From an optimization exercise on the open Yosys and OpenROAD flow, aimed at small area, a short achievable clock period and few clock cycles; shortcuts taken in it are not production practice. Function was checked by simulation only, so behaviour that the tests miss may differ from the original. Not every run is shown, and edits may drop behaviour that the tests do not exercise. Power is estimated from default activity; no workload was simulated.

### flow/run.sh
#!/bin/bash
# synth_recipe.tcl (not shown) runs the flow's synth.tcl, then flattens the netlist and writes it again
# the make line also repeats each setting of config.mk as NAME=value (left out here)
make -C /OpenROAD-flow-scripts/flow DESIGN_CONFIG=/design/flow/config.mk WORK_HOME=/design/flow/orfs CLKGATE_MAP_FILE= SYNTH_SCRIPT=/design/flow/synth_recipe.tcl finish
### flow/config.mk
export PLATFORM = sky130hd
export DESIGN_NAME = cpu
export DESIGN_NICKNAME = cpu
export VERILOG_FILES = /design/flow/design.v
export SDC_FILE = /design/flow/constraint.sdc
export NUM_CORES = 4
export LEC_CHECK = 0
export CAP_MARGIN = 20
export CORE_MARGIN = 2
export CORE_UTILIZATION = 30
export SLEW_MARGIN = 20
### flow/constraint.sdc
create_clock -name core_clock -period 12.0 [get_ports {clk}]
set_input_delay 2.4000 -clock core_clock [delete_from_list [all_inputs] [get_ports {clk}]]
set_output_delay 2.4000 -clock core_clock [all_outputs]
set_load 0.01 [all_outputs]
### flow/design.v
	`default_nettype none	    
module alu (
    input  wire [31:0] in_0,  
    input  wire [31:0] in_1,  
    input  wire [3:0]    op,    
    output reg  [31:0] out,   
    output reg                 of     
);
    wire signed [31:0] s_in_0 = $signed(in_0); 
    wire signed [31:0] s_in_1 = $signed(in_1); 
    wire signed [31:0] s_out  = $signed(out);  
    always @(*) begin
        case (op)
            4'h1  : begin 
                out   = in_0 & in_1;
            end
            4'h2   : begin 
                out   = in_0 | in_1;
            end
            4'h3  : begin 
                out   = in_0 ^ in_1;
            end
            4'h4 : begin 
                out   = in_0 + in_1;
            end
            4'h5 : begin 
                out   = in_0 + in_1;
            end
            4'h6 : begin 
                out   = in_0 - in_1;
            end
            4'h7 : begin 
                out   = in_0 - in_1;
            end
            4'h8 : begin 
                out   = in_0 >> in_1[4:0];
            end
            4'h9 : begin 
                out   = in_0 << in_1[4:0];
            end
            default      : begin 
                out   = in_0;
            end
        endcase
    end
    always @(*) begin
        case (op)
            4'h4 : begin 
                if (((s_in_0 > 0) && (s_in_1 > 0) && (s_out < 0)) ||
                    ((s_in_0 < 0) && (s_in_1 < 0) && (s_out > 0))) begin
                    of = 1'b1;
                end else begin
                    of = 1'b0;
                end
            end
            4'h6 : begin 
                if (((s_in_0 < 0) && (s_in_1 > 0) && (s_out > 0)) ||
                    ((s_in_0 > 0) && (s_in_1 < 0) && (s_out < 0))) begin
                    of = 1'b1;
                end else begin
                    of = 1'b0;
                end
            end
            default     : begin 
                of = 1'b0;
            end
        endcase
    end
endmodule
module bus_if (
    input  wire                clk,             
    input  wire                reset,           
    input  wire                stall,           
    input  wire                flush,           
    output reg                 busy,            
    input  wire [29:0] addr,            
    input  wire                as_n,            
    input  wire                rw,              
    input  wire [31:0] wr_data,         
    output reg  [31:0] rd_data,         
    input  wire [31:0] spm_rd_data,     
    output wire [29:0] spm_addr,        
    output reg                 spm_as_n,        
    output wire                spm_rw,          
    output wire [31:0] spm_wr_data,    
    input  wire [31:0] bus_rd_data,     
    input  wire                bus_rdy_n,       
    input  wire                bus_grant_n,       
    output reg                 bus_req_n,       
    output reg  [29:0] bus_addr,        
    output reg                 bus_as_n,        
    output reg                 bus_rw,         
    output reg  [31:0] bus_wr_data     
);
    reg  [1:0]      state;           
    reg  [31:0]        rd_buf;          
    wire [2:0]   s_index;         
    assign s_index     = addr[29:27];
    assign spm_addr    = addr;
    assign spm_rw      = rw;
    assign spm_wr_data = wr_data;
    always @(*) begin
        rd_data  = 32'h0;
        spm_as_n = 1'b1;
        busy     = 1'b0;
        case (state)
            2'h0   : begin  
                if ((flush == 1'b0) && (as_n == 1'b0)) begin
                    if (s_index == 1) begin  
                        if (stall == 1'b0) begin  
                            spm_as_n  = 1'b0;
                            if (rw == 1'b1) begin  
                                rd_data  = spm_rd_data;
                            end
                        end
                    end else begin                      
                        busy     = 1'b1;
                    end
                end
            end
            2'h1    : begin  
                busy     = 1'b1;
            end
            2'h2 : begin  
                if (bus_rdy_n == 1'b0) begin  
                    if (rw == 1'b1) begin  
                        rd_data  = bus_rd_data;
                    end
                end else begin                   
                    busy     = 1'b1;
                end
            end
            2'h3  : begin  
                if (rw == 1'b1) begin  
                    rd_data  = rd_buf;
                end
            end
        endcase
    end
   always @(posedge clk or negedge reset) begin
        if (reset == 1'b0) begin
            state       <= 2'h0;
            bus_req_n   <= 1'b1;
            bus_addr    <= 30'h0;
            bus_as_n    <= 1'b1;
            bus_rw      <= 1'b1;
            bus_wr_data <= 32'h0;
            rd_buf      <= 32'h0;
        end else begin
            case (state)
                2'h0   : begin  
                    if ((flush == 1'b0) && (as_n == 1'b0)) begin 
                        if (s_index != 1) begin  
                            state       <= 2'h1;
                            bus_req_n   <= 1'b0;
                            bus_addr    <= addr;
                            bus_rw      <= rw;
                            bus_wr_data <= wr_data;
                        end
                    end
                end
                2'h1    : begin  
                    if (bus_grant_n == 1'b0) begin  
                        state       <= 2'h2;
                        bus_as_n    <= 1'b0;
                    end
                end
                2'h2 : begin  
                    bus_as_n     <= 1'b1;
                    if (bus_rdy_n == 1'b0) begin  
                        bus_req_n   <= 1'b1;
                        bus_addr    <= 30'h0;
                        bus_rw      <= 1'b1;
                        bus_wr_data <= 32'h0;
                        if (bus_rw == 1'b1) begin  
                            rd_buf      <= bus_rd_data;
                        end
                        if (stall == 1'b1) begin  
                            state       <= 2'h3;
                        end else begin               
                            state       <= 2'h0;
                        end
                    end
                end
                2'h3  : begin  
                    if (stall == 1'b0) begin  
                        state       <= 2'h0;
                    end
                end
            endcase
        end
    end
endmodule    
module ctrl (
    input  wire                   clk,          
    input  wire                   reset,        
    input  wire [4:0]     creg_rd_addr, 
    output reg  [31:0]    creg_rd_data, 
    output reg  [0:0]  exe_mode,     
    input  wire [8-1:0] irq,          
    output reg                    int_detect,   
    input  wire [29:0]    id_pc,        
    input  wire [29:0]    mem_pc,       
    input  wire                   mem_en,       
    input  wire                   mem_br_flag,  
    input  wire [1:0]      mem_ctrl_op,  
    input  wire [4:0]     mem_dst_addr, 
    input  wire [2:0]      mem_exp_code, 
    input  wire [31:0]    mem_out,      
    input  wire                   if_busy,      
    input  wire                   ld_hazard,    
    input  wire                   mem_busy,     
    output wire                   if_stall,     
    output wire                   id_stall,     
    output wire                   ex_stall,     
    output wire                   mem_stall,    
    output wire                   if_flush,     
    output wire                   id_flush,     
    output wire                   ex_flush,     
    output wire                   mem_flush,    
    output reg  [29:0]    new_pc        
);
    reg                          int_en;        
    reg  [0:0]        pre_exe_mode;  
    reg                          pre_int_en;    
    reg  [29:0]          epc;           
    reg  [29:0]          exp_vector;    
    reg  [2:0]            exp_code;      
    reg                          dly_flag;      
    reg  [8-1:0]       mask;          
    reg [29:0]        pre_pc;           
    reg                       br_flag;          
    wire   stall     = if_busy | mem_busy;
    assign if_stall  = stall | (ld_hazard & ~flush);
    assign id_stall  = stall;
    assign ex_stall  = stall;
    assign mem_stall = stall;
    reg    flush;
    assign if_flush  = flush;
    assign id_flush  = flush | ld_hazard;
    assign ex_flush  = flush;
    assign mem_flush = flush;
    always @(*) begin
        new_pc = 30'h0;
        flush  = 1'b0;
        if (mem_en == 1'b1) begin 
            if (mem_exp_code != 3'h0) begin       
                new_pc = exp_vector;
                flush  = 1'b1;
            end else if (mem_ctrl_op == 2'h2) begin 
                new_pc = epc;
                flush  = 1'b1;
            end else if (mem_ctrl_op == 2'h1) begin 
                new_pc = mem_pc;
                flush  = 1'b1;
            end
        end
    end
    always @(*) begin
        if ((int_en == 1'b1) && ((|((~mask) & irq)) == 1'b1)) begin
            int_detect = 1'b1;
        end else begin
            int_detect = 1'b0;
        end
    end
    always @(*) begin
        case (creg_rd_addr)
           5'h0     : begin 
               creg_rd_data = {{32-2{1'b0}}, int_en, exe_mode};
           end
           5'h1 : begin 
               creg_rd_data = {{32-2{1'b0}}, 
                               pre_int_en, pre_exe_mode};
           end
           5'h2         : begin 
               creg_rd_data = {id_pc, 2'h0};
           end
           5'h3        : begin 
               creg_rd_data = {epc, 2'h0};
           end
           5'h4 : begin 
               creg_rd_data = {exp_vector, 2'h0};
           end
           5'h5      : begin 
               creg_rd_data = {{32-1-3{1'b0}}, 
                               dly_flag, exp_code};
           end
           5'h6   : begin 
               creg_rd_data = {{32-8{1'b0}}, mask};
           end
           5'h7        : begin 
               creg_rd_data = {{32-8{1'b0}}, irq};
           end
           5'h1d   : begin 
               creg_rd_data = $unsigned(8192);
           end
           5'h1e   : begin 
               creg_rd_data = $unsigned(16384);
           end
           5'h1f   : begin 
               creg_rd_data = {8'd41, 8'd7, 
                               8'd1, 8'd0};
           end
           default               : begin 
               creg_rd_data = 32'h0;
           end
        endcase
    end
    always @(posedge clk or negedge reset) begin
        if (reset == 1'b0) begin
            exe_mode     <= 1'b0;
            int_en       <= 1'b0;
            pre_exe_mode <= 1'b0;
            pre_int_en   <= 1'b0;
            exp_code     <= 3'h0;
            mask         <= {8{1'b1}};
            dly_flag     <= 1'b0;
            epc          <= 30'h0;
            exp_vector   <= 30'h0;
            pre_pc       <= 30'h0;
            br_flag      <= 1'b0;
        end else begin
            if ((mem_en == 1'b1) && (stall == 1'b0)) begin
                pre_pc       <= mem_pc;
                br_flag      <= mem_br_flag;
                if (mem_exp_code != 3'h0) begin       
                    exe_mode     <= 1'b0;
                    int_en       <= 1'b0;
                    pre_exe_mode <= exe_mode;
                    pre_int_en   <= int_en;
                    exp_code     <= mem_exp_code;
                    dly_flag     <= br_flag;
                    epc          <= pre_pc;
                end else if (mem_ctrl_op == 2'h2) begin 
                    exe_mode     <= pre_exe_mode;
                    int_en       <= pre_int_en;
                end else if (mem_ctrl_op == 2'h1) begin 
                    case (mem_dst_addr)
                        5'h0     : begin 
                            exe_mode     <= mem_out[0];
                            int_en       <= mem_out[1];
                        end
                        5'h1 : begin 
                            pre_exe_mode <= mem_out[0];
                            pre_int_en   <= mem_out[1];
                        end
                        5'h3        : begin 
                            epc          <= mem_out[31:2];
                        end
                        5'h4 : begin 
                            exp_vector   <= mem_out[31:2];
                        end
                        5'h5      : begin 
                            dly_flag     <= mem_out[3];
                            exp_code     <= mem_out[2:0];
                        end
                        5'h6   : begin 
                            mask         <= mem_out[8-1:0];
                        end
                    endcase
                end
            end
        end
    end
endmodule
module decoder (
    input  wire [29:0]   if_pc          ,          
    input  wire [31:0]   if_insn        ,       
    input  wire                  if_en          ,        
    input  wire [31:0]   gpr_rd_data_0  , 
    input  wire [31:0]   gpr_rd_data_1  , 
    output wire [4:0]    gpr_rd_addr_0  , 
    output wire [4:0]    gpr_rd_addr_1  , 
    input  wire                  id_en          ,         
    input  wire [4:0]    id_dst_addr    ,   
    input  wire                  id_gpr_we_n    ,    
    input  wire [1:0]      id_mem_op      ,     
    input  wire                  ex_en          ,         
    input  wire [4:0]    ex_dst_addr    ,   
    input  wire                  ex_gpr_we_n    ,    
    input  wire [31:0]   ex_fwd_data    ,   
    input  wire [31:0]   mem_fwd_data   ,  
    input  wire [0:0] exe_mode       ,      
    input  wire [31:0]   creg_rd_data   ,  
    output wire [4:0]    creg_rd_addr   ,  
    output reg  [3:0]      alu_op         ,        
    output reg  [31:0]   alu_in_0       ,      
    output reg  [31:0]   alu_in_1       ,      
    output reg  [29:0]   br_addr        ,       
    output reg                   br_taken       ,      
    output reg                   br_flag        ,       
    output reg  [1:0]      mem_op         ,        
    output wire [31:0]   mem_wr_data    ,   
    output reg  [1:0]     ctrl_op        ,       
    output reg  [4:0]    dst_addr       ,      
    output reg                   gpr_we_n       ,       
    output reg  [2:0]     exp_code       ,      
    output reg                   ld_hazard      
);
    reg         [31:0]  ra_data;                          
    reg         [31:0]  rb_data;                          
    wire [5:0]    op      = if_insn[31:26];     
    wire [4:0]  ra_addr = if_insn[25:21]; 
    wire [4:0]  rb_addr = if_insn[20:16]; 
    wire [4:0]  rc_addr = if_insn[15:11]; 
    wire [15:0]   imm     = if_insn[15:0];    
    wire [31:0] imm_s = {{16{imm[15]}}, imm};
    wire [31:0] imm_u = {{16{1'b0}}, imm};
    assign gpr_rd_addr_0 = ra_addr; 
    assign gpr_rd_addr_1 = rb_addr;
    assign creg_rd_addr  = ra_addr; 
    wire signed [31:0]  s_ra_data = $signed(ra_data);     
    wire signed [31:0]  s_rb_data = $signed(rb_data);     
    assign mem_wr_data = rb_data; 
    wire [29:0] ret_addr  = if_pc + 1'b1;                    
    wire [29:0] br_target = if_pc + imm_s[29:0]; 
    wire [29:0] jr_target = ra_data[31:2];         
    always @(*) begin
        if ((id_en == 1'b1) && (id_gpr_we_n == 1'b0) && 
            (id_dst_addr == ra_addr)) begin
            ra_data = ex_fwd_data;   
        end else if ((ex_en == 1'b1) && (ex_gpr_we_n == 1'b0) && 
                     (ex_dst_addr == ra_addr)) begin
            ra_data = mem_fwd_data;  
        end else begin
            ra_data = gpr_rd_data_0; 
        end
        if ((id_en == 1'b1) && (id_gpr_we_n == 1'b0) && 
            (id_dst_addr == rb_addr)) begin
            rb_data = ex_fwd_data;   
        end else if ((ex_en == 1'b1) && (ex_gpr_we_n == 1'b0) && 
                     (ex_dst_addr == rb_addr)) begin
            rb_data = mem_fwd_data;  
        end else begin
            rb_data = gpr_rd_data_1; 
        end
    end
    always @(*) begin
        if ((id_en == 1'b1) && (id_mem_op == 2'h1) &&
            ((id_dst_addr == ra_addr) || (id_dst_addr == rb_addr))) begin
            ld_hazard = 1'b1;  
        end else begin
            ld_hazard = 1'b0; 
        end
    end
    always @(*) begin
        alu_op   = 4'h0;
        alu_in_0 = ra_data;
        alu_in_1 = rb_data;
        br_taken = 1'b0;
        br_flag  = 1'b0;
        br_addr  = {30{1'b0}};
        mem_op   = 2'h0;
        ctrl_op  = 2'h0;
        dst_addr = rb_addr;
        gpr_we_n  = 1'b1;
        exp_code = 3'h0;
        if (if_en == 1'b1) begin
            case (op)
                6'h00  : begin 
                    alu_op   = 4'h1;
                    dst_addr = rc_addr;
                    gpr_we_n  = 1'b0;
                end
                6'h01  : begin 
                    alu_op   = 4'h1;
                    alu_in_1 = imm_u;
                    gpr_we_n  = 1'b0;
                end
                6'h02   : begin 
                    alu_op   = 4'h2;
                    dst_addr = rc_addr;
                    gpr_we_n  = 1'b0;
                end
                6'h03   : begin 
                    alu_op   = 4'h2;
                    alu_in_1 = imm_u;
                    gpr_we_n  = 1'b0;
                end
                6'h04  : begin 
                    alu_op   = 4'h3;
                    dst_addr = rc_addr;
                    gpr_we_n  = 1'b0;
                end
                6'h05  : begin 
                    alu_op   = 4'h3;
                    alu_in_1 = imm_u;
                    gpr_we_n  = 1'b0;
                end
                6'h06 : begin 
                    alu_op   = 4'h4;
                    dst_addr = rc_addr;
                    gpr_we_n  = 1'b0;
                end
                6'h07 : begin 
                    alu_op   = 4'h4;
                    alu_in_1 = imm_s;
                    gpr_we_n  = 1'b0;
                end
                6'h08 : begin 
                    alu_op   = 4'h5;
                    dst_addr = rc_addr;
                    gpr_we_n  = 1'b0;
                end
                6'h09 : begin 
                    alu_op   = 4'h5;
                    alu_in_1 = imm_s;
                    gpr_we_n  = 1'b0;
                end
                6'h0a : begin 
                    alu_op   = 4'h6;
                    dst_addr = rc_addr;
                    gpr_we_n  = 1'b0;
                end
                6'h0b : begin 
                    alu_op   = 4'h7;
                    dst_addr = rc_addr;
                    gpr_we_n  = 1'b0;
                end
                6'h0c : begin 
                    alu_op   = 4'h8;
                    dst_addr = rc_addr;
                    gpr_we_n  = 1'b0;
                end
                6'h0d : begin 
                    alu_op   = 4'h8;
                    alu_in_1 = imm_u;
                    gpr_we_n  = 1'b0;
                end
                6'h0e : begin 
                    alu_op   = 4'h9;
                    dst_addr = rc_addr;
                    gpr_we_n  = 1'b0;
                end
                6'h0f : begin 
                    alu_op   = 4'h9;
                    alu_in_1 = imm_u;
                    gpr_we_n  = 1'b0;
                end
                6'h10    : begin 
                    br_addr  = br_target;
                    br_taken = (ra_data == rb_data) ? 1'b1 : 1'b0;
                    br_flag  = 1'b1;
                end
                6'h11   : begin 
                    br_addr  = br_target;
                    br_taken = (ra_data != rb_data) ? 1'b1 : 1'b0;
                    br_flag  = 1'b1;
                end
                6'h12  : begin 
                    br_addr  = br_target;
                    br_taken = (s_ra_data < s_rb_data) ? 1'b1 : 1'b0;
                    br_flag  = 1'b1;
                end
                6'h13  : begin 
                    br_addr  = br_target;
                    br_taken = (ra_data < rb_data) ? 1'b1 : 1'b0;
                    br_flag  = 1'b1;
                end
                6'h14   : begin 
                    br_addr  = jr_target;
                    br_taken = 1'b1;
                    br_flag  = 1'b1;
                end
                6'h15  : begin 
                    alu_in_0 = {ret_addr, {2{1'b0}}};
                    br_addr  = jr_target;
                    br_taken = 1'b1;
                    br_flag  = 1'b1;
                    dst_addr = 5'd31;
                    gpr_we_n  = 1'b0;
                end
                6'h16   : begin 
                    alu_op   = 4'h5;
                    alu_in_1 = imm_s;
                    mem_op   = 2'h1;
                    gpr_we_n  = 1'b0;
                end
                6'h17   : begin 
                    alu_op   = 4'h5;
                    alu_in_1 = imm_s;
                    mem_op   = 2'h2;
                end
                6'h18  : begin 
                    exp_code = 3'h5;
                end
                6'h19  : begin 
                    if (exe_mode == 1'b0) begin
                        alu_in_0 = creg_rd_data;
                        gpr_we_n  = 1'b0;
                    end else begin
                        exp_code = 3'h6;
                    end
                end
                6'h1a  : begin 
                    if (exe_mode == 1'b0) begin
                        ctrl_op  = 2'h1;
                    end else begin
                        exp_code = 3'h6;
                    end
                end
                6'h1b  : begin 
                    if (exe_mode == 1'b0) begin
                        ctrl_op  = 2'h2;
                    end else begin
                        exp_code = 3'h6;
                    end
                end
                default       : begin 
                    exp_code = 3'h2;
                end
            endcase
        end
    end
endmodule
module ex_reg (
    input  wire                clk,            
    input  wire                reset,          
    input  wire [31:0] alu_out,        
    input  wire                alu_of,         
    input  wire                stall,          
    input  wire                flush,          
    input  wire                int_detect,     
    input  wire [29:0] id_pc,          
    input  wire                id_en,          
    input  wire                id_br_flag,     
    input  wire [1:0]    id_mem_op,      
    input  wire [31:0] id_mem_wr_data, 
    input  wire [1:0]   id_ctrl_op,     
    input  wire [4:0]  id_dst_addr,    
    input  wire                id_gpr_we_n,     
    input  wire [2:0]   id_exp_code,    
    output reg  [29:0] ex_pc,          
    output reg                 ex_en,          
    output reg                 ex_br_flag,     
    output reg  [1:0]    ex_mem_op,      
    output reg  [31:0] ex_mem_wr_data, 
    output reg  [1:0]   ex_ctrl_op,     
    output reg  [4:0]  ex_dst_addr,    
    output reg                 ex_gpr_we_n,     
    output reg  [2:0]   ex_exp_code,    
    output reg  [31:0] ex_out          
);
    always @(posedge clk or negedge reset) begin
        if (reset == 1'b0) begin 
            ex_pc          <= 30'h0;
            ex_en          <= 1'b0;
            ex_br_flag     <= 1'b0;
            ex_mem_op      <= 2'h0;
            ex_mem_wr_data <= 32'h0;
            ex_ctrl_op     <= 2'h0;
            ex_dst_addr    <= 5'd0;
            ex_gpr_we_n     <= 1'b1;
            ex_exp_code    <= 3'h0;
            ex_out         <= 32'h0;
        end else begin
            if (stall == 1'b0) begin 
                if (flush == 1'b1) begin               
                    ex_pc          <= 30'h0;
                    ex_en          <= 1'b0;
                    ex_br_flag     <= 1'b0;
                    ex_mem_op      <= 2'h0;
                    ex_mem_wr_data <= 32'h0;
                    ex_ctrl_op     <= 2'h0;
                    ex_dst_addr    <= 5'd0;
                    ex_gpr_we_n     <= 1'b1;
                    ex_exp_code    <= 3'h0;
                    ex_out         <= 32'h0;
                end else if (int_detect == 1'b1) begin 
                    ex_pc          <= id_pc;
                    ex_en          <= id_en;
                    ex_br_flag     <= id_br_flag;
                    ex_mem_op      <= 2'h0;
                    ex_mem_wr_data <= 32'h0;
                    ex_ctrl_op     <= 2'h0;
                    ex_dst_addr    <= 5'd0;
                    ex_gpr_we_n     <= 1'b1;
                    ex_exp_code    <= 3'h1;
                    ex_out         <= 32'h0;
                end else if (alu_of == 1'b1) begin     
                    ex_pc          <= id_pc;
                    ex_en          <= id_en;
                    ex_br_flag     <= id_br_flag;
                    ex_mem_op      <= 2'h0;
                    ex_mem_wr_data <= 32'h0;
                    ex_ctrl_op     <= 2'h0;
                    ex_dst_addr    <= 5'd0;
                    ex_gpr_we_n     <= 1'b1;
                    ex_exp_code    <= 3'h3;
                    ex_out         <= 32'h0;
                end else begin                            
                    ex_pc          <= id_pc;
                    ex_en          <= id_en;
                    ex_br_flag     <= id_br_flag;
                    ex_mem_op      <= id_mem_op;
                    ex_mem_wr_data <= id_mem_wr_data;
                    ex_ctrl_op     <= id_ctrl_op;
                    ex_dst_addr    <= id_dst_addr;
                    ex_gpr_we_n     <= id_gpr_we_n;
                    ex_exp_code    <= id_exp_code;
                    ex_out         <= alu_out;
                end
            end
        end
    end
endmodule
module ex_stage (
    input  wire                clk,            
    input  wire                reset,          
    input  wire                stall,          
    input  wire                flush,          
    input  wire                int_detect,     
    output wire [31:0] fwd_data,       
    input  wire [29:0] id_pc,          
    input  wire                id_en,          
    input  wire [3:0]    id_alu_op,      
    input  wire [31:0] id_alu_in_0,    
    input  wire [31:0] id_alu_in_1,    
    input  wire                id_br_flag,     
    input  wire [1:0]    id_mem_op,      
    input  wire [31:0] id_mem_wr_data, 
    input  wire [1:0]   id_ctrl_op,     
    input  wire [4:0]  id_dst_addr,    
    input  wire                id_gpr_we_n,     
    input  wire [2:0]   id_exp_code,    
    output wire [29:0] ex_pc,          
    output wire                ex_en,          
    output wire                ex_br_flag,     
    output wire [1:0]    ex_mem_op,      
    output wire [31:0] ex_mem_wr_data, 
    output wire [1:0]   ex_ctrl_op,     
    output wire [4:0]  ex_dst_addr,    
    output wire                ex_gpr_we_n,     
    output wire [2:0]   ex_exp_code,    
    output wire [31:0] ex_out          
);
    wire [31:0]        alu_out;        
    wire                       alu_of;         
    assign fwd_data = alu_out;
    alu alu (
        .in_0           (id_alu_in_0),    
        .in_1           (id_alu_in_1),    
        .op             (id_alu_op),      
        .out            (alu_out),        
        .of             (alu_of)          
    );
    ex_reg ex_reg (
        .clk            (clk),            
        .reset          (reset),          
        .alu_out        (alu_out),        
        .alu_of         (alu_of),         
        .stall          (stall),          
        .flush          (flush),          
        .int_detect     (int_detect),     
        .id_pc          (id_pc),          
        .id_en          (id_en),          
        .id_br_flag     (id_br_flag),     
        .id_mem_op      (id_mem_op),      
        .id_mem_wr_data (id_mem_wr_data), 
        .id_ctrl_op     (id_ctrl_op),     
        .id_dst_addr    (id_dst_addr),    
        .id_gpr_we_n     (id_gpr_we_n),     
        .id_exp_code    (id_exp_code),    
        .ex_pc          (ex_pc),          
        .ex_en          (ex_en),          
        .ex_br_flag     (ex_br_flag),     
        .ex_mem_op      (ex_mem_op),      
        .ex_mem_wr_data (ex_mem_wr_data), 
        .ex_ctrl_op     (ex_ctrl_op),     
        .ex_dst_addr    (ex_dst_addr),    
        .ex_gpr_we_n     (ex_gpr_we_n),     
        .ex_exp_code    (ex_exp_code),    
        .ex_out         (ex_out)          
    );
endmodule
module gpr(
    input   wire                    clk             ,
    input   wire                    reset           ,
    input   wire    [4:0]   rd_addr_0       , 
    output  wire    [31:0]  rd_data_0       , 
    input   wire    [4:0]   rd_addr_1       , 
    output  wire    [31:0]  rd_data_1       , 
    input   wire                    we_n            , 
    input   wire    [4:0]   wr_addr         , 
    input   wire    [31:0]  wr_data           
);
    reg     [31:0]      gpr_mem [32-1:0];
    integer                     i;
    assign rd_data_0 = ((we_n == 1'b0) && (wr_addr == rd_addr_0)) ? wr_data : gpr_mem[rd_addr_0]; 
    assign rd_data_1 = ((we_n == 1'b0) && (wr_addr == rd_addr_1)) ? wr_data : gpr_mem[rd_addr_1]; 
    always @(posedge clk or negedge reset) begin : OWNER_CTRL
        if(reset == 1'b0)
            begin
                for(i=0;i<32;i=i+1) begin
                    gpr_mem[i]  <= 32'h0;
                end
            end
        else begin
            if(we_n == 1'b0)
                begin
                    gpr_mem[wr_addr] <= wr_data;
                end
        end
    end
endmodule
module id_reg (
    input  wire                clk,            
    input  wire                reset,          
    input  wire [3:0]    alu_op,         
    input  wire [31:0] alu_in_0,       
    input  wire [31:0] alu_in_1,       
    input  wire                br_flag,        
    input  wire [1:0]    mem_op,         
    input  wire [31:0] mem_wr_data,    
    input  wire [1:0]   ctrl_op,        
    input  wire [4:0]  dst_addr,       
    input  wire                gpr_we_n,        
    input  wire [2:0]   exp_code,       
    input  wire                stall,          
    input  wire                flush,          
    input  wire [29:0] if_pc,          
    input  wire                if_en,          
    output reg  [29:0] id_pc,          
    output reg                 id_en,          
    output reg  [3:0]    id_alu_op,      
    output reg  [31:0] id_alu_in_0,    
    output reg  [31:0] id_alu_in_1,    
    output reg                 id_br_flag,     
    output reg  [1:0]    id_mem_op,      
    output reg  [31:0] id_mem_wr_data, 
    output reg  [1:0]   id_ctrl_op,     
    output reg  [4:0]  id_dst_addr,    
    output reg                 id_gpr_we_n,     
    output reg [2:0]    id_exp_code     
);
    always @(posedge clk or negedge reset) begin
        if (reset == 1'b0) begin 
            id_pc          <= 30'h0;
            id_en          <= 1'b0;
            id_alu_op      <= 4'h0;
            id_alu_in_0    <= 32'h0;
            id_alu_in_1    <= 32'h0;
            id_br_flag     <= 1'b0;
            id_mem_op      <= 2'h0;
            id_mem_wr_data <= 32'h0;
            id_ctrl_op     <= 2'h0;
            id_dst_addr    <= 5'd0;
            id_gpr_we_n     <= 1'b1;
            id_exp_code    <= 3'h0;
        end else begin
            if (stall == 1'b0) begin 
                if (flush == 1'b1) begin
                   id_pc          <= 30'h0;
                   id_en          <= 1'b0;
                   id_alu_op      <= 4'h0;
                   id_alu_in_0    <= 32'h0;
                   id_alu_in_1    <= 32'h0;
                   id_br_flag     <= 1'b0;
                   id_mem_op      <= 2'h0;
                   id_mem_wr_data <= 32'h0;
                   id_ctrl_op     <= 2'h0;
                   id_dst_addr    <= 5'd0;
                   id_gpr_we_n     <= 1'b1;
                   id_exp_code    <= 3'h0;
                end else begin
                   id_pc          <= if_pc;
                   id_en          <= if_en;
                   id_alu_op      <= alu_op;
                   id_alu_in_0    <= alu_in_0;
                   id_alu_in_1    <= alu_in_1;
                   id_br_flag     <= br_flag;
                   id_mem_op      <= mem_op;
                   id_mem_wr_data <= mem_wr_data;
                   id_ctrl_op     <= ctrl_op;
                   id_dst_addr    <= dst_addr;
                   id_gpr_we_n     <= gpr_we_n;
                   id_exp_code    <= exp_code;
                end
            end
        end
    end
endmodule
module id_stage (
    input  wire                  clk,            
    input  wire                  reset,          
    input  wire [31:0]   gpr_rd_data_0,  
    input  wire [31:0]   gpr_rd_data_1,  
    output wire [4:0]    gpr_rd_addr_0,  
    output wire [4:0]    gpr_rd_addr_1,  
    input  wire                  ex_en,         
    input  wire [31:0]   ex_fwd_data,    
    input  wire [4:0]    ex_dst_addr,    
    input  wire                  ex_gpr_we_n,     
    input  wire [31:0]   mem_fwd_data,   
    input  wire [0:0] exe_mode,       
    input  wire [31:0]   creg_rd_data,   
    output wire [4:0]    creg_rd_addr,   
    input  wire                  stall,          
    input  wire                  flush,          
    output wire [29:0]   br_addr,        
    output wire                  br_taken,       
    output wire                  ld_hazard,      
    input  wire [29:0]   if_pc,          
    input  wire [31:0]   if_insn,        
    input  wire                  if_en,          
    output wire [29:0]   id_pc,          
    output wire                  id_en,          
    output wire [3:0]      id_alu_op,      
    output wire [31:0]   id_alu_in_0,    
    output wire [31:0]   id_alu_in_1,    
    output wire                  id_br_flag,     
    output wire [1:0]      id_mem_op,      
    output wire [31:0]   id_mem_wr_data, 
    output wire [1:0]     id_ctrl_op,     
    output wire [4:0]    id_dst_addr,    
    output wire                  id_gpr_we_n,     
    output wire [2:0]     id_exp_code     
);
    wire  [3:0]            alu_op;         
    wire  [31:0]         alu_in_0;       
    wire  [31:0]         alu_in_1;       
    wire                         br_flag;        
    wire  [1:0]            mem_op;         
    wire  [31:0]         mem_wr_data;    
    wire  [1:0]           ctrl_op;        
    wire  [4:0]          dst_addr;       
    wire                         gpr_we_n;        
    wire  [2:0]           exp_code;       
    decoder decoder (
        .if_pc          (if_pc          ),          
        .if_insn        (if_insn        ),        
        .if_en          (if_en          ),          
        .gpr_rd_data_0  (gpr_rd_data_0),  
        .gpr_rd_data_1  (gpr_rd_data_1),  
        .gpr_rd_addr_0  (gpr_rd_addr_0),  
        .gpr_rd_addr_1  (gpr_rd_addr_1),  
        .id_en          (id_en),          
        .id_dst_addr    (id_dst_addr),    
        .id_gpr_we_n    (id_gpr_we_n),   
        .id_mem_op      (id_mem_op),      
        .ex_en          (ex_en),          
        .ex_fwd_data    (ex_fwd_data),    
        .ex_dst_addr    (ex_dst_addr),    
        .ex_gpr_we_n    (ex_gpr_we_n),   
        .mem_fwd_data   (mem_fwd_data),   
        .exe_mode       (exe_mode),       
        .creg_rd_data   (creg_rd_data),   
        .creg_rd_addr   (creg_rd_addr),   
        .alu_op         (alu_op),         
        .alu_in_0       (alu_in_0),       
        .alu_in_1       (alu_in_1),       
        .br_addr        (br_addr),        
        .br_taken       (br_taken),       
        .br_flag        (br_flag),        
        .mem_op         (mem_op),         
        .mem_wr_data    (mem_wr_data),    
        .ctrl_op        (ctrl_op),        
        .dst_addr       (dst_addr),       
        .gpr_we_n       (gpr_we_n),      
        .exp_code       (exp_code),       
        .ld_hazard      (ld_hazard)       
    );
    id_reg id_reg (
        .clk            (clk),            
        .reset          (reset),          
        .alu_op         (alu_op),         
        .alu_in_0       (alu_in_0),       
        .alu_in_1       (alu_in_1),       
        .br_flag        (br_flag),        
        .mem_op         (mem_op),         
        .mem_wr_data    (mem_wr_data),    
        .ctrl_op        (ctrl_op),        
        .dst_addr       (dst_addr),       
        .gpr_we_n        (gpr_we_n),      
        .exp_code       (exp_code),       
        .stall          (stall),          
        .flush          (flush),          
        .if_pc          (if_pc),          
        .if_en          (if_en),          
        .id_pc          (id_pc),          
        .id_en          (id_en),          
        .id_alu_op      (id_alu_op),      
        .id_alu_in_0    (id_alu_in_0),    
        .id_alu_in_1    (id_alu_in_1),    
        .id_br_flag     (id_br_flag),     
        .id_mem_op      (id_mem_op),      
        .id_mem_wr_data (id_mem_wr_data), 
        .id_ctrl_op     (id_ctrl_op),     
        .id_dst_addr    (id_dst_addr),    
        .id_gpr_we_n     (id_gpr_we_n),   
        .id_exp_code    (id_exp_code)     
    );
endmodule
module if_reg (
    input   wire                    clk     , 
    input   wire                    reset   , 
    input   wire    [31:0]  insn    , 
    input   wire                    stall   , 
    input   wire                    flush   , 
    input   wire    [29:0]  new_pc  , 
    input   wire                    br_taken, 
    input   wire    [29:0]  br_addr , 
    output  reg     [29:0]  if_pc   , 
    output  reg     [31:0]  if_insn , 
    output  reg                     if_en     
);
    always @(posedge clk or negedge reset) begin : PIPELINE_REG
        if (reset == 1'b0) begin 
            if_pc   <= 30'h0;
            if_insn <= 32'h0;
            if_en   <= 1'b0;
        end else begin
            if (stall == 1'b0) begin 
                if (flush == 1'b1) begin      
                    if_pc   <= new_pc;
                    if_insn <= 32'h0;
                    if_en   <= 1'b0;
                end else if (br_taken == 1'b1) begin  
                    if_pc   <= br_addr;
                    if_insn <= insn;
                    if_en   <= 1'b1;
                end else begin                          
                    if_pc   <= if_pc + 1'd1;          
                    if_insn <= insn;
                    if_en   <= 1'b1;
                end
            end
        end
    end
endmodule    
module if_stage (
    input  wire                clk,         
    input  wire                reset,       
    input  wire [31:0] spm_rd_data, 
    output wire [29:0] spm_addr,    
    output wire                spm_as_n,     
    output wire                spm_rw,      
    output wire [31:0] spm_wr_data, 
    input  wire [31:0] bus_rd_data, 
    input  wire                bus_rdy_n,    
    input  wire                bus_grant_n,   
    output wire                bus_req_n,    
    output wire [29:0] bus_addr,    
    output wire                bus_as_n,     
    output wire                bus_rw,      
    output wire [31:0] bus_wr_data, 
    input  wire                stall,       
    input  wire                flush,       
    input  wire [29:0] new_pc,      
    input  wire                br_taken,    
    input  wire [29:0] br_addr,     
    output wire                busy,        
    output wire [29:0] if_pc,       
    output wire [31:0] if_insn,     
    output wire                if_en        
);
    wire [31:0]        insn;        
    bus_if bus_if (
        .clk         (clk),                 
        .reset       (reset),               
        .stall       (stall),               
        .flush       (flush),               
        .busy        (busy),                
        .addr        (if_pc),               
        .as_n        (1'b0),            
        .rw          (1'b1),               
        .wr_data     (32'h0),     
        .rd_data     (insn),                
        .spm_rd_data (spm_rd_data),         
        .spm_addr    (spm_addr),            
        .spm_as_n     (spm_as_n),             
        .spm_rw      (spm_rw),              
        .spm_wr_data (spm_wr_data),         
        .bus_rd_data (bus_rd_data),         
        .bus_rdy_n    (bus_rdy_n),            
        .bus_grant_n   (bus_grant_n),           
        .bus_req_n    (bus_req_n),            
        .bus_addr    (bus_addr),            
        .bus_as_n     (bus_as_n),             
        .bus_rw      (bus_rw),              
        .bus_wr_data (bus_wr_data)          
    );
    if_reg if_reg (
        .clk         (clk),                 
        .reset       (reset),               
        .insn        (insn),                
        .stall       (stall),               
        .flush       (flush),               
        .new_pc      (new_pc),              
        .br_taken    (br_taken),            
        .br_addr     (br_addr),             
        .if_pc       (if_pc),               
        .if_insn     (if_insn),             
        .if_en       (if_en)                
    );
endmodule
module mem_ctrl (
    input  wire                ex_en,          
    input  wire [1:0]    ex_mem_op,     
    input  wire [31:0] ex_mem_wr_data, 
    input  wire [31:0] ex_out,         
    input  wire [31:0] rd_data,        
    output wire [29:0] addr,           
    output reg                 as_n,            
    output reg                 rw,             
    output wire [31:0] wr_data,        
    output reg [31:0]  out   ,         
    output reg                 miss_align      
);
    wire [1:0]    offset;           
    assign wr_data = ex_mem_wr_data;           
    assign addr    = ex_out[31:2];     
    assign offset  = ex_out[1:0];   
    always @(*) begin
        miss_align = 1'b0;
        out        = 32'h0;
        as_n        = 1'b1;
        rw         = 1'b1;
        if (ex_en == 1'b1) begin
            case (ex_mem_op)
                2'h1 : begin 
                    if (offset == 2'b00) begin 
                        out         = rd_data;
                        as_n        = 1'b0;
                    end else begin                         
                        miss_align  = 1'b1;
                    end
                end
                2'h2 : begin 
                    if (offset == 2'b00) begin 
                        rw          = 1'b0;
                        as_n        = 1'b0;
                    end else begin                         
                        miss_align  = 1'b1;
                    end
                end
                default     : begin 
                    out         = ex_out;
                end
            endcase
        end
    end
endmodule
module mem_reg (
    input  wire                clk,          
    input  wire                reset,        
    input  wire [31:0] out,          
    input  wire                miss_align,   
    input  wire                stall,        
    input  wire                flush,        
    input  wire [29:0] ex_pc,        
    input  wire                ex_en,        
    input  wire                ex_br_flag,   
    input  wire [1:0]   ex_ctrl_op,   
    input  wire [4:0]  ex_dst_addr,  
    input  wire                ex_gpr_we_n,   
    input  wire [2:0]   ex_exp_code,  
    output reg  [29:0] mem_pc,       
    output reg                 mem_en,       
    output reg                 mem_br_flag,  
    output reg  [1:0]   mem_ctrl_op,  
    output reg  [4:0]  mem_dst_addr, 
    output reg                 mem_gpr_we_n,  
    output reg  [2:0]   mem_exp_code, 
    output reg  [31:0] mem_out       
);
    always @(posedge clk or negedge reset) begin
        if (reset == 1'b0) begin    
            mem_pc       <= 30'h0;
            mem_en       <= 1'b0;
            mem_br_flag  <= 1'b0;
            mem_ctrl_op  <= 2'h0;
            mem_dst_addr <= 5'h0;
            mem_gpr_we_n  <= 1'b1;
            mem_exp_code <= 3'h0;
            mem_out      <= 32'h0;
        end else begin
            if (stall == 1'b0) begin 
                if (flush == 1'b1) begin               
                    mem_pc       <= 30'h0;
                    mem_en       <= 1'b0;
                    mem_br_flag  <= 1'b0;
                    mem_ctrl_op  <= 2'h0;
                    mem_dst_addr <= 5'h0;
                    mem_gpr_we_n  <= 1'b1;
                    mem_exp_code <= 3'h0;
                    mem_out      <= 32'h0;
                end else if (miss_align == 1'b1) begin 
                    mem_pc       <= ex_pc;
                    mem_en       <= ex_en;
                    mem_br_flag  <= ex_br_flag;
                    mem_ctrl_op  <= 2'h0;
                    mem_dst_addr <= 5'h0;
                    mem_gpr_we_n  <= 1'b1;
                    mem_exp_code <= 3'h4;
                    mem_out      <= 32'h0;
                end else begin                            
                    mem_pc       <= ex_pc;
                    mem_en       <= ex_en;
                    mem_br_flag  <= ex_br_flag;
                    mem_ctrl_op  <= ex_ctrl_op;
                    mem_dst_addr <= ex_dst_addr;
                    mem_gpr_we_n  <= ex_gpr_we_n;
                    mem_exp_code <= ex_exp_code;
                    mem_out      <= out;
                end
            end
        end
    end
endmodule
module mem_stage (
    input  wire                clk,            
    input  wire                reset,          
    input  wire                stall,          
    input  wire                flush,          
    output wire                busy,           
    output wire [31:0] fwd_data,       
    input  wire [31:0] spm_rd_data,    
    output wire [29:0] spm_addr,       
    output wire                spm_as_n,        
    output wire                spm_rw,         
    output wire [31:0] spm_wr_data,    
    input  wire [31:0] bus_rd_data,    
    input  wire                bus_rdy_n,       
    input  wire                bus_grant_n,      
    output wire                bus_req_n,       
    output wire [29:0] bus_addr,       
    output wire                bus_as_n,        
    output wire                bus_rw,         
    output wire [31:0] bus_wr_data,    
    input  wire [29:0] ex_pc,          
    input  wire                ex_en,          
    input  wire                ex_br_flag,     
    input  wire [1:0]    ex_mem_op,      
    input  wire [31:0] ex_mem_wr_data, 
    input  wire [1:0]   ex_ctrl_op,     
    input  wire [4:0]  ex_dst_addr,    
    input  wire                ex_gpr_we_n,     
    input  wire [2:0]   ex_exp_code,    
    input  wire [31:0] ex_out,         
    output wire [29:0] mem_pc,         
    output wire                mem_en,         
    output wire                mem_br_flag,    
    output wire [1:0]   mem_ctrl_op,    
    output wire [4:0]  mem_dst_addr,   
    output wire                mem_gpr_we_n,    
    output wire [2:0]   mem_exp_code,   
    output wire [31:0] mem_out         
);
    wire [31:0]        rd_data;        
    wire [29:0]        addr;           
    wire                       as_n;            
    wire                       rw;             
    wire [31:0]        wr_data;        
    wire [31:0]        out;            
    wire                       miss_align;     
    assign fwd_data  = out;
    mem_ctrl mem_ctrl (
        .ex_en          (ex_en),               
        .ex_mem_op      (ex_mem_op),           
        .ex_mem_wr_data (ex_mem_wr_data),      
        .ex_out         (ex_out),              
        .rd_data        (rd_data),             
        .addr           (addr),                
        .as_n            (as_n),                 
        .rw             (rw),                  
        .wr_data        (wr_data),             
        .out            (out),                 
        .miss_align     (miss_align)           
    );
    bus_if bus_if (
        .clk         (clk),                    
        .reset       (reset),                  
        .stall       (stall),                  
        .flush       (flush),                  
        .busy        (busy),                   
        .addr        (addr),                   
        .as_n         (as_n),                    
        .rw          (rw),                     
        .wr_data     (wr_data),                
        .rd_data     (rd_data),                
        .spm_rd_data (spm_rd_data),            
        .spm_addr    (spm_addr),               
        .spm_as_n     (spm_as_n),                
        .spm_rw      (spm_rw),                 
        .spm_wr_data (spm_wr_data),            
        .bus_rd_data (bus_rd_data),            
        .bus_rdy_n    (bus_rdy_n),               
        .bus_grant_n   (bus_grant_n),              
        .bus_req_n    (bus_req_n),               
        .bus_addr    (bus_addr),               
        .bus_as_n     (bus_as_n),                
        .bus_rw      (bus_rw),                 
        .bus_wr_data (bus_wr_data)             
    );
    mem_reg mem_reg (
        .clk          (clk),                   
        .reset        (reset),                 
        .out          (out),                   
        .miss_align   (miss_align),            
        .stall        (stall),                 
        .flush        (flush),                 
        .ex_pc        (ex_pc),                 
        .ex_en        (ex_en),                 
        .ex_br_flag   (ex_br_flag),            
        .ex_ctrl_op   (ex_ctrl_op),            
        .ex_dst_addr  (ex_dst_addr),           
        .ex_gpr_we_n   (ex_gpr_we_n),            
        .ex_exp_code  (ex_exp_code),           
        .mem_pc       (mem_pc),                
        .mem_en       (mem_en),                
        .mem_br_flag  (mem_br_flag),           
        .mem_ctrl_op  (mem_ctrl_op),           
        .mem_dst_addr (mem_dst_addr),          
        .mem_gpr_we_n  (mem_gpr_we_n),           
        .mem_exp_code (mem_exp_code),          
        .mem_out      (mem_out)                
    );
endmodule
module cpu (
    input  wire                   clk,             
    input  wire                   reset,           
    input  wire [31:0]    if_bus_rd_data,  
    input  wire                   if_bus_rdy_n,     
    input  wire                   if_bus_grant_n,    
    output wire                   if_bus_req_n,     
    output wire [29:0]    if_bus_addr,     
    output wire                   if_bus_as_n,      
    output wire                   if_bus_rw,       
    output wire [31:0]    if_bus_wr_data,  
    input  wire [31:0]    mem_bus_rd_data, 
    input  wire                   mem_bus_rdy_n,    
    input  wire                   mem_bus_grant_n,   
    output wire                   mem_bus_req_n,    
    output wire [29:0]    mem_bus_addr,    
    output wire                   mem_bus_as_n,     
    output wire                   mem_bus_rw,      
    output wire [31:0]    mem_bus_wr_data, 
    input  wire [8-1:0] cpu_irq,
    input  wire [31:0]    if_spm_rd_data,
    output wire [11:0]     if_spm_addr,
    output wire                   if_spm_as_n,
    output wire                   if_spm_rw,
    output wire [31:0]    if_spm_wr_data,
    input  wire [31:0]    mem_spm_rd_data,
    output wire [11:0]     mem_spm_addr,
    output wire                   mem_spm_as_n,
    output wire                   mem_spm_rw,
    output wire [31:0]    mem_spm_wr_data
);
    wire [29:0]          if_pc;          
    wire [31:0]          if_insn;        
    wire                         if_en;          
    wire [29:0]          id_pc;          
    wire                         id_en;          
    wire [3:0]             id_alu_op;      
    wire [31:0]          id_alu_in_0;    
    wire [31:0]          id_alu_in_1;    
    wire                         id_br_flag;     
    wire [1:0]             id_mem_op;      
    wire [31:0]          id_mem_wr_data; 
    wire [1:0]            id_ctrl_op;     
    wire [4:0]           id_dst_addr;    
    wire                         id_gpr_we_n;     
    wire [2:0]            id_exp_code;    
    wire [29:0]          ex_pc;          
    wire                         ex_en;          
    wire                         ex_br_flag;     
    wire [1:0]             ex_mem_op;      
    wire [31:0]          ex_mem_wr_data; 
    wire [1:0]            ex_ctrl_op;     
    wire [4:0]           ex_dst_addr;    
    wire                         ex_gpr_we_n;     
    wire [2:0]            ex_exp_code;    
    wire [31:0]          ex_out;         
    wire [29:0]          mem_pc;         
    wire                         mem_en;         
    wire                         mem_br_flag;    
    wire [1:0]            mem_ctrl_op;    
    wire [4:0]           mem_dst_addr;   
    wire                         mem_gpr_we_n;    
    wire [2:0]            mem_exp_code;   
    wire [31:0]          mem_out;           
    wire                         if_stall;       
    wire                         id_stall;       
    wire                         ex_stall;       
    wire                         mem_stall;      
    wire                         if_flush;       
    wire                         id_flush;       
    wire                         ex_flush;       
    wire                         mem_flush;      
    wire                         if_busy;        
    wire                         mem_busy;       
    wire [29:0]          new_pc;         
    wire [29:0]          br_addr;        
    wire                         br_taken;       
    wire                         ld_hazard;      
    wire [31:0]          gpr_rd_data_0;  
    wire [31:0]          gpr_rd_data_1;  
    wire [4:0]           gpr_rd_addr_0;  
    wire [4:0]           gpr_rd_addr_1;  
    wire [0:0]        exe_mode;       
    wire [31:0]          creg_rd_data;   
    wire [4:0]           creg_rd_addr;   
    wire                         int_detect;      
    wire [29:0]          if_spm_addr_w;
    wire [29:0]          mem_spm_addr_w;
    assign if_spm_addr  = if_spm_addr_w[11:0];
    assign mem_spm_addr = mem_spm_addr_w[11:0];
    wire [31:0]          ex_fwd_data;     
    wire [31:0]          mem_fwd_data;    
        if_stage if_stage (
        .clk            (clk),              
        .reset          (reset),            
        .spm_rd_data    (if_spm_rd_data),   
        .spm_addr       (if_spm_addr_w),      
        .spm_as_n        (if_spm_as_n),       
        .spm_rw         (if_spm_rw),        
        .spm_wr_data    (if_spm_wr_data),   
        .bus_rd_data    (if_bus_rd_data),   
        .bus_rdy_n       (if_bus_rdy_n),      
        .bus_grant_n      (if_bus_grant_n),     
        .bus_req_n       (if_bus_req_n),      
        .bus_addr       (if_bus_addr),      
        .bus_as_n        (if_bus_as_n),       
        .bus_rw         (if_bus_rw),        
        .bus_wr_data    (if_bus_wr_data),   
        .stall          (if_stall),         
        .flush          (if_flush),         
        .new_pc         (new_pc),           
        .br_taken       (br_taken),         
        .br_addr        (br_addr),          
        .busy           (if_busy),          
        .if_pc          (if_pc),            
        .if_insn        (if_insn),          
        .if_en          (if_en)             
    );
        id_stage id_stage (
        .clk            (clk),              
        .reset          (reset),            
        .gpr_rd_data_0  (gpr_rd_data_0),    
        .gpr_rd_data_1  (gpr_rd_data_1),    
        .gpr_rd_addr_0  (gpr_rd_addr_0),    
        .gpr_rd_addr_1  (gpr_rd_addr_1),                    
        .ex_en          (ex_en),            
        .ex_fwd_data    (ex_fwd_data),      
        .ex_dst_addr    (ex_dst_addr),      
        .ex_gpr_we_n     (ex_gpr_we_n),       
        .mem_fwd_data   (mem_fwd_data),     
        .exe_mode       (exe_mode),         
        .creg_rd_data   (creg_rd_data),     
        .creg_rd_addr   (creg_rd_addr),     
        .stall         (id_stall),         
        .flush          (id_flush),         
        .br_addr        (br_addr),          
        .br_taken       (br_taken),         
        .ld_hazard      (ld_hazard),        
        .if_pc          (if_pc),            
        .if_insn        (if_insn),          
        .if_en          (if_en),            
        .id_pc          (id_pc),            
        .id_en          (id_en),            
        .id_alu_op      (id_alu_op),        
        .id_alu_in_0    (id_alu_in_0),      
        .id_alu_in_1    (id_alu_in_1),      
        .id_br_flag     (id_br_flag),       
        .id_mem_op      (id_mem_op),        
        .id_mem_wr_data (id_mem_wr_data),   
        .id_ctrl_op     (id_ctrl_op),       
        .id_dst_addr    (id_dst_addr),      
        .id_gpr_we_n     (id_gpr_we_n),       
        .id_exp_code    (id_exp_code)       
    );
        ex_stage ex_stage (
        .clk            (clk),              
        .reset          (reset),            
        .stall          (ex_stall),         
        .flush          (ex_flush),         
        .int_detect     (int_detect),       
        .fwd_data       (ex_fwd_data),      
        .id_pc          (id_pc),            
        .id_en          (id_en),            
        .id_alu_op      (id_alu_op),        
        .id_alu_in_0    (id_alu_in_0),      
        .id_alu_in_1    (id_alu_in_1),      
        .id_br_flag     (id_br_flag),       
        .id_mem_op      (id_mem_op),        
        .id_mem_wr_data (id_mem_wr_data),   
        .id_ctrl_op     (id_ctrl_op),       
        .id_dst_addr    (id_dst_addr),      
        .id_gpr_we_n     (id_gpr_we_n),       
        .id_exp_code    (id_exp_code),      
        .ex_pc          (ex_pc),            
        .ex_en          (ex_en),            
        .ex_br_flag     (ex_br_flag),       
        .ex_mem_op      (ex_mem_op),        
        .ex_mem_wr_data (ex_mem_wr_data),   
        .ex_ctrl_op     (ex_ctrl_op),       
        .ex_dst_addr    (ex_dst_addr),      
        .ex_gpr_we_n     (ex_gpr_we_n),       
        .ex_exp_code    (ex_exp_code),      
        .ex_out         (ex_out)            
    );
        mem_stage mem_stage (
        .clk            (clk),              
        .reset          (reset),            
        .stall          (mem_stall),        
        .flush          (mem_flush),        
        .busy           (mem_busy),         
        .fwd_data       (mem_fwd_data),     
        .spm_rd_data    (mem_spm_rd_data),  
        .spm_addr       (mem_spm_addr_w),     
        .spm_as_n        (mem_spm_as_n),      
        .spm_rw         (mem_spm_rw),       
        .spm_wr_data    (mem_spm_wr_data),  
        .bus_rd_data    (mem_bus_rd_data),  
        .bus_rdy_n       (mem_bus_rdy_n),     
        .bus_grant_n      (mem_bus_grant_n),    
        .bus_req_n       (mem_bus_req_n),     
        .bus_addr       (mem_bus_addr),     
        .bus_as_n        (mem_bus_as_n),      
        .bus_rw         (mem_bus_rw),       
        .bus_wr_data    (mem_bus_wr_data),  
        .ex_pc          (ex_pc),            
        .ex_en          (ex_en),            
        .ex_br_flag     (ex_br_flag),       
        .ex_mem_op      (ex_mem_op),        
        .ex_mem_wr_data (ex_mem_wr_data),   
        .ex_ctrl_op     (ex_ctrl_op),       
        .ex_dst_addr    (ex_dst_addr),      
        .ex_gpr_we_n     (ex_gpr_we_n),       
        .ex_exp_code    (ex_exp_code),      
        .ex_out         (ex_out),           
        .mem_pc         (mem_pc),           
        .mem_en         (mem_en),           
        .mem_br_flag    (mem_br_flag),      
        .mem_ctrl_op    (mem_ctrl_op),      
        .mem_dst_addr   (mem_dst_addr),     
        .mem_gpr_we_n    (mem_gpr_we_n),      
        .mem_exp_code   (mem_exp_code),     
        .mem_out        (mem_out)           
    );
        ctrl ctrl (
        .clk            (clk),              
        .reset          (reset),            
        .creg_rd_addr   (creg_rd_addr),     
        .creg_rd_data   (creg_rd_data),     
        .exe_mode       (exe_mode),         
        .irq            (cpu_irq),          
        .int_detect     (int_detect),       
        .id_pc          (id_pc),            
        .mem_pc         (mem_pc),           
        .mem_en         (mem_en),           
        .mem_br_flag    (mem_br_flag),      
        .mem_ctrl_op    (mem_ctrl_op),      
        .mem_dst_addr   (mem_dst_addr),     
        .mem_exp_code   (mem_exp_code),     
        .mem_out        (mem_out),          
        .if_busy        (if_busy),          
        .ld_hazard      (ld_hazard),        
        .mem_busy       (mem_busy),         
        .if_stall       (if_stall),         
        .id_stall       (id_stall),         
        .ex_stall       (ex_stall),         
        .mem_stall      (mem_stall),        
        .if_flush       (if_flush),         
        .id_flush       (id_flush),         
        .ex_flush       (ex_flush),         
        .mem_flush      (mem_flush),        
        .new_pc         (new_pc)            
    );
        gpr gpr (
        .clk       (clk),                   
        .reset     (reset),                 
        .rd_addr_0 (gpr_rd_addr_0),         
        .rd_data_0 (gpr_rd_data_0),         
        .rd_addr_1 (gpr_rd_addr_1),         
        .rd_data_1 (gpr_rd_data_1),         
        .we_n       (mem_gpr_we_n),           
        .wr_addr   (mem_dst_addr),          
        .wr_data   (mem_out)                
    );
endmodule
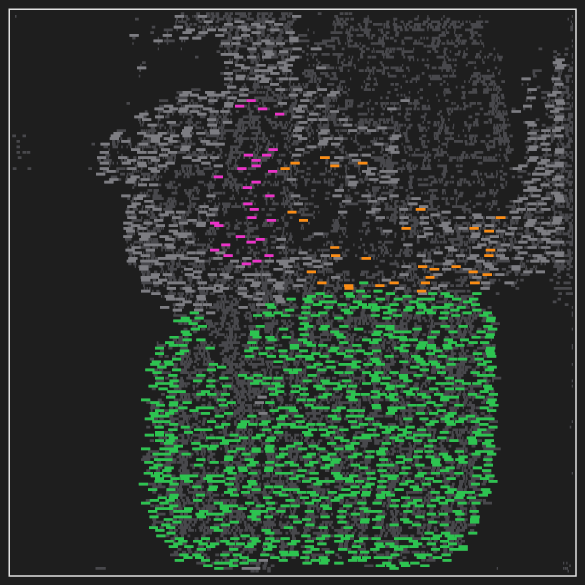
Figure 1: run 1, where the registers sit.
Drawn at 1 px/um.
Key: if_stage.if_reg.if_pc = magenta [sequential cells 30]; mem_stage.mem_reg.mem_out = orange [sequential cells 32]; gpr.gpr_mem = green [sequential cells 1,024]
Finished Core Util: 34.6%
Seq power: 8550 uW

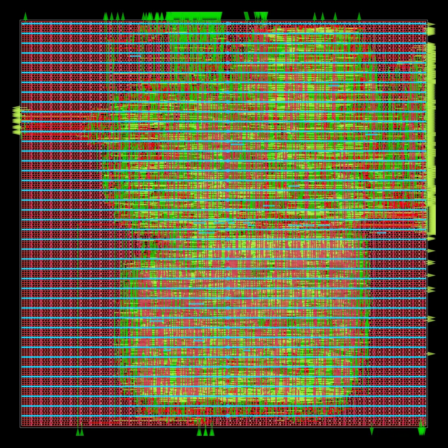
Figure 2: run 1, finished layout with every layer on.
Die Footprint: 0.320 mm^2
die width: 565 um
post-route non-filler standard cell count: 13,600

==> results.sh, run 1 <==
export IMPL_run_status="timing/DRC/antenna clean"
export IMPL_async_flop_share_pct=100
export IMPL_maxPowerGroup="combinational cells"
export IMPL_clk_latency_ns=0.95
export IMPL_cts_hold_buf=0
export IMPL_p_leak_uw=0.0484
export IMPL_multiInputGateArea_mm2=0.0487
export IMPL_dr_wl_met2_mm=205
export IMPL_cp_max_fo=38
export IMPL_critPathCaptureType="register"
export IMPL_grt_pass1_vias=83700
export IMPL_cts_tree="yes"
export IMPL_period_minus_slack_ns=9.66
export IMPL_reg2reg_depth=32
export IMPL_pg_comb_uw=14000
export IMPL_finalSetupViolCount=0
export IMPL_ys_warnings_count=11
export IMPL_buffer_area_share_pct=5.22
export IMPL_antenna_found_initial=57
export IMPL_worst_pin_slew_ns=1.32
export IMPL_post_cts_resized=0
export IMPL_syn_area_mm2=0.0945
export IMPL_grt_pass1_wl_mm=701
export IMPL_seq_cell_count=1688
export IMPL_synth_top_area_cell="dfrtp_1"
export IMPL_cts_root_buf="clkbuf_16"
export IMPL_gp_congestion=1.02
export IMPL_routed_via_density=6.58
export IMPL_design_core_area_mm2=0.314
export IMPL_crit_type="register to register"
export IMPL_vias=89500
export IMPL_clk_path_buf_depth=4
export IMPL_antenna_left=0
export IMPL_irDropWorstVdd_mv=0.308
export IMPL_ys_seq_area_share_pct=44.7
export IMPL_grt_use_met1_pct=40.2
export IMPL_nWellTaps=4160
export IMPL_post_cts_buffers=0
export IMPL_htreeDepth=4
export IMPL_synthTopCellsByArea="dfrtp_1 44%, mux2_2 13%, a22oi_1 5.3%, nand2_1 3.9%, a22o_1 2.9%"
export IMPL_fillers=31500
export IMPL_remaining_drc_errors=0
export IMPL_synthCells=9341
export IMPL_wirelength_mm=518
export IMPL_route_met3_wl_mm=74.1
export IMPL_final_common_cell="dfrtp_1"
export IMPL_dominant_cells="multi-input combinational cells"
export IMPL_maxCapViolCount=0
export IMPL_syn_avg_cell_area_um2=10.1
export IMPL_min_delay_start="ex_stage.ex_reg.ex_pc[20]$_DFFE_PN0N_"
export IMPL_cts_buffers=187
export IMPL_area_growth_pct=15.0
export IMPL_crit_path_top_delay_cell="dfrtp_4"
export IMPL_place_ws_ns=2.59
export IMPL_hold_depth=2
export IMPL_slew_violations=0
export IMPL_drt_initial_drc_count=16100
export IMPL_ioPinCount=364
export IMPL_rrSetupSlack_ns=2.34
export IMPL_cp_required_ns=12.79
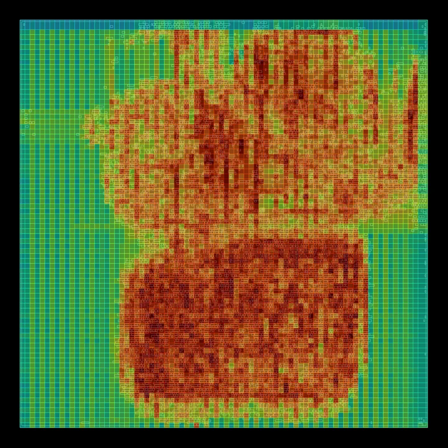
Figure 3: run 1, routing congestion map.
M2 GR Usage: 43.2%
GRT Max-Usage Layer: met2
M3 GR Usage: 12.1%

[run 1: metrics by stage]
| stage | instance area, um^2 | total power, uW | hold WS [ns] | cells |
|---|---|---|---|---|
| 3_5_place_dp | 102000 | 21800 | 0.455 | 13200 |
| 4_1_cts | 109000 | 27900 | 0.468 | 13600 |
| 6_report | 109000 | 28600 | 0.465 | 13600 |
| 5_1_grt | 109000 | 29300 | 0.487 | 13600 |
| 3_3_place_gp | 102000 | 21800 | 0.449 | 13200 |
| 2_1_floorplan | 94700 | 15200 | 0.438 | 9405 |
[run 1: flip-flops by register name, indices dropped and copies added, names as in the netlist, 32 cells and up]
signal	cells
ex_stage.ex_reg.ex_mem_wr_data	32
ex_stage.ex_reg.ex_out	32
gpr.gpr_mem	1024
id_stage.id_reg.id_alu_in_0	32
id_stage.id_reg.id_alu_in_1	32
id_stage.id_reg.id_mem_wr_data	32
if_stage.bus_if.rd_buf	32
if_stage.if_reg.if_insn	32
mem_stage.bus_if.bus_wr_data	32
mem_stage.bus_if.rd_buf	32
mem_stage.mem_reg.mem_out	32
[run 1: critical path: cells and delay by family (launching register included)]
kind / cells / cell delay [ns]
compound gates: 11 / 2.85
xor+xnor: 2 / 0.35
fa+ha+maj: 3 / 1.18
buf+inv: 4 / 1.04
flops: 1 / 0.82
simple gates: 12 / 3.31
[run 1: cells by family (layout without fill, tap and decap cells)]
kind of cell / count (synthesis) / count (layout) / share of synthesized area [%]
compound gates: 2721 / 2721 / 20.2
other cells: 2 / 90 / 0.00795
flops: 1688 / 1688 / 44.7
buf+inv: 1114 / 1111 / 4.97
fa+ha+maj: 165 / 165 / 2.20
simple gates: 2171 / 2171 / 10.5
xor+xnor: 131 / 131 / 1.21
mux: 1349 / 1349 / 16.3
[run 1: how the worst max path moves through the flow]
stage          slack, ns  cells past startpoint                               endpoint
2_1_floorplan       4.55                     35   if_stage.if_reg.if_pc[2]$_DFFE_PN0P_
4_1_cts             2.67                     32  if_stage.if_reg.if_pc[22]$_DFFE_PN0P_
3_3_place_gp        2.69                     23  if_stage.if_reg.if_pc[22]$_DFFE_PN0P_
6_report            2.34                     32  if_stage.if_reg.if_pc[22]$_DFFE_PN0P_
3_5_place_dp        2.59                     23  if_stage.if_reg.if_pc[22]$_DFFE_PN0P_
5_1_grt             1.81                     32  if_stage.if_reg.if_pc[22]$_DFFE_PN0P_
## Run 2: what changed since run 1
--- a/flow/design.v
+++ b/flow/design.v
@@ -8,60 +8,52 @@
 );
-    wire signed [31:0] s_in_0 = $signed(in_0); 
-    wire signed [31:0] s_in_1 = $signed(in_1); 
-    wire signed [31:0] s_out  = $signed(out);  
+    wire                 sub = (op == 4'h6) || (op == 4'h7);
+    wire [31:0]  b   = in_1 ^ {32{sub}};
+    wire [31:0]  p0  = in_0 ^ b;
+    wire [31:0]  g0  = (in_0 & b) | {{32-1{1'b0}}, p0[0] & sub};
+    wire [32*6-1:0]      gg;
+    wire [32*6-1:0]      pp;
+    assign gg[31:0] = g0;
+    assign pp[31:0] = p0;
+    genvar l, i;
+    generate
+        for (l = 0; l < 5; l = l + 1) begin : lvl
+            for (i = 0; i < 32; i = i + 1) begin : bt
+                if (i >= (1 << l)) begin : op2
+                    assign gg[(l+1)*32+i] = gg[l*32+i] | (pp[l*32+i] & gg[l*32+i-(1<<l)]);
+                    assign pp[(l+1)*32+i] = pp[l*32+i] & pp[l*32+i-(1<<l)];
+                end else begin : pass
+                    assign gg[(l+1)*32+i] = gg[l*32+i];
+                    assign pp[(l+1)*32+i] = pp[l*32+i];
+                end
+            end
+        end
+    endgenerate
+    wire [31:0]  sum = p0 ^ {gg[5*32+30:5*32], sub};
     always @(*) begin
         case (op)
-            4'h1  : begin 
-                out   = in_0 & in_1;
-            end
-            4'h2   : begin 
-                out   = in_0 | in_1;
-            end
-            4'h3  : begin 
-                out   = in_0 ^ in_1;
-            end
-            4'h4 : begin 
-                out   = in_0 + in_1;
-            end
-            4'h5 : begin 
-                out   = in_0 + in_1;
-            end
-            4'h6 : begin 
-                out   = in_0 - in_1;
-            end
-            4'h7 : begin 
-                out   = in_0 - in_1;
-            end
-            4'h8 : begin 
-                out   = in_0 >> in_1[4:0];
-            end
-            4'h9 : begin 
-                out   = in_0 << in_1[4:0];
-            end
-            default      : begin 
-                out   = in_0;
-            end
+            4'h1  : out = in_0 & in_1;
+            4'h2   : out = in_0 | in_1;
+            4'h3  : out = in_0 ^ in_1;
+            4'h4,
+            4'h5,
+            4'h6,
+            4'h7 : out = sum;
+            4'h8 : out = in_0 >> in_1[4:0];
+            4'h9 : out = in_0 << in_1[4:0];
+            default      : out = in_0;
         endcase
     end
+    wire a_neg = in_0[31];
+    wire b_neg = in_1[31];
+    wire a_pos = ~in_0[31] & (|in_0[30:0]);
+    wire b_pos = ~in_1[31] & (|in_1[30:0]);
+    wire a_min = in_0[31] & ~(|in_0[30:0]);
+    wire b_min = in_1[31] & ~(|in_1[30:0]);
     always @(*) begin
         case (op)
-            4'h4 : begin 
-                if (((s_in_0 > 0) && (s_in_1 > 0) && (s_out < 0)) ||
-                    ((s_in_0 < 0) && (s_in_1 < 0) && (s_out > 0))) begin
-                    of = 1'b1;
-                end else begin
-                    of = 1'b0;
-                end
-            end
-            4'h6 : begin 
-                if (((s_in_0 < 0) && (s_in_1 > 0) && (s_out > 0)) ||
-                    ((s_in_0 > 0) && (s_in_1 < 0) && (s_out < 0))) begin
-                    of = 1'b1;
-                end else begin
-                    of = 1'b0;
-                end
-            end
-            default     : begin 
-                of = 1'b0;
-            end
+            4'h4 : of = (a_pos & b_pos & sum[31]) |
+                                (a_neg & b_neg & ~sum[31] & ~(a_min & b_min));
+            4'h6 : of = (a_neg & b_pos & ~sum[31]) |
+                                (a_pos & b_neg & sum[31]);
+            default      : of = 1'b0;
         endcase
@@ -88,7 +80,7 @@
     input  wire                bus_grant_n,       
-    output reg                 bus_req_n,       
-    output reg  [29:0] bus_addr,        
+    output wire                bus_req_n,       
+    output wire [29:0] bus_addr,        
     output reg                 bus_as_n,        
-    output reg                 bus_rw,         
-    output reg  [31:0] bus_wr_data     
+    output wire                bus_rw,         
+    output wire [31:0] bus_wr_data     
 );
@@ -101,2 +93,9 @@
     assign spm_wr_data = wr_data;
+    assign bus_addr    = addr;
+    assign bus_rw      = rw;
+    assign bus_wr_data = wr_data;
+    reg                        req_q;
+    wire                       start = (state == 2'h0) && (flush == 1'b0) &&
+                                       (as_n == 1'b0) && (s_index != 1);
+    assign bus_req_n   = req_q & ~start;
     always @(*) begin
@@ -139,2 +138,7 @@
     end
+   always @(posedge clk) begin
+        if ((state == 2'h2) && (bus_rdy_n == 1'b0) && (rw == 1'b1)) begin
+            rd_buf <= bus_rd_data;
+        end
+   end
    always @(posedge clk or negedge reset) begin
@@ -142,8 +146,4 @@
             state       <= 2'h0;
-            bus_req_n   <= 1'b1;
-            bus_addr    <= 30'h0;
+            req_q       <= 1'b1;
             bus_as_n    <= 1'b1;
-            bus_rw      <= 1'b1;
-            bus_wr_data <= 32'h0;
-            rd_buf      <= 32'h0;
         end else begin
@@ -154,6 +154,3 @@
                             state       <= 2'h1;
-                            bus_req_n   <= 1'b0;
-                            bus_addr    <= addr;
-                            bus_rw      <= rw;
-                            bus_wr_data <= wr_data;
+                            req_q       <= 1'b0;
                         end
@@ -170,9 +167,3 @@
                     if (bus_rdy_n == 1'b0) begin  
-                        bus_req_n   <= 1'b1;
-                        bus_addr    <= 30'h0;
-                        bus_rw      <= 1'b1;
-                        bus_wr_data <= 32'h0;
-                        if (bus_rw == 1'b1) begin  
-                            rd_buf      <= bus_rd_data;
-                        end
+                        req_q       <= 1'b1;
                         if (stall == 1'b1) begin  
@@ -382,2 +373,4 @@
     input  wire [31:0]   mem_fwd_data   ,  
+    input  wire [31:0]   ex_out         ,
+    input  wire [1:0]      ex_mem_op      ,
     input  wire [0:0] exe_mode       ,      
@@ -416,9 +409,15 @@
     wire [29:0] br_target = if_pc + imm_s[29:0]; 
-    wire [29:0] jr_target = ra_data[31:2];         
+    wire use_ra = (op <= 6'h17) || (op == 6'h1a);
+    wire use_rb = ((op <= 6'h0f) && (!op[0] || (op == 6'h0b))) || ((op >= 6'h10) && (op <= 6'h13)) ||
+                  (op == 6'h17);
+    wire is_br  = (op >= 6'h10) && (op <= 6'h15);
+    wire ex_wr_ra  = (id_en == 1'b1) && (id_gpr_we_n == 1'b0) && (id_dst_addr == ra_addr);
+    wire ex_wr_rb  = (id_en == 1'b1) && (id_gpr_we_n == 1'b0) && (id_dst_addr == rb_addr);
+    wire mem_wr_ra = (ex_en == 1'b1) && (ex_gpr_we_n == 1'b0) && (ex_dst_addr == ra_addr);
+    wire mem_wr_rb = (ex_en == 1'b1) && (ex_gpr_we_n == 1'b0) && (ex_dst_addr == rb_addr);
+    wire mem_ld    = (ex_mem_op == 2'h1);
     always @(*) begin
-        if ((id_en == 1'b1) && (id_gpr_we_n == 1'b0) && 
-            (id_dst_addr == ra_addr)) begin
+        if (ex_wr_ra) begin
             ra_data = ex_fwd_data;   
-        end else if ((ex_en == 1'b1) && (ex_gpr_we_n == 1'b0) && 
-                     (ex_dst_addr == ra_addr)) begin
+        end else if (mem_wr_ra) begin
             ra_data = mem_fwd_data;  
@@ -427,7 +426,5 @@
         end
-        if ((id_en == 1'b1) && (id_gpr_we_n == 1'b0) && 
-            (id_dst_addr == rb_addr)) begin
+        if (ex_wr_rb) begin
             rb_data = ex_fwd_data;   
-        end else if ((ex_en == 1'b1) && (ex_gpr_we_n == 1'b0) && 
-                     (ex_dst_addr == rb_addr)) begin
+        end else if (mem_wr_rb) begin
             rb_data = mem_fwd_data;  
@@ -437,8 +434,18 @@
     end
+    wire [31:0] ra_br = mem_wr_ra ? ex_out : gpr_rd_data_0;
+    wire [31:0] rb_br = mem_wr_rb ? ex_out : gpr_rd_data_1;
+    wire signed [31:0] s_ra_br = $signed(ra_br);
+    wire signed [31:0] s_rb_br = $signed(rb_br);
+    wire [29:0] jr_target = ra_br[31:2];
     always @(*) begin
-        if ((id_en == 1'b1) && (id_mem_op == 2'h1) &&
-            ((id_dst_addr == ra_addr) || (id_dst_addr == rb_addr))) begin
-            ld_hazard = 1'b1;  
-        end else begin
-            ld_hazard = 1'b0; 
+        ld_hazard = 1'b0;
+        if (if_en == 1'b1) begin
+            if ((id_en == 1'b1) && (id_mem_op == 2'h1) &&
+                ((use_ra && (id_dst_addr == ra_addr)) || (use_rb && (id_dst_addr == rb_addr)))) begin
+                ld_hazard = 1'b1;  
+            end
+            if (is_br && ((use_ra && (ex_wr_ra || (mem_wr_ra && mem_ld))) ||
+                          (use_rb && (ex_wr_rb || (mem_wr_rb && mem_ld))))) begin
+                ld_hazard = 1'b1;
+            end
         end
@@ -541,3 +548,3 @@
                     br_addr  = br_target;
-                    br_taken = (ra_data == rb_data) ? 1'b1 : 1'b0;
+                    br_taken = (ra_br == rb_br) ? 1'b1 : 1'b0;
                     br_flag  = 1'b1;
@@ -546,3 +553,3 @@
                     br_addr  = br_target;
-                    br_taken = (ra_data != rb_data) ? 1'b1 : 1'b0;
+                    br_taken = (ra_br != rb_br) ? 1'b1 : 1'b0;
                     br_flag  = 1'b1;
@@ -551,3 +558,3 @@
                     br_addr  = br_target;
-                    br_taken = (s_ra_data < s_rb_data) ? 1'b1 : 1'b0;
+                    br_taken = (s_ra_br < s_rb_br) ? 1'b1 : 1'b0;
                     br_flag  = 1'b1;
@@ -556,3 +563,3 @@
                     br_addr  = br_target;
-                    br_taken = (ra_data < rb_data) ? 1'b1 : 1'b0;
+                    br_taken = (ra_br < rb_br) ? 1'b1 : 1'b0;
                     br_flag  = 1'b1;
@@ -643,2 +650,8 @@
 );
+    always @(posedge clk) begin
+        if (stall == 1'b0) begin
+            ex_mem_wr_data <= id_mem_wr_data;
+            ex_out <= alu_out;
+        end
+    end
     always @(posedge clk or negedge reset) begin
@@ -649,3 +662,2 @@
             ex_mem_op      <= 2'h0;
-            ex_mem_wr_data <= 32'h0;
             ex_ctrl_op     <= 2'h0;
@@ -654,3 +666,2 @@
             ex_exp_code    <= 3'h0;
-            ex_out         <= 32'h0;
         end else begin
@@ -662,3 +673,2 @@
                     ex_mem_op      <= 2'h0;
-                    ex_mem_wr_data <= 32'h0;
                     ex_ctrl_op     <= 2'h0;
@@ -667,3 +677,2 @@
                     ex_exp_code    <= 3'h0;
-                    ex_out         <= 32'h0;
                 end else if (int_detect == 1'b1) begin 
@@ -673,3 +682,2 @@
                     ex_mem_op      <= 2'h0;
-                    ex_mem_wr_data <= 32'h0;
                     ex_ctrl_op     <= 2'h0;
@@ -678,3 +686,2 @@
                     ex_exp_code    <= 3'h1;
-                    ex_out         <= 32'h0;
                 end else if (alu_of == 1'b1) begin     
@@ -684,3 +691,2 @@
                     ex_mem_op      <= 2'h0;
-                    ex_mem_wr_data <= 32'h0;
                     ex_ctrl_op     <= 2'h0;
@@ -689,3 +695,2 @@
                     ex_exp_code    <= 3'h3;
-                    ex_out         <= 32'h0;
                 end else begin                            
@@ -695,3 +700,2 @@
                     ex_mem_op      <= id_mem_op;
-                    ex_mem_wr_data <= id_mem_wr_data;
                     ex_ctrl_op     <= id_ctrl_op;
@@ -700,3 +704,2 @@
                     ex_exp_code    <= id_exp_code;
-                    ex_out         <= alu_out;
                 end
@@ -787,17 +790,17 @@
     reg     [31:0]      gpr_mem [32-1:0];
-    integer                     i;
-    assign rd_data_0 = ((we_n == 1'b0) && (wr_addr == rd_addr_0)) ? wr_data : gpr_mem[rd_addr_0]; 
-    assign rd_data_1 = ((we_n == 1'b0) && (wr_addr == rd_addr_1)) ? wr_data : gpr_mem[rd_addr_1]; 
-    always @(posedge clk or negedge reset) begin : OWNER_CTRL
-        if(reset == 1'b0)
-            begin
-                for(i=0;i<32;i=i+1) begin
-                    gpr_mem[i]  <= 32'h0;
-                end
-            end
-        else begin
-            if(we_n == 1'b0)
-                begin
-                    gpr_mem[wr_addr] <= wr_data;
-                end
+    reg     [32-1:0]      valid;
+    wire    [31:0]      mem_0 = valid[rd_addr_0] ? gpr_mem[rd_addr_0] : 32'h0;
+    wire    [31:0]      mem_1 = valid[rd_addr_1] ? gpr_mem[rd_addr_1] : 32'h0;
+    assign rd_data_0 = ((we_n == 1'b0) && (wr_addr == rd_addr_0)) ? wr_data : mem_0; 
+    assign rd_data_1 = ((we_n == 1'b0) && (wr_addr == rd_addr_1)) ? wr_data : mem_1; 
+    always @(posedge clk) begin
+        if (we_n == 1'b0) begin
+            gpr_mem[wr_addr] <= wr_data;
+        end
+    end
+    always @(posedge clk or negedge reset) begin
+        if (reset == 1'b0) begin
+            valid <= {32{1'b0}};
+        end else if (we_n == 1'b0) begin
+            valid[wr_addr] <= 1'b1;
         end
@@ -835,2 +838,9 @@
 );
+    always @(posedge clk) begin
+        if (stall == 1'b0) begin
+            id_alu_in_0 <= alu_in_0;
+            id_alu_in_1 <= alu_in_1;
+            id_mem_wr_data <= mem_wr_data;
+        end
+    end
     always @(posedge clk or negedge reset) begin
@@ -840,7 +850,4 @@
             id_alu_op      <= 4'h0;
-            id_alu_in_0    <= 32'h0;
-            id_alu_in_1    <= 32'h0;
             id_br_flag     <= 1'b0;
             id_mem_op      <= 2'h0;
-            id_mem_wr_data <= 32'h0;
             id_ctrl_op     <= 2'h0;
@@ -855,7 +862,4 @@
                    id_alu_op      <= 4'h0;
-                   id_alu_in_0    <= 32'h0;
-                   id_alu_in_1    <= 32'h0;
                    id_br_flag     <= 1'b0;
                    id_mem_op      <= 2'h0;
-                   id_mem_wr_data <= 32'h0;
                    id_ctrl_op     <= 2'h0;
@@ -868,7 +872,4 @@
                    id_alu_op      <= alu_op;
-                   id_alu_in_0    <= alu_in_0;
-                   id_alu_in_1    <= alu_in_1;
                    id_br_flag     <= br_flag;
                    id_mem_op      <= mem_op;
-                   id_mem_wr_data <= mem_wr_data;
                    id_ctrl_op     <= ctrl_op;
@@ -894,2 +895,4 @@
     input  wire [31:0]   mem_fwd_data,   
+    input  wire [31:0]   ex_out,
+    input  wire [1:0]      ex_mem_op,
     input  wire [0:0] exe_mode,       
@@ -945,2 +948,4 @@
         .mem_fwd_data   (mem_fwd_data),   
+        .ex_out         (ex_out),
+        .ex_mem_op      (ex_mem_op),
         .exe_mode       (exe_mode),       
@@ -1006,2 +1011,7 @@
 );
+    always @(posedge clk) begin
+        if (stall == 1'b0) begin
+            if_insn <= insn;
+        end
+    end
     always @(posedge clk or negedge reset) begin : PIPELINE_REG
@@ -1009,3 +1019,2 @@
             if_pc   <= 30'h0;
-            if_insn <= 32'h0;
             if_en   <= 1'b0;
@@ -1015,7 +1024,5 @@
                     if_pc   <= new_pc;
-                    if_insn <= 32'h0;
-                    if_en   <= 1'b0;
+                            if_en   <= 1'b0;
                 end else if (br_taken == 1'b1) begin  
                     if_pc   <= br_addr;
-                    if_insn <= insn;
                     if_en   <= 1'b1;
@@ -1023,3 +1030,2 @@
                     if_pc   <= if_pc + 1'd1;          
-                    if_insn <= insn;
                     if_en   <= 1'b1;
@@ -1166,2 +1172,7 @@
 );
+    always @(posedge clk) begin
+        if (stall == 1'b0) begin
+            mem_out <= out;
+        end
+    end
     always @(posedge clk or negedge reset) begin
@@ -1175,3 +1186,2 @@
             mem_exp_code <= 3'h0;
-            mem_out      <= 32'h0;
         end else begin
@@ -1186,3 +1196,2 @@
                     mem_exp_code <= 3'h0;
-                    mem_out      <= 32'h0;
                 end else if (miss_align == 1'b1) begin 
@@ -1195,3 +1204,2 @@
                     mem_exp_code <= 3'h4;
-                    mem_out      <= 32'h0;
                 end else begin                            
@@ -1204,3 +1212,2 @@
                     mem_exp_code <= ex_exp_code;
-                    mem_out      <= out;
                 end
@@ -1448,2 +1455,4 @@
         .ex_gpr_we_n     (ex_gpr_we_n),       
+        .ex_out         (ex_out),
+        .ex_mem_op      (ex_mem_op),
         .mem_fwd_data   (mem_fwd_data),     
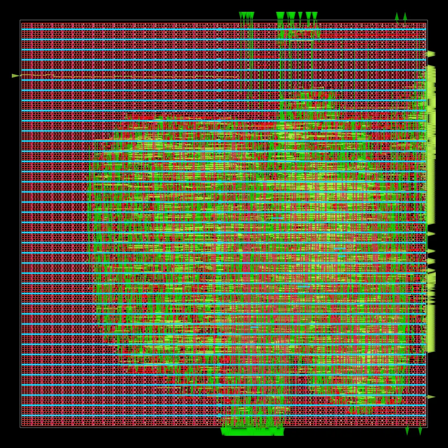
Figure 4: run 2, finished layout with every layer on.
total wire length: 338 mm
Finished Core Util: 34.7%
# IOs: 364

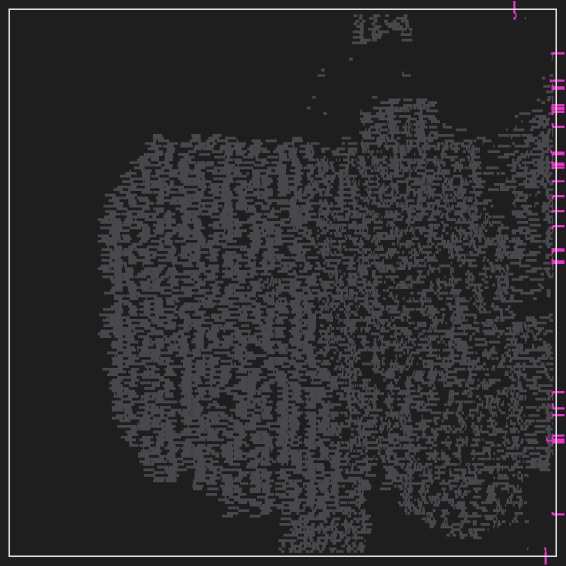
Figure 5: run 2, nets reached from selected ports.
Drawn at 1 px/um.
Key: if_spm_wr_data = magenta [direction output, end cells 32, buffers 0, wire 106 um]
Port Buffers: 297

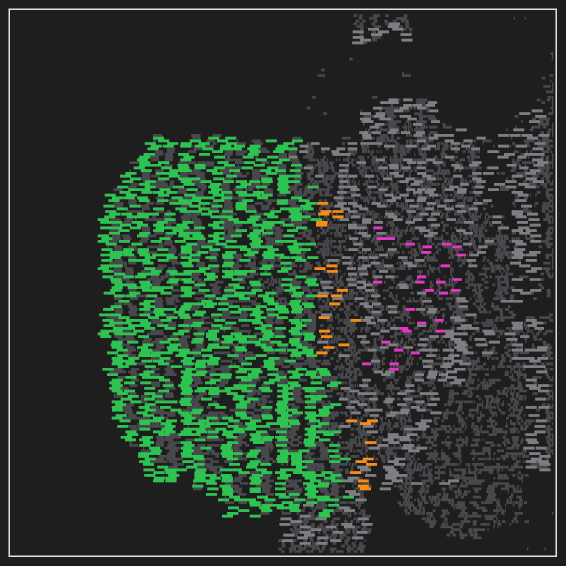
Figure 6: run 2, where the registers sit.
Drawn at 1 px/um.
Key: mem_stage.mem_reg.mem_out = orange [sequential cells 32]; if_stage.if_reg.if_pc = magenta [sequential cells 30, where right middle]; gpr.gpr_mem = green [sequential cells 1,024]
Another 551 sequential cells are not colored.
register area: 0.0475 mm^2
Seq power: 9840 uW
Seq/total area: 47.0%

==> run 2 against run 1 <==
Critical path type is now register to primary output. Worst setup slack gained 1.3 ns. Register-to-register slack gained 1.4 ns. Sequential cell count shrank 51. Largest cell class is now registers. Critical endpoint is now if_spm_as_n.
==> results.sh, run 2 <==
export IMPL_synthXorXnorAreaFrac_pct=1.34
export IMPL_synth_top_area_cell="edfxtp_1"
export IMPL_final_common_cell="edfxtp_1"
export IMPL_synthCells=6245
export IMPL_area_growth_pct=15.0
export IMPL_run_status="timing/DRC/antenna clean"
export IMPL_post_cts_resized=0
export IMPL_synth_top_family_by_area="multiplexers"
export IMPL_synthTopCellsByArea="edfxtp_1 45%, mux4_2 18%, dfrtp_1 8.5%, ha_1 2.4%, mux2_2 2.1%"
export IMPL_crit_path_top_delay_cell="buf_4"
export IMPL_grtUsageMet2_pct=34.6
export IMPL_cp_max_fo=83
export IMPL_rrSetupSlack_ns=3.75
export IMPL_dr_wl_met2_mm=155
export IMPL_syn_area_mm2=0.0880
export IMPL_top_register="gpr.gpr_mem"
export IMPL_cp_required_ns=9.60
export IMPL_async_flop_share_pct=19.2
export IMPL_cts_hold_buf=0
export IMPL_slew_violations=0
export IMPL_route_met3_wl_mm=38.0
export IMPL_crit_type="register to primary output"
export IMPL_routed_via_density=6.00
export IMPL_critPathCaptureType="primary output"
export IMPL_synth_compound_gate_area_share_pct=11.1
## run 2: cell types whose count changed after synthesis, sizes merged, moves of 100 or more
cell,change
dfrtp,-1372
edfxtp,+1312
mux2,-961
mux4,+672
a22oi,-628
nand2,-551
clkbuf,-346
a22o,-281
a21oi,-215
o21ai,-156
nand3,-127
nand4,-100
## run 2: worst max-delay path by stage
stage                     cells past startpoint                                           from                                            to
final                                        13  mem_stage.mem_reg.mem_exp_code[1]$_DFFE_PN0N_                                   if_spm_as_n
after global placement                       12                                   if_bus_rdy_n                                   if_spm_as_n
after floorplan                               7                                   if_bus_rdy_n  mem_stage.mem_reg.mem_ctrl_op[0]$_DFFE_PN0N_
after detailed placement                     12                                   if_bus_rdy_n                                   if_spm_as_n
after global routing                         20                                       register         if_stage.if_reg.if_pc[14]$_DFFE_PN0N_
after CTS                                    12                                   if_bus_rdy_n                                   if_spm_as_n
## run 2: layout make-up
cell class,count,area [um^2]
inverters,187,709
well taps,3900,4880
clock inverters,95,985
repair buffers,515,4790
multi-input cells,3841,37400
clock buffers,232,4900
fillers,27900,190000
flip-flops and latches,1637,47500
diodes,5,12.5
## run 2: worst register-to-register path: stages, from the launching register on
cell       delay [ns]
dfxtp_4          0.72
buf_4            0.75
buf_4            0.92
mux4_2           0.65
mux4_2           0.46
mux2_2           0.35
a221oi_1         0.42
nor2_1           0.21
ha_1             0.34
nand3_1          0.10
nor4_1           0.30
buf_4            0.19
nand2_1          0.07
a2111oi_0        0.50
nor3_1           0.12
o21ai_1          0.18
and2_1           0.53
buf_4            0.41
nand2_1          0.48
o21ai_0          0.34
a32oi_1          0.09
## run 2: power breakdown
part | total, uW | switching (uW) | internal, uW
Clock | 5660 | 2390 | 3270
Sequential | 9840 | 1820 | 8020
Combinational | 17300 | 10700 | 6650
Total | 32800 | 14900 | 17900
## run 2: per-stage QoR
step / std cells / hold slack [ns] / instance area (um^2) / utilization (%) / setup WS (ns)
floorplan: 6309 / 0.400 / 88200 / - / 2.94
global placement: 10100 / 0.401 / 95000 / 32.6 / 3.60
detailed placement: 10100 / 0.405 / 95100 / 32.6 / 3.62
CTS: 10400 / 0.418 / 101000 / 34.7 / 3.62
global route: 10400 / 0.421 / 101000 / 34.7 / 3.33
finish: 10400 / 0.417 / 101000 / 34.7 / 3.63
==> run 3: too many edits to list; what changed since run 2 <==
flow/design.v: 1592 -> 1844 lines; modules unchanged: 2
  alu: edited, 60 -> 56 lines
  bus_if: edited, 123 -> 116 lines
  if_bus_if: new, 101 lines
  ctrl: edited, 172 -> 168 lines
  decoder: edited, 266 -> 304 lines
  ex_stage: edited, 69 -> 73 lines
  gpr: edited, 30 -> 64 lines
  id_reg: edited, 75 -> 91 lines
  id_stage: edited, 115 -> 124 lines
  if_reg: edited, 38 -> 47 lines
  if_stage: edited, 66 -> 74 lines
  mem_reg: edited, 68 -> 82 lines
  mem_stage: edited, 109 -> 116 lines
  cpu: edited, 266 -> 293 lines
==> module bus_if as of run 3 <==
module bus_if (
    input  wire                clk,             
    input  wire                reset,           
    input  wire                other_busy,      
    input  wire                flush,           
    output reg                 busy,            
    output wire                wr_pend,         
    output wire                wr_busy,         
    input  wire [29:0] addr,            
    input  wire                as_n,            
    input  wire                rw,              
    input  wire [31:0] wr_data,         
    output wire [31:0] rd_data,         
    input  wire [31:0] spm_rd_data,     
    output wire [29:0] spm_addr,        
    output wire                spm_as_n,        
    output wire                spm_rw,          
    output wire [31:0] spm_wr_data,    
    input  wire [31:0] bus_rd_data,     
    input  wire                bus_rdy_n,       
    input  wire                bus_grant_n,     
    output wire                bus_req_n,       
    output reg  [29:0] bus_addr,        
    output reg                 bus_as_n,        
    output reg                 bus_rw,         
    output reg  [31:0] bus_wr_data     
);
    reg  [1:0]      state;           
    reg  [31:0]        rd_buf;          
    reg                        req_q;           
    reg                        wpost;           
    wire                       is_spm  = (addr[29:27] == 1);
    wire                       acc     = (flush == 1'b0) && (as_n == 1'b0);
    wire                       idle    = (state == 2'h0);
    reg                        sdone;
    wire                       wbusy   = wpost && !idle;
    wire                       start_r = idle && acc && !is_spm && (rw == 1'b1);
    wire                       start_w = idle && acc && !is_spm && (rw == 1'b0) && !sdone;
    wire                       start   = start_r || start_w;
    wire                       spm_w   = acc && is_spm && (rw == 1'b0) && !sdone && !wbusy;
    assign spm_addr    = addr;
    assign spm_rw      = rw;
    assign spm_wr_data = wr_data;
    assign spm_as_n    = !(spm_w || (acc && is_spm && (rw == 1'b1)));
    assign bus_req_n   = req_q & ~start;
    assign wr_pend     = wbusy || start_w;
    assign wr_busy     = wbusy;
    assign rd_data     = is_spm ? spm_rd_data :
                         (state == 2'h3) ? rd_buf : bus_rd_data;
    always @(*) begin
        busy = 1'b0;
        if (acc && is_spm && (rw == 1'b0) && !sdone && wbusy) begin
            busy = 1'b1;
        end
        if (acc && !is_spm) begin
            case (state)
                2'h0   : busy = (rw == 1'b1);
                2'h1    : busy = (rw == 1'b1) || !sdone;
                2'h2 : busy = wpost ? !sdone : (bus_rdy_n != 1'b0);
                default              : busy = 1'b0;
            endcase
        end
    end
    always @(posedge clk) begin
        if (start) begin
            bus_addr    <= addr;
            bus_rw      <= rw;
            bus_wr_data <= wr_data;
        end
        if ((state == 2'h2) && (bus_rdy_n == 1'b0)) begin
            rd_buf      <= bus_rd_data;
        end
    end
    always @(posedge clk or negedge reset) begin
        if (reset == 1'b0) begin
            state       <= 2'h0;
            req_q       <= 1'b1;
            bus_as_n    <= 1'b1;
            wpost       <= 1'b0;
            sdone       <= 1'b0;
        end else begin
            sdone       <= (sdone || start_w || spm_w) && (other_busy || busy);
            case (state)
                2'h0   : begin
                    if (start) begin
                        state       <= 2'h1;
                        req_q       <= 1'b0;
                        wpost       <= start_w;
                    end
                end
                2'h1    : begin
                    if (bus_grant_n == 1'b0) begin
                        state       <= 2'h2;
                        bus_as_n    <= 1'b0;
                    end
                end
                2'h2 : begin
                    bus_as_n     <= 1'b1;
                    if (bus_rdy_n == 1'b0) begin
                        req_q       <= 1'b1;
                        if (!wpost && other_busy) begin
                            state       <= 2'h3;
                        end else begin
                            state       <= 2'h0;
                        end
                    end
                end
                2'h3  : begin
                    if (!other_busy) begin
                        state       <= 2'h0;
                    end
                end
            endcase
        end
    end
endmodule
==> module if_bus_if as of run 3 <==
module if_bus_if (
    input  wire                clk,             
    input  wire                reset,           
    input  wire                stall,           
    input  wire                flush,           
    input  wire                hold,            
    output reg                 busy,            
    input  wire [29:0] addr,            
    input  wire                next_bus,        
    output wire [31:0] rd_data,         
    input  wire [31:0] spm_rd_data,     
    output wire [29:0] spm_addr,        
    output wire                spm_as_n,        
    output wire                spm_rw,          
    output wire [31:0] spm_wr_data,    
    input  wire [31:0] bus_rd_data,     
    input  wire                bus_rdy_n,       
    input  wire                bus_grant_n,     
    output wire                bus_req_n,       
    output wire [29:0] bus_addr,        
    output wire                bus_as_n,        
    output wire                bus_rw,         
    output wire [31:0] bus_wr_data     
);
    localparam [2:0] S_IDLE = 3'd0, S_REQ = 3'd1, S_ACCESS = 3'd2, S_STALL = 3'd3, S_NEXT = 3'd4;
    reg  [2:0]                 state;
    reg  [31:0]        rd_buf;
    reg                        req_q;
    reg                        as_q;
    wire                       is_spm   = (addr[29:27] == 1);
    wire                       start    = (state == S_IDLE) && (flush == 1'b0) && !is_spm && !hold;
    wire                       rdy      = (state == S_ACCESS) && (bus_rdy_n == 1'b0);
    wire                       cont     = rdy && !stall && !hold &&
                                          next_bus;
    assign spm_addr    = addr;
    assign spm_rw      = 1'b1;
    assign spm_wr_data = 32'h0;
    assign spm_as_n    = !((state == S_IDLE) && (flush == 1'b0) && is_spm);
    assign bus_req_n   = req_q & ~start;
    assign bus_as_n    = ~as_q & (state != S_NEXT);
    assign bus_addr    = addr;
    assign bus_rw      = 1'b1;
    assign bus_wr_data = 32'h0;
    assign rd_data     = (state == S_STALL) ? rd_buf :
                         (state == S_ACCESS) ? bus_rd_data : spm_rd_data;
    always @(*) begin
        case (state)
            S_IDLE   : busy = (flush == 1'b0) && !is_spm;
            S_ACCESS : busy = (bus_rdy_n != 1'b0);
            S_STALL  : busy = 1'b0;
            default  : busy = 1'b1;
        endcase
    end
    always @(posedge clk) begin
        if (rdy) begin
            rd_buf <= bus_rd_data;
        end
    end
    always @(posedge clk or negedge reset) begin
        if (reset == 1'b0) begin
            state       <= S_IDLE;
            req_q       <= 1'b1;
            as_q        <= 1'b0;
        end else begin
            case (state)
                S_IDLE   : begin
                    if (start) begin
                        state       <= S_REQ;
                        req_q       <= 1'b0;
                    end
                end
                S_REQ    : begin
                    if (bus_grant_n == 1'b0) begin
                        state       <= S_ACCESS;
                        as_q        <= 1'b1;
                    end
                end
                S_NEXT   : begin
                    state       <= S_ACCESS;
                end
                S_ACCESS : begin
                    as_q        <= 1'b0;
                    if (bus_rdy_n == 1'b0) begin
                        if (cont) begin
                            state       <= S_NEXT;
                        end else begin
                            req_q       <= 1'b1;
                            state       <= stall ? S_STALL : S_IDLE;
                        end
                    end
                end
                S_STALL  : begin
                    if (!stall) begin
                        state       <= S_IDLE;
                    end
                end
                default  : state <= S_IDLE;
            endcase
        end
    end
endmodule
==> module ex_stage as of run 3 <==
module ex_stage (
    input  wire                clk,            
    input  wire                reset,          
    input  wire                stall,          
    input  wire                flush,          
    input  wire                int_detect,     
    output wire [31:0] fwd_data,       
    input  wire [29:0] id_pc,          
    input  wire                id_en,          
    input  wire [3:0]    id_alu_op,      
    input  wire [6:0]          id_alu_sel,     
    input  wire                id_alu_sub,     
    input  wire [31:0] id_alu_in_0,    
    input  wire [31:0] id_alu_in_1,    
    input  wire                id_br_flag,     
    input  wire [1:0]    id_mem_op,      
    input  wire [31:0] id_mem_wr_data, 
    input  wire [1:0]   id_ctrl_op,     
    input  wire [4:0]  id_dst_addr,    
    input  wire                id_gpr_we_n,     
    input  wire [2:0]   id_exp_code,    
    output wire [29:0] ex_pc,          
    output wire                ex_en,          
    output wire                ex_br_flag,     
    output wire [1:0]    ex_mem_op,      
    output wire [31:0] ex_mem_wr_data, 
    output wire [1:0]   ex_ctrl_op,     
    output wire [4:0]  ex_dst_addr,    
    output wire                ex_gpr_we_n,     
    output wire [2:0]   ex_exp_code,    
    output wire [31:0] ex_out          
);
    wire [31:0]        alu_out;        
    wire                       alu_of;         
    assign fwd_data = alu_out;
    alu alu (
        .in_0           (id_alu_in_0),    
        .in_1           (id_alu_in_1),    
        .op             (id_alu_op),      
        .sel            (id_alu_sel),     
        .sub            (id_alu_sub),     
        .out            (alu_out),        
        .of             (alu_of)          
    );
    ex_reg ex_reg (
        .clk            (clk),            
        .reset          (reset),          
        .alu_out        (alu_out),        
        .alu_of         (alu_of),         
        .stall          (stall),          
        .flush          (flush),          
        .int_detect     (int_detect),     
        .id_pc          (id_pc),          
        .id_en          (id_en),          
        .id_br_flag     (id_br_flag),     
        .id_mem_op      (id_mem_op),      
        .id_mem_wr_data (id_mem_wr_data), 
        .id_ctrl_op     (id_ctrl_op),     
        .id_dst_addr    (id_dst_addr),    
        .id_gpr_we_n     (id_gpr_we_n),     
        .id_exp_code    (id_exp_code),    
        .ex_pc          (ex_pc),          
        .ex_en          (ex_en),          
        .ex_br_flag     (ex_br_flag),     
        .ex_mem_op      (ex_mem_op),      
        .ex_mem_wr_data (ex_mem_wr_data), 
        .ex_ctrl_op     (ex_ctrl_op),     
        .ex_dst_addr    (ex_dst_addr),    
        .ex_gpr_we_n     (ex_gpr_we_n),     
        .ex_exp_code    (ex_exp_code),    
        .ex_out         (ex_out)          
    );
endmodule
==> module if_reg as of run 3 <==
module if_reg (
    input   wire                    clk     , 
    input   wire                    reset   , 
    input   wire    [31:0]  insn    , 
    input   wire                    stall   , 
    input   wire                    flush   , 
    input   wire    [29:0]  new_pc  , 
    input   wire                    br_taken, 
    input   wire    [29:0]  br_addr , 
    output  reg     [29:0]  if_pc   , 
    output  reg     [31:0]  if_insn , 
    output  reg                     if_en   , 
    output  wire                    next_bus, 
    output  reg     [32-1:0]  if_sel_0, 
    output  reg     [32-1:0]  if_sel_1  
);
    wire    [29:0]  pc_inc = if_pc + 1'd1;
    assign next_bus = (flush == 1'b1)    ? (new_pc[29:27]  != 1) :
                      (br_taken == 1'b1) ? (br_addr[29:27] != 1) :
                                              (pc_inc[29:27]  != 1);
    always @(posedge clk) begin
        if (stall == 1'b0) begin
            if_insn <= insn;
            if_sel_0 <= {{32-1{1'b0}}, 1'b1} << insn[25:21];
            if_sel_1 <= {{32-1{1'b0}}, 1'b1} << insn[20:16];
        end
    end
    always @(posedge clk or negedge reset) begin : PIPELINE_REG
        if (reset == 1'b0) begin 
            if_pc   <= 30'h0;
            if_en   <= 1'b0;
        end else begin
            if (stall == 1'b0) begin 
                if (flush == 1'b1) begin      
                    if_pc   <= new_pc;
                            if_en   <= 1'b0;
                end else if (br_taken == 1'b1) begin  
                    if_pc   <= br_addr;
                    if_en   <= 1'b1;
                end else begin                          
                    if_pc   <= pc_inc;          
                    if_en   <= 1'b1;
                end
            end
        end
    end
endmodule    
--- a/flow/config.mk
+++ b/flow/config.mk
@@ -9,3 +9,4 @@
 export CORE_MARGIN = 2
 export CORE_UTILIZATION = 30
+export SETUP_SLACK_MARGIN = 5
 export SLEW_MARGIN = 20
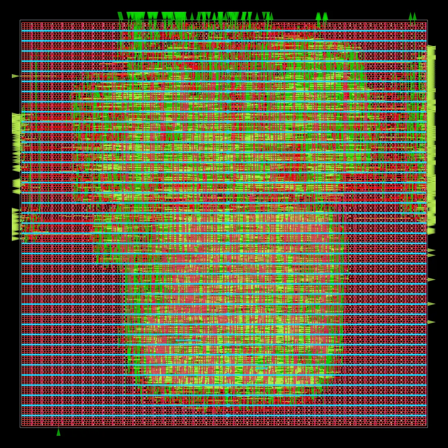
Figure 7: run 3, finished layout with every layer on.
post-route non-filler standard cell count: 11,900
total wire length: 442 mm
die width: 548 um
Die Footprint: 0.300 mm^2

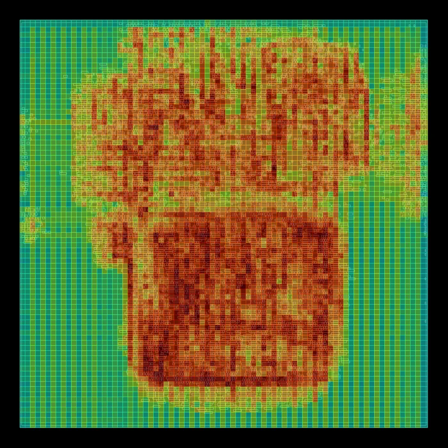
Figure 8: run 3, routing congestion map.
M2 GR Usage: 38.9%
GRT met1 Usage: 37.9%

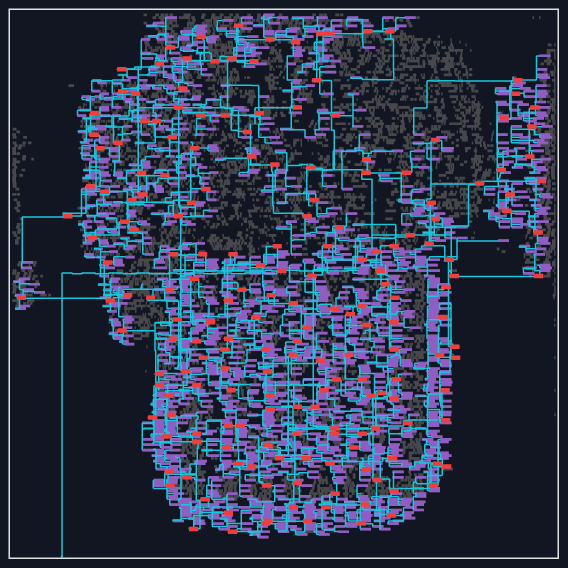
Figure 9: run 3, clock wires, drivers and flops.
Drawn at 1 px/um.
Key: flip-flops = purple [count 1,768]; clock wires = cyan [length 23.9 mm]; clock drivers = red [count 194]
There are 195 routed clock nets.
clock-net power: 6250 uW
Clk pwr share: 19.4%
Clock Latency Late Sink: 0.94 ns
clock skew: 0.0844 ns

==> run 3 against run 2 <==
Via count grew 22%. Core utilization increased by 0.44 points. First-iteration DRC count increased by 62%. Fmax is 20% higher. Clock power increased by about 10%. Die area up 0.75%. Design area increased by 2.2%. Worst setup slack improved by 1.4 ns. Register-to-register slack improved by 1.3 ns. Cell count grew 14%. Combinational power fell by 8%. Critical path type is now register to register. Largest power group unchanged. Highest routed layer unchanged.
==> results.sh, run 3 <==
export IMPL_cts_hold_buf=0
export IMPL_synth_top_area_cell="edfxtp_1"
export IMPL_grt_busiest_layer="met2"
export IMPL_gp_congestion=0.983
export IMPL_run_status="timing/DRC/antenna clean"
export IMPL_internal_power_uw=16700
export IMPL_synthTopCellsByArea="edfxtp_1 49%, dfrtp_1 8.9%, a22oi_1 6.9%, nand2_1 2.9%, ha_1 2.9%"
export IMPL_combPwrFrac_pct=49.4
export IMPL_io_buffers=297
export IMPL_crit_path_top_delay_cell="or4_1"
export IMPL_largest_reg_flops=1024
export IMPL_cts_root_buf="clkbuf_16"
export IMPL_final_common_cell="edfxtp_1"
export IMPL_cp_required_ns=12.70
export IMPL_antenna_found_initial=33
export IMPL_area_growth_pct=16.7
export IMPL_slew_violations=0
export IMPL_cp_num_buf_inv=4
export IMPL_netSwitchingFraction_pct=48.2
export IMPL_grt_pass1_vias=71200
export IMPL_syn_area_mm2=0.0887
export IMPL_top_register="gpr.gpr_mem"
export IMPL_fillers=28800
export IMPL_cts_tree="yes"
export IMPL_layout_setup_ws_ns=5.03
export IMPL_period_minus_slack_ns=6.97
[run 3: kinds of logic after synthesis]
family	count (synthesis)	synth area share, %
simple gates	1891	9.78
buf+inv	785	3.75
xor+xnor	165	1.63
other cells	2	0.00847
flops	1768	58.1
mux	308	4.27
compound gates	2360	18.9
fa+ha+maj	235	3.60
[run 3: power groups by stage]
stage	registers (uW)	clock network, uW	logic [uW]
after floorplan	9850	0	8120
final	10100	6250	16000
after global routing	10100	6520	16300
after global placement	10100	0	14800
after CTS	10000	6290	15000
after detailed placement	10100	0	14900
[run 3: stage by stage]
step | utilization [%] | std cells
detailed placement | 32.9 | 11500
finish | 35.2 | 11900
floorplan | - | 7578
global placement | 32.9 | 11500
global route | 35.2 | 11800
CTS | 35.1 | 11800
[run 3: area by class of cell]
type / count / area share (%)
tap: 3919 / 4.74
inverter: 176 / 0.650
clock buffer: 237 / 5.01
sequential: 1768 / 49.8
antenna: 18 / 0.0435
timing repair buffer: 586 / 5.03
clock inverter: 124 / 1.30
multi-input combinational: 5025 / 33.5
[run 3: metal layers]
| layer | up-vias | routed length (um) |
|---|---|---|
| met5 | - | 46 |
| met4 | 4 | 34300 |
| met3 | 1825 | 68300 |
| met2 | 7314 | 173000 |
| met1 | 37500 | 167000 |
| li1 | 29700 | - |
[run 3: final timing paths]
check	slack, ns	end	cells past startpoint	start
setup reg to reg	5.03	if_stage.if_reg.if_pc[1]$_DFFE_PN0P_	23	if_stage.if_reg.if_sel_0[3]$_SDFFCE_PP0P_
hold / removal	0.41	ex_stage.ex_reg.ex_mem_wr_data[10]$_DFFE_PN_	0	id_stage.id_reg.id_mem_wr_data[10]$_DFFE_PN_
setup / recovery	5.03	if_stage.if_reg.if_pc[1]$_DFFE_PN0P_	23	if_stage.if_reg.if_sel_0[3]$_SDFFCE_PP0P_
max in group asynchronous	8.79	gpr.valid[31]$_DFFE_PN0N_	3	reset
hold reg to reg	0.41	ex_stage.ex_reg.ex_mem_wr_data[10]$_DFFE_PN_	0	id_stage.id_reg.id_mem_wr_data[10]$_DFFE_PN_
min in group asynchronous	1.43	ctrl.br_flag$_DFFE_PN0P_	1	reset
[run 3: repair_timing]
| action | CTS | global route |
|---|---|---|
| setup buffers | 3 | 2 |
| resized for setup | 6 | 16 |
| endpoints found under the setup margin | 29 | 30 |
## Run 4: what changed since run 3
--- a/flow/design.v
+++ b/flow/design.v
@@ -95,3 +95,6 @@
     wire                       start_w = idle && acc && !is_spm && (rw == 1'b0) && !sdone;
-    wire                       start   = start_r || start_w;
+    wire                       chain   = (state == 2'h2) && (bus_rdy_n == 1'b0) &&
+                                         (bus_grant_n == 1'b0) && wpost && acc && !is_spm && !sdone;
+    wire                       chain_w = chain && (rw == 1'b0);
+    wire                       start   = start_r || start_w || chain;
     wire                       spm_w   = acc && is_spm && (rw == 1'b0) && !sdone && !wbusy;
@@ -101,3 +104,3 @@
     assign spm_as_n    = !(spm_w || (acc && is_spm && (rw == 1'b1)));
-    assign bus_req_n   = req_q & ~start;
+    assign bus_req_n   = req_q & ~(start_r || start_w);
     assign wr_pend     = wbusy || start_w;
@@ -115,3 +118,3 @@
                 2'h1    : busy = (rw == 1'b1) || !sdone;
-                2'h2 : busy = wpost ? !sdone : (bus_rdy_n != 1'b0);
+                2'h2 : busy = wpost ? (!sdone && !chain_w) : (bus_rdy_n != 1'b0);
                 default              : busy = 1'b0;
@@ -138,3 +141,3 @@
         end else begin
-            sdone       <= (sdone || start_w || spm_w) && (other_busy || busy);
+            sdone       <= (sdone || start_w || chain_w || spm_w) && (other_busy || busy);
             case (state)
@@ -155,3 +158,6 @@
                     bus_as_n     <= 1'b1;
-                    if (bus_rdy_n == 1'b0) begin
+                    if (chain) begin
+                        bus_as_n    <= 1'b0;
+                        wpost       <= chain_w;
+                    end else if (bus_rdy_n == 1'b0) begin
                         req_q       <= 1'b1;
@@ -443,2 +449,16 @@
 module decoder (
+    input  wire                  clk            ,
+    input  wire                  reset          ,
+    input  wire                  stall          ,    
+    input  wire                  if_stall       ,    
+    input  wire                  flush          ,    
+    input  wire                  int_detect     ,
+    input  wire                  alu_of         ,
+    input  wire                  miss_align     ,
+    input  wire                  wb_we_n        ,    
+    input  wire [4:0]    wb_dst_addr    ,
+    input  wire [4:0]    nxt_ra_addr    ,    
+    input  wire [4:0]    nxt_rb_addr    ,
+    output reg                   wt_ra          ,    
+    output reg                   wt_rb          ,
     input  wire [29:0]   if_pc          ,          
@@ -504,6 +524,32 @@
     wire is_br  = (op >= 6'h10) && (op <= 6'h15);
-    wire ex_wr_ra  = (id_en == 1'b1) && (id_gpr_we_n == 1'b0) && (id_dst_addr == ra_addr);
-    wire ex_wr_rb  = (id_en == 1'b1) && (id_gpr_we_n == 1'b0) && (id_dst_addr == rb_addr);
-    wire mem_wr_ra = (ex_en == 1'b1) && (ex_gpr_we_n == 1'b0) && (ex_dst_addr == ra_addr);
-    wire mem_wr_rb = (ex_en == 1'b1) && (ex_gpr_we_n == 1'b0) && (ex_dst_addr == rb_addr);
+    reg  ex_wr_ra, ex_wr_rb, mem_wr_ra, mem_wr_rb;
+    wire [4:0] ra_nxt   = if_stall ? ra_addr : nxt_ra_addr;
+    wire [4:0] rb_nxt   = if_stall ? rb_addr : nxt_rb_addr;
+    wire               exw_nxt  = stall ? ((id_en == 1'b1) && (id_gpr_we_n == 1'b0))
+                                        : (!flush && !ld_hazard && (if_en == 1'b1) && (gpr_we_n == 1'b0));
+    wire [4:0] exd_nxt  = stall ? id_dst_addr : dst_addr;
+    wire               memw_nxt = stall ? ((ex_en == 1'b1) && (ex_gpr_we_n == 1'b0))
+                                        : (!flush && !int_detect && !alu_of &&
+                                           (id_en == 1'b1) && (id_gpr_we_n == 1'b0));
+    wire [4:0] memd_nxt = stall ? ex_dst_addr : id_dst_addr;
+    wire               wbw_nxt  = stall ? (wb_we_n == 1'b0)
+                                        : (!flush && !miss_align && (ex_gpr_we_n == 1'b0));
+    wire [4:0] wbd_nxt  = stall ? wb_dst_addr : ex_dst_addr;
+    always @(posedge clk or negedge reset) begin
+        if (reset == 1'b0) begin
+            ex_wr_ra  <= 1'b0;
+            ex_wr_rb  <= 1'b0;
+            mem_wr_ra <= 1'b0;
+            mem_wr_rb <= 1'b0;
+            wt_ra     <= 1'b0;
+            wt_rb     <= 1'b0;
+        end else begin
+            ex_wr_ra  <= exw_nxt  && (exd_nxt  == ra_nxt);
+            ex_wr_rb  <= exw_nxt  && (exd_nxt  == rb_nxt);
+            mem_wr_ra <= memw_nxt && (memd_nxt == ra_nxt);
+            mem_wr_rb <= memw_nxt && (memd_nxt == rb_nxt);
+            wt_ra     <= wbw_nxt  && (wbd_nxt  == ra_nxt);
+            wt_rb     <= wbw_nxt  && (wbd_nxt  == rb_nxt);
+        end
+    end
     wire mem_ld    = (ex_mem_op == 2'h1);
@@ -840,2 +886,3 @@
     output wire [31:0] fwd_data,       
+    output wire                alu_of_o,       
     input  wire [29:0] id_pc,          
@@ -868,2 +915,3 @@
     assign fwd_data = alu_out;
+    assign alu_of_o = alu_of;
     alu alu (
@@ -917,2 +965,4 @@
     input   wire                    hold            , 
+    input   wire                    wt_0            , 
+    input   wire                    wt_1            , 
     output  wire    [31:0]  rd_data_1       , 
@@ -951,4 +1001,4 @@
     end
-    assign rd_data_0 = ((we_n == 1'b0) && (wr_addr == rd_addr_0)) ? wr_data : (mem_0 & {32{vld_0}}); 
-    assign rd_data_1 = ((we_n == 1'b0) && (wr_addr == rd_addr_1)) ? wr_data : (mem_1 & {32{vld_1}}); 
+    assign rd_data_0 = wt_0 ? wr_data : (mem_0 & {32{vld_0}}); 
+    assign rd_data_1 = wt_1 ? wr_data : (mem_1 & {32{vld_1}}); 
     generate
@@ -1080,2 +1130,13 @@
     input  wire                  flush,          
+    input  wire                  pipe_flush,
+    input  wire                  if_stall,
+    input  wire                  int_detect,
+    input  wire                  alu_of,
+    input  wire                  miss_align,
+    input  wire                  wb_we_n,
+    input  wire [4:0]    wb_dst_addr,
+    input  wire [4:0]    nxt_ra_addr,
+    input  wire [4:0]    nxt_rb_addr,
+    output wire                  wt_ra,
+    output wire                  wt_rb,
     output wire [29:0]   br_addr,        
@@ -1112,2 +1173,16 @@
     decoder decoder (
+        .clk            (clk),
+        .reset          (reset),
+        .stall          (stall),
+        .if_stall       (if_stall),
+        .flush          (pipe_flush),
+        .int_detect     (int_detect),
+        .alu_of         (alu_of),
+        .miss_align     (miss_align),
+        .wb_we_n        (wb_we_n),
+        .wb_dst_addr    (wb_dst_addr),
+        .nxt_ra_addr    (nxt_ra_addr),
+        .nxt_rb_addr    (nxt_rb_addr),
+        .wt_ra          (wt_ra),
+        .wt_rb          (wt_rb),
         .if_pc          (if_pc          ),          
@@ -1205,2 +1280,5 @@
                                               (pc_inc[29:27]  != 1);
+    wire    [29:0]  pc_tk = (flush == 1'b1) ? new_pc : br_addr;
+    wire    [29:0]  pc_nt = (flush == 1'b1) ? new_pc : pc_inc;
+    wire    [29:0]  pc_d  = (br_taken == 1'b1) ? pc_tk : pc_nt;
     always @(posedge clk) begin
@@ -1218,12 +1296,4 @@
             if (stall == 1'b0) begin 
-                if (flush == 1'b1) begin      
-                    if_pc   <= new_pc;
-                            if_en   <= 1'b0;
-                end else if (br_taken == 1'b1) begin  
-                    if_pc   <= br_addr;
-                    if_en   <= 1'b1;
-                end else begin                          
-                    if_pc   <= pc_inc;          
-                    if_en   <= 1'b1;
-                end
+                if_pc   <= pc_d;
+                if_en   <= ~flush;
             end
@@ -1445,2 +1515,3 @@
     output wire [31:0] fwd_data,       
+    output wire                miss_align_o,   
     input  wire [31:0] spm_rd_data,    
@@ -1486,2 +1557,3 @@
     assign fwd_data  = out;
+    assign miss_align_o = miss_align;
     mem_ctrl mem_ctrl (
@@ -1633,2 +1705,6 @@
     wire [31:0]          if_nxt_insn;
+    wire                         alu_of;
+    wire                         miss_align;
+    wire                         wt_ra;
+    wire                         wt_rb;
     wire [29:0]          new_pc;         
@@ -1699,2 +1775,13 @@
         .stall         (id_stall),         
+        .pipe_flush     (ex_flush),
+        .if_stall       (if_stall),
+        .int_detect     (int_detect),
+        .alu_of         (alu_of),
+        .miss_align     (miss_align),
+        .wb_we_n        (mem_gpr_we_n),
+        .wb_dst_addr    (mem_dst_addr),
+        .nxt_ra_addr    (if_nxt_insn[25:21]),
+        .nxt_rb_addr    (if_nxt_insn[20:16]),
+        .wt_ra          (wt_ra),
+        .wt_rb          (wt_rb),
         .flush          (id_flush),         
@@ -1728,2 +1815,3 @@
         .fwd_data       (ex_fwd_data),      
+        .alu_of_o       (alu_of),           
         .id_pc          (id_pc),            
@@ -1763,2 +1851,3 @@
         .fwd_data       (mem_fwd_data),     
+        .miss_align_o   (miss_align),       
         .spm_rd_data    (mem_spm_rd_data),  
@@ -1838,2 +1927,4 @@
         .hold      (if_stall),              
+        .wt_0      (wt_ra),                 
+        .wt_1      (wt_rb),                 
         .rd_data_1 (gpr_rd_data_1),         
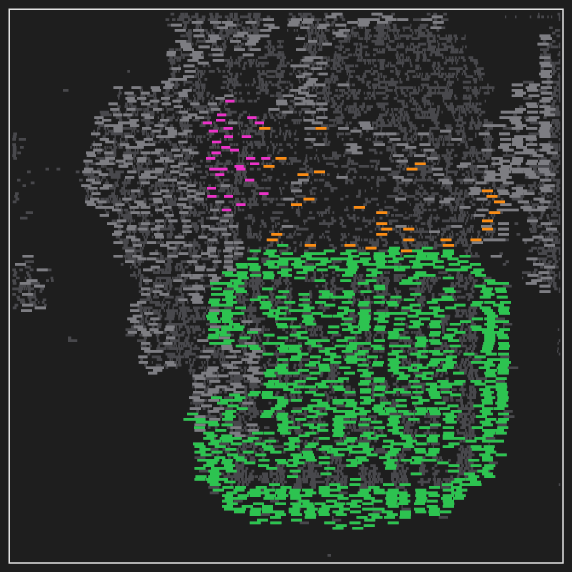
Figure 10: run 4, where the registers sit.
Drawn at 1 px/um.
Key: if_stage.if_reg.if_pc = magenta [sequential cells 30, where top middle]; mem_stage.mem_reg.mem_out = orange [sequential cells 32]; gpr.gpr_mem = green [sequential cells 1,024]
Seq/total area: 49.1%
Finished Core Util: 35.1%
Seq power: 10,200 uW
register area: 0.0516 mm^2

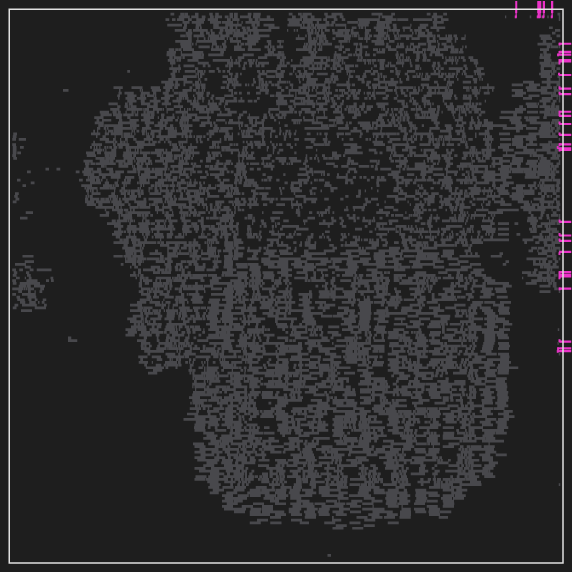
Figure 11: run 4, nets reached from selected ports.
Drawn at 1 px/um.

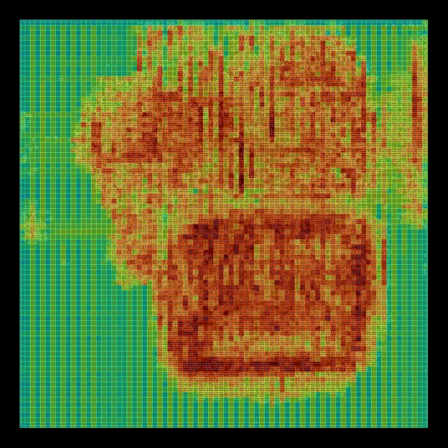
Figure 12: run 4, routing congestion map.
GRT met1 Usage: 37.0%
GRT Total Usage: 28.3%
M3 GR Usage: 12.1%
M2 GR Usage: 39.2%

==> run 4 against run 3 <==
Still clean on timing, DRC and antenna. Register-to-register slack worse by 0.25 ns. Die area up 1.7%. Via count up 1.2%. Cell count up 1.1%. Worst setup slack worse by 0.25 ns. Design area up 1.6%. Sequential share of layout area down 0.64 points. Non-clock buffer count up 19. Combinational power up 17%. Clock-buffer cell count up 3. First-iteration DRC count up 5.8%. Clock skew up 0.037 ns. Critical endpoint is now if_stage.bus_if.state[2]$_DFFE_PN0P_. Largest power group unchanged.
==> results.sh, run 4 <==
export IMPL_ys_seq_area_share_pct=57.2
export IMPL_vias=77300
export IMPL_largest_reg_flops=1024
export IMPL_p_leak_uw=0.0377
export IMPL_async_flop_share_pct=18.9
export IMPL_cts_buffers=195
export IMPL_crit_type="register to register"
export IMPL_drt_initial_drc_count=15800
export IMPL_critPathCaptureType="register"
export IMPL_cp_num_buf_inv=2
export IMPL_place_ws_ns=4.09
export IMPL_ys_flop_type="edfxtp_1"
export IMPL_irDropWorstVdd_mv=0.219
export IMPL_cts_root_buf="clkbuf_16"
export IMPL_io_buffers=297
export IMPL_antenna_left=0
export IMPL_antenna_found_initial=37
export IMPL_cp_max_fo=23
export IMPL_cts_tree="yes"
export IMPL_gp_congestion=1.02
export IMPL_reg2reg_depth=21
export IMPL_min_delay_start="id_stage.id_reg.id_mem_wr_data[7]$_DFFE_PN_"
export IMPL_top_register="gpr.gpr_mem"
export IMPL_dieWidth_um=552
export IMPL_synthCells=7633
export IMPL_remaining_drc_errors=0
export IMPL_cp_cell_sequence="buf_4 > a22o_1 > a221oi_1 > nand4_1 > nor3_2 > o21a_1 > a21oi_1 > a21oi_1 > fa_1 > xor2_1 > nand4_1 > nor4_4 > and2_1 > nand4_1 > nor4bb_1 > or4_4 > and3_4 > mux2i_1 > o311ai_1 > buf_4 > and4b_1"
export IMPL_hold_depth=0
export IMPL_routed_via_density=6.45
export IMPL_grt_pass1_vias=72400
export IMPL_crit_path_top_delay_cell="nor4bb_1"
export IMPL_final_cell_area_mm2=0.105
export IMPL_syn_area_mm2=0.0902
export IMPL_slew_violations=0
export IMPL_ioPinCount=364
export IMPL_crit_family="simple AND/OR/NAND/NOR gates"
export IMPL_die_area_mm2=0.305
export IMPL_finClkSkew_ns=0.121
export IMPL_worst_pin_slew_ns=1.24
export IMPL_finalSetupViolCount=0
export IMPL_synthTopCellsByArea="edfxtp_1 48%, dfrtp_1 8.9%, a22oi_1 5.6%, ha_1 2.8%, a221oi_1 2.4%"
export IMPL_area_growth_pct=16.6
export IMPL_clk_latency_ns=0.97
export IMPL_place_area_mm2=0.0982
export IMPL_synth_top_area_cell="edfxtp_1"
export IMPL_ys_warnings_count=12
export IMPL_rr_endpoint="if_stage.bus_if.state[2]$_DFFE_PN0P_"
export IMPL_rrSetupSlack_ns=4.78
export IMPL_maxCapViolCount=0
export IMPL_htreeDepth=4
export IMPL_syn_avg_cell_area_um2=11.8
export IMPL_cp_required_ns=12.77
export IMPL_grt_pass1_wl_mm=605
export IMPL_run_status="timing/DRC/antenna clean"
export IMPL_crit_start="if_stage.if_reg.if_sel_1[18]$_SDFFCE_PN0N_"
export IMPL_clk_path_buf_depth=4
export IMPL_period_minus_slack_ns=7.22
run 4: changes by cell type after synthesis, moves of 46 or more:
cell,previous run,this run
nand3_1,204,117
a21oi_1,277,381
a221oi_1,190,248
o21ai_0,346,300
nand4_1,156,211
nand2_1,691,518
inv_1,169,253
a22o_1,172,238
a211oi_1,15,92
a22oi_1,813,678
a21o_1,63,133
run 4: repair_timing:
action                     CTS  global route
buffers inserted            10             7
setup endpoints to repair   32            29
hold buffers                 0             0
pin swaps                    1             0
gates resized for setup     14            31
run 4: worst max path at each step:
stage,endpoint,slack (ns),depth (start not counted)
3_3_place_gp,if_stage.if_reg.if_pc[11]$_DFFE_PN0N_,4.11,22
6_report,if_stage.bus_if.state[2]$_DFFE_PN0P_,4.78,21
3_5_place_dp,if_stage.if_reg.if_pc[11]$_DFFE_PN0N_,4.09,22
4_1_cts,if_stage.if_reg.if_pc[7]$_DFFE_PN0N_,5.01,22
5_1_grt,if_stage.bus_if.state[2]$_DFFE_PN0P_,4.99,23
2_1_floorplan,if_stage.if_reg.if_insn[0]$_DFFE_PN_,5.13,10
run 4: area by class of cell:
type                            count  area [um^2]  area share, %
Clock inverter                    111         1340           1.27
Tap cell                         3958         4950           4.71
Timing Repair Buffer              605         5310           5.05
Inverter                          260          985          0.937
Multi-Input combinational cell   5025        35700           34.0
Sequential cell                  1774        51600           49.1
Clock buffer                      240         5170           4.92
Antenna cell                       14         35.0         0.0333
run 4: cells by family after synthesis:
family	after synthesis	synth area share, %
compound gates	2521	19.9
fa+ha+maj	235	3.54
simple gates	1690	8.71
flops	1774	57.2
xor+xnor	179	1.78
mux	334	4.68
buf+inv	898	4.20
other cells	2	0.00833
run 4: power breakdown:
group,internal [uW],switching (uW)
registers,8750,1420
clock network,3560,2710
logic,5410,13200
run 4: through the flow:
stage	hold WS [ns]	utilization, %	instances	power (uW)
floorplan	0.400	-	7697	19600
global placement	0.402	32.8	11600	27500
detailed placement	0.405	32.8	11600	27600
CTS	0.418	35.0	12000	33900
global route	0.424	35.1	12000	35800
finish	0.417	35.1	12000	35100
run 4: routing by layer:
metal	global-route usage [%]	up-vias	wire, um
met5	0.860	-	349
met4	14.7	20	30100
met3	12.1	1695	73100
met2	39.2	7305	179000
met1	37.0	38100	169000
li1	-	30200	-

## Gallery

Clock wires, drivers and flops.
Drawn at 1 px/um.
image #1
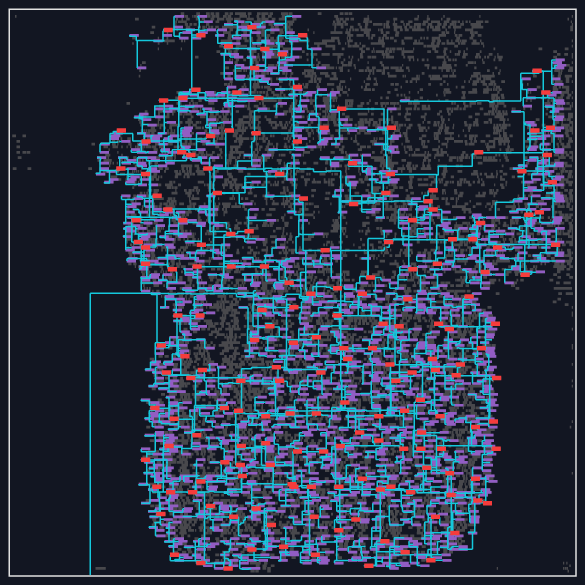
image #2
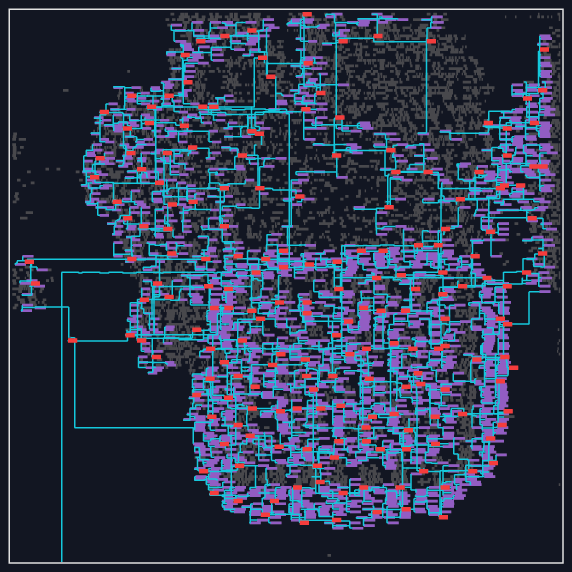
image #3
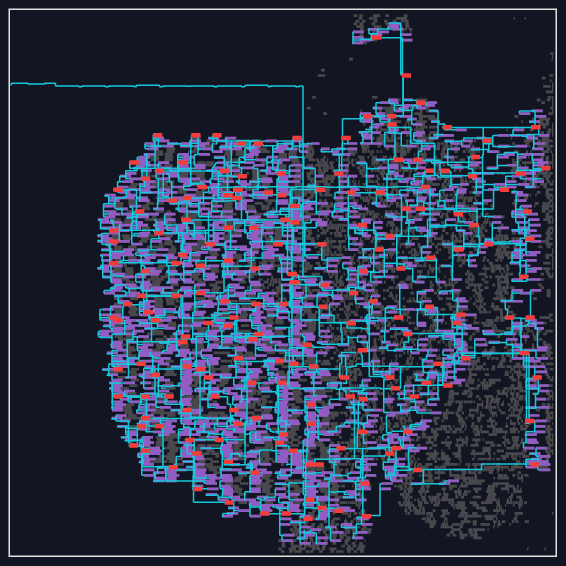
run 2 -> image #3
run 4 -> image #2
run 1 -> image #1

Key to image #1:
Key: clock wires = cyan [length 24.2 mm]; flip-flops = purple [count 1,688]; clock drivers = red [count 187]
There are 188 routed clock nets.


==> notes/layouts.md <==
Pictures saved along the way, in no particular order.

Flops by top-level scope.
Drawn at 1 px/um.
picture 1
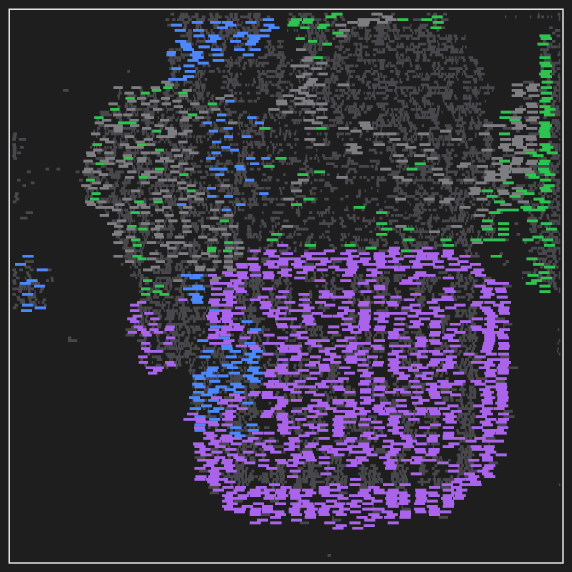
picture 2
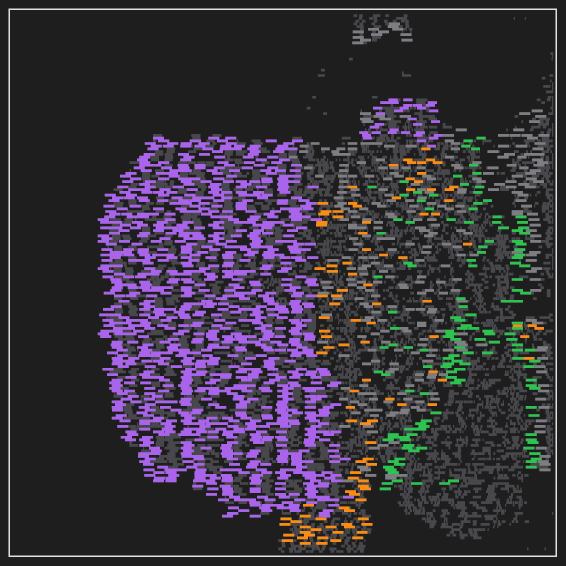
picture 3
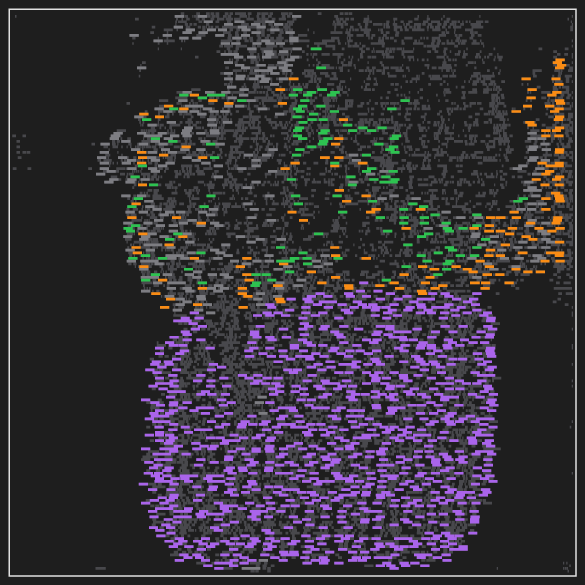
Picture 2 is run 2.
Picture 3 is run 1.
Picture 1 is run 4.

Key to picture 2:
Key: mem_stage = orange [sequential cells 111]; gpr = purple [sequential cells 1,056]; id_stage = green [sequential cells 145]
Another 325 sequential cells are not colored.

separate check: timing with driven ports:
In the flow no input, the clock included, has a driving cell. The finished layouts below were timed again as built, in two steps. Step 1: set_driving_cell puts a clkbuf_16 on clk and a buf_2 on each other input, an assumption about the parent block. Step 2 also shifts input and output timing later by t, the mid clock arrival at the registers, as if the neighbouring blocks saw the same clock. a / b / c = ideal / step 1 / step 2; a / b = the first two.
| run | t (ns) | setup WS [ns] | worst data-port slew with drivers (ns) |
|---|---|---|---|
| run 1 | 0.977 | 2.342 / 2.342 / 2.261 | 0.18 |
| run 2 | 0.926 | 3.628 / 3.535 / 3.595 | 0.10 |
| run 3 | 0.988 | 5.033 / 5.033 / 5.012 | 0.07 |
| run 4 | 0.990 | 4.781 / 4.781 / 4.577 | 0.08 |
After both steps every run listed still meets setup and hold. The setup slack of run 4, which loses most, moves by 0.000 ns with the drivers and by -0.204 ns with both steps.
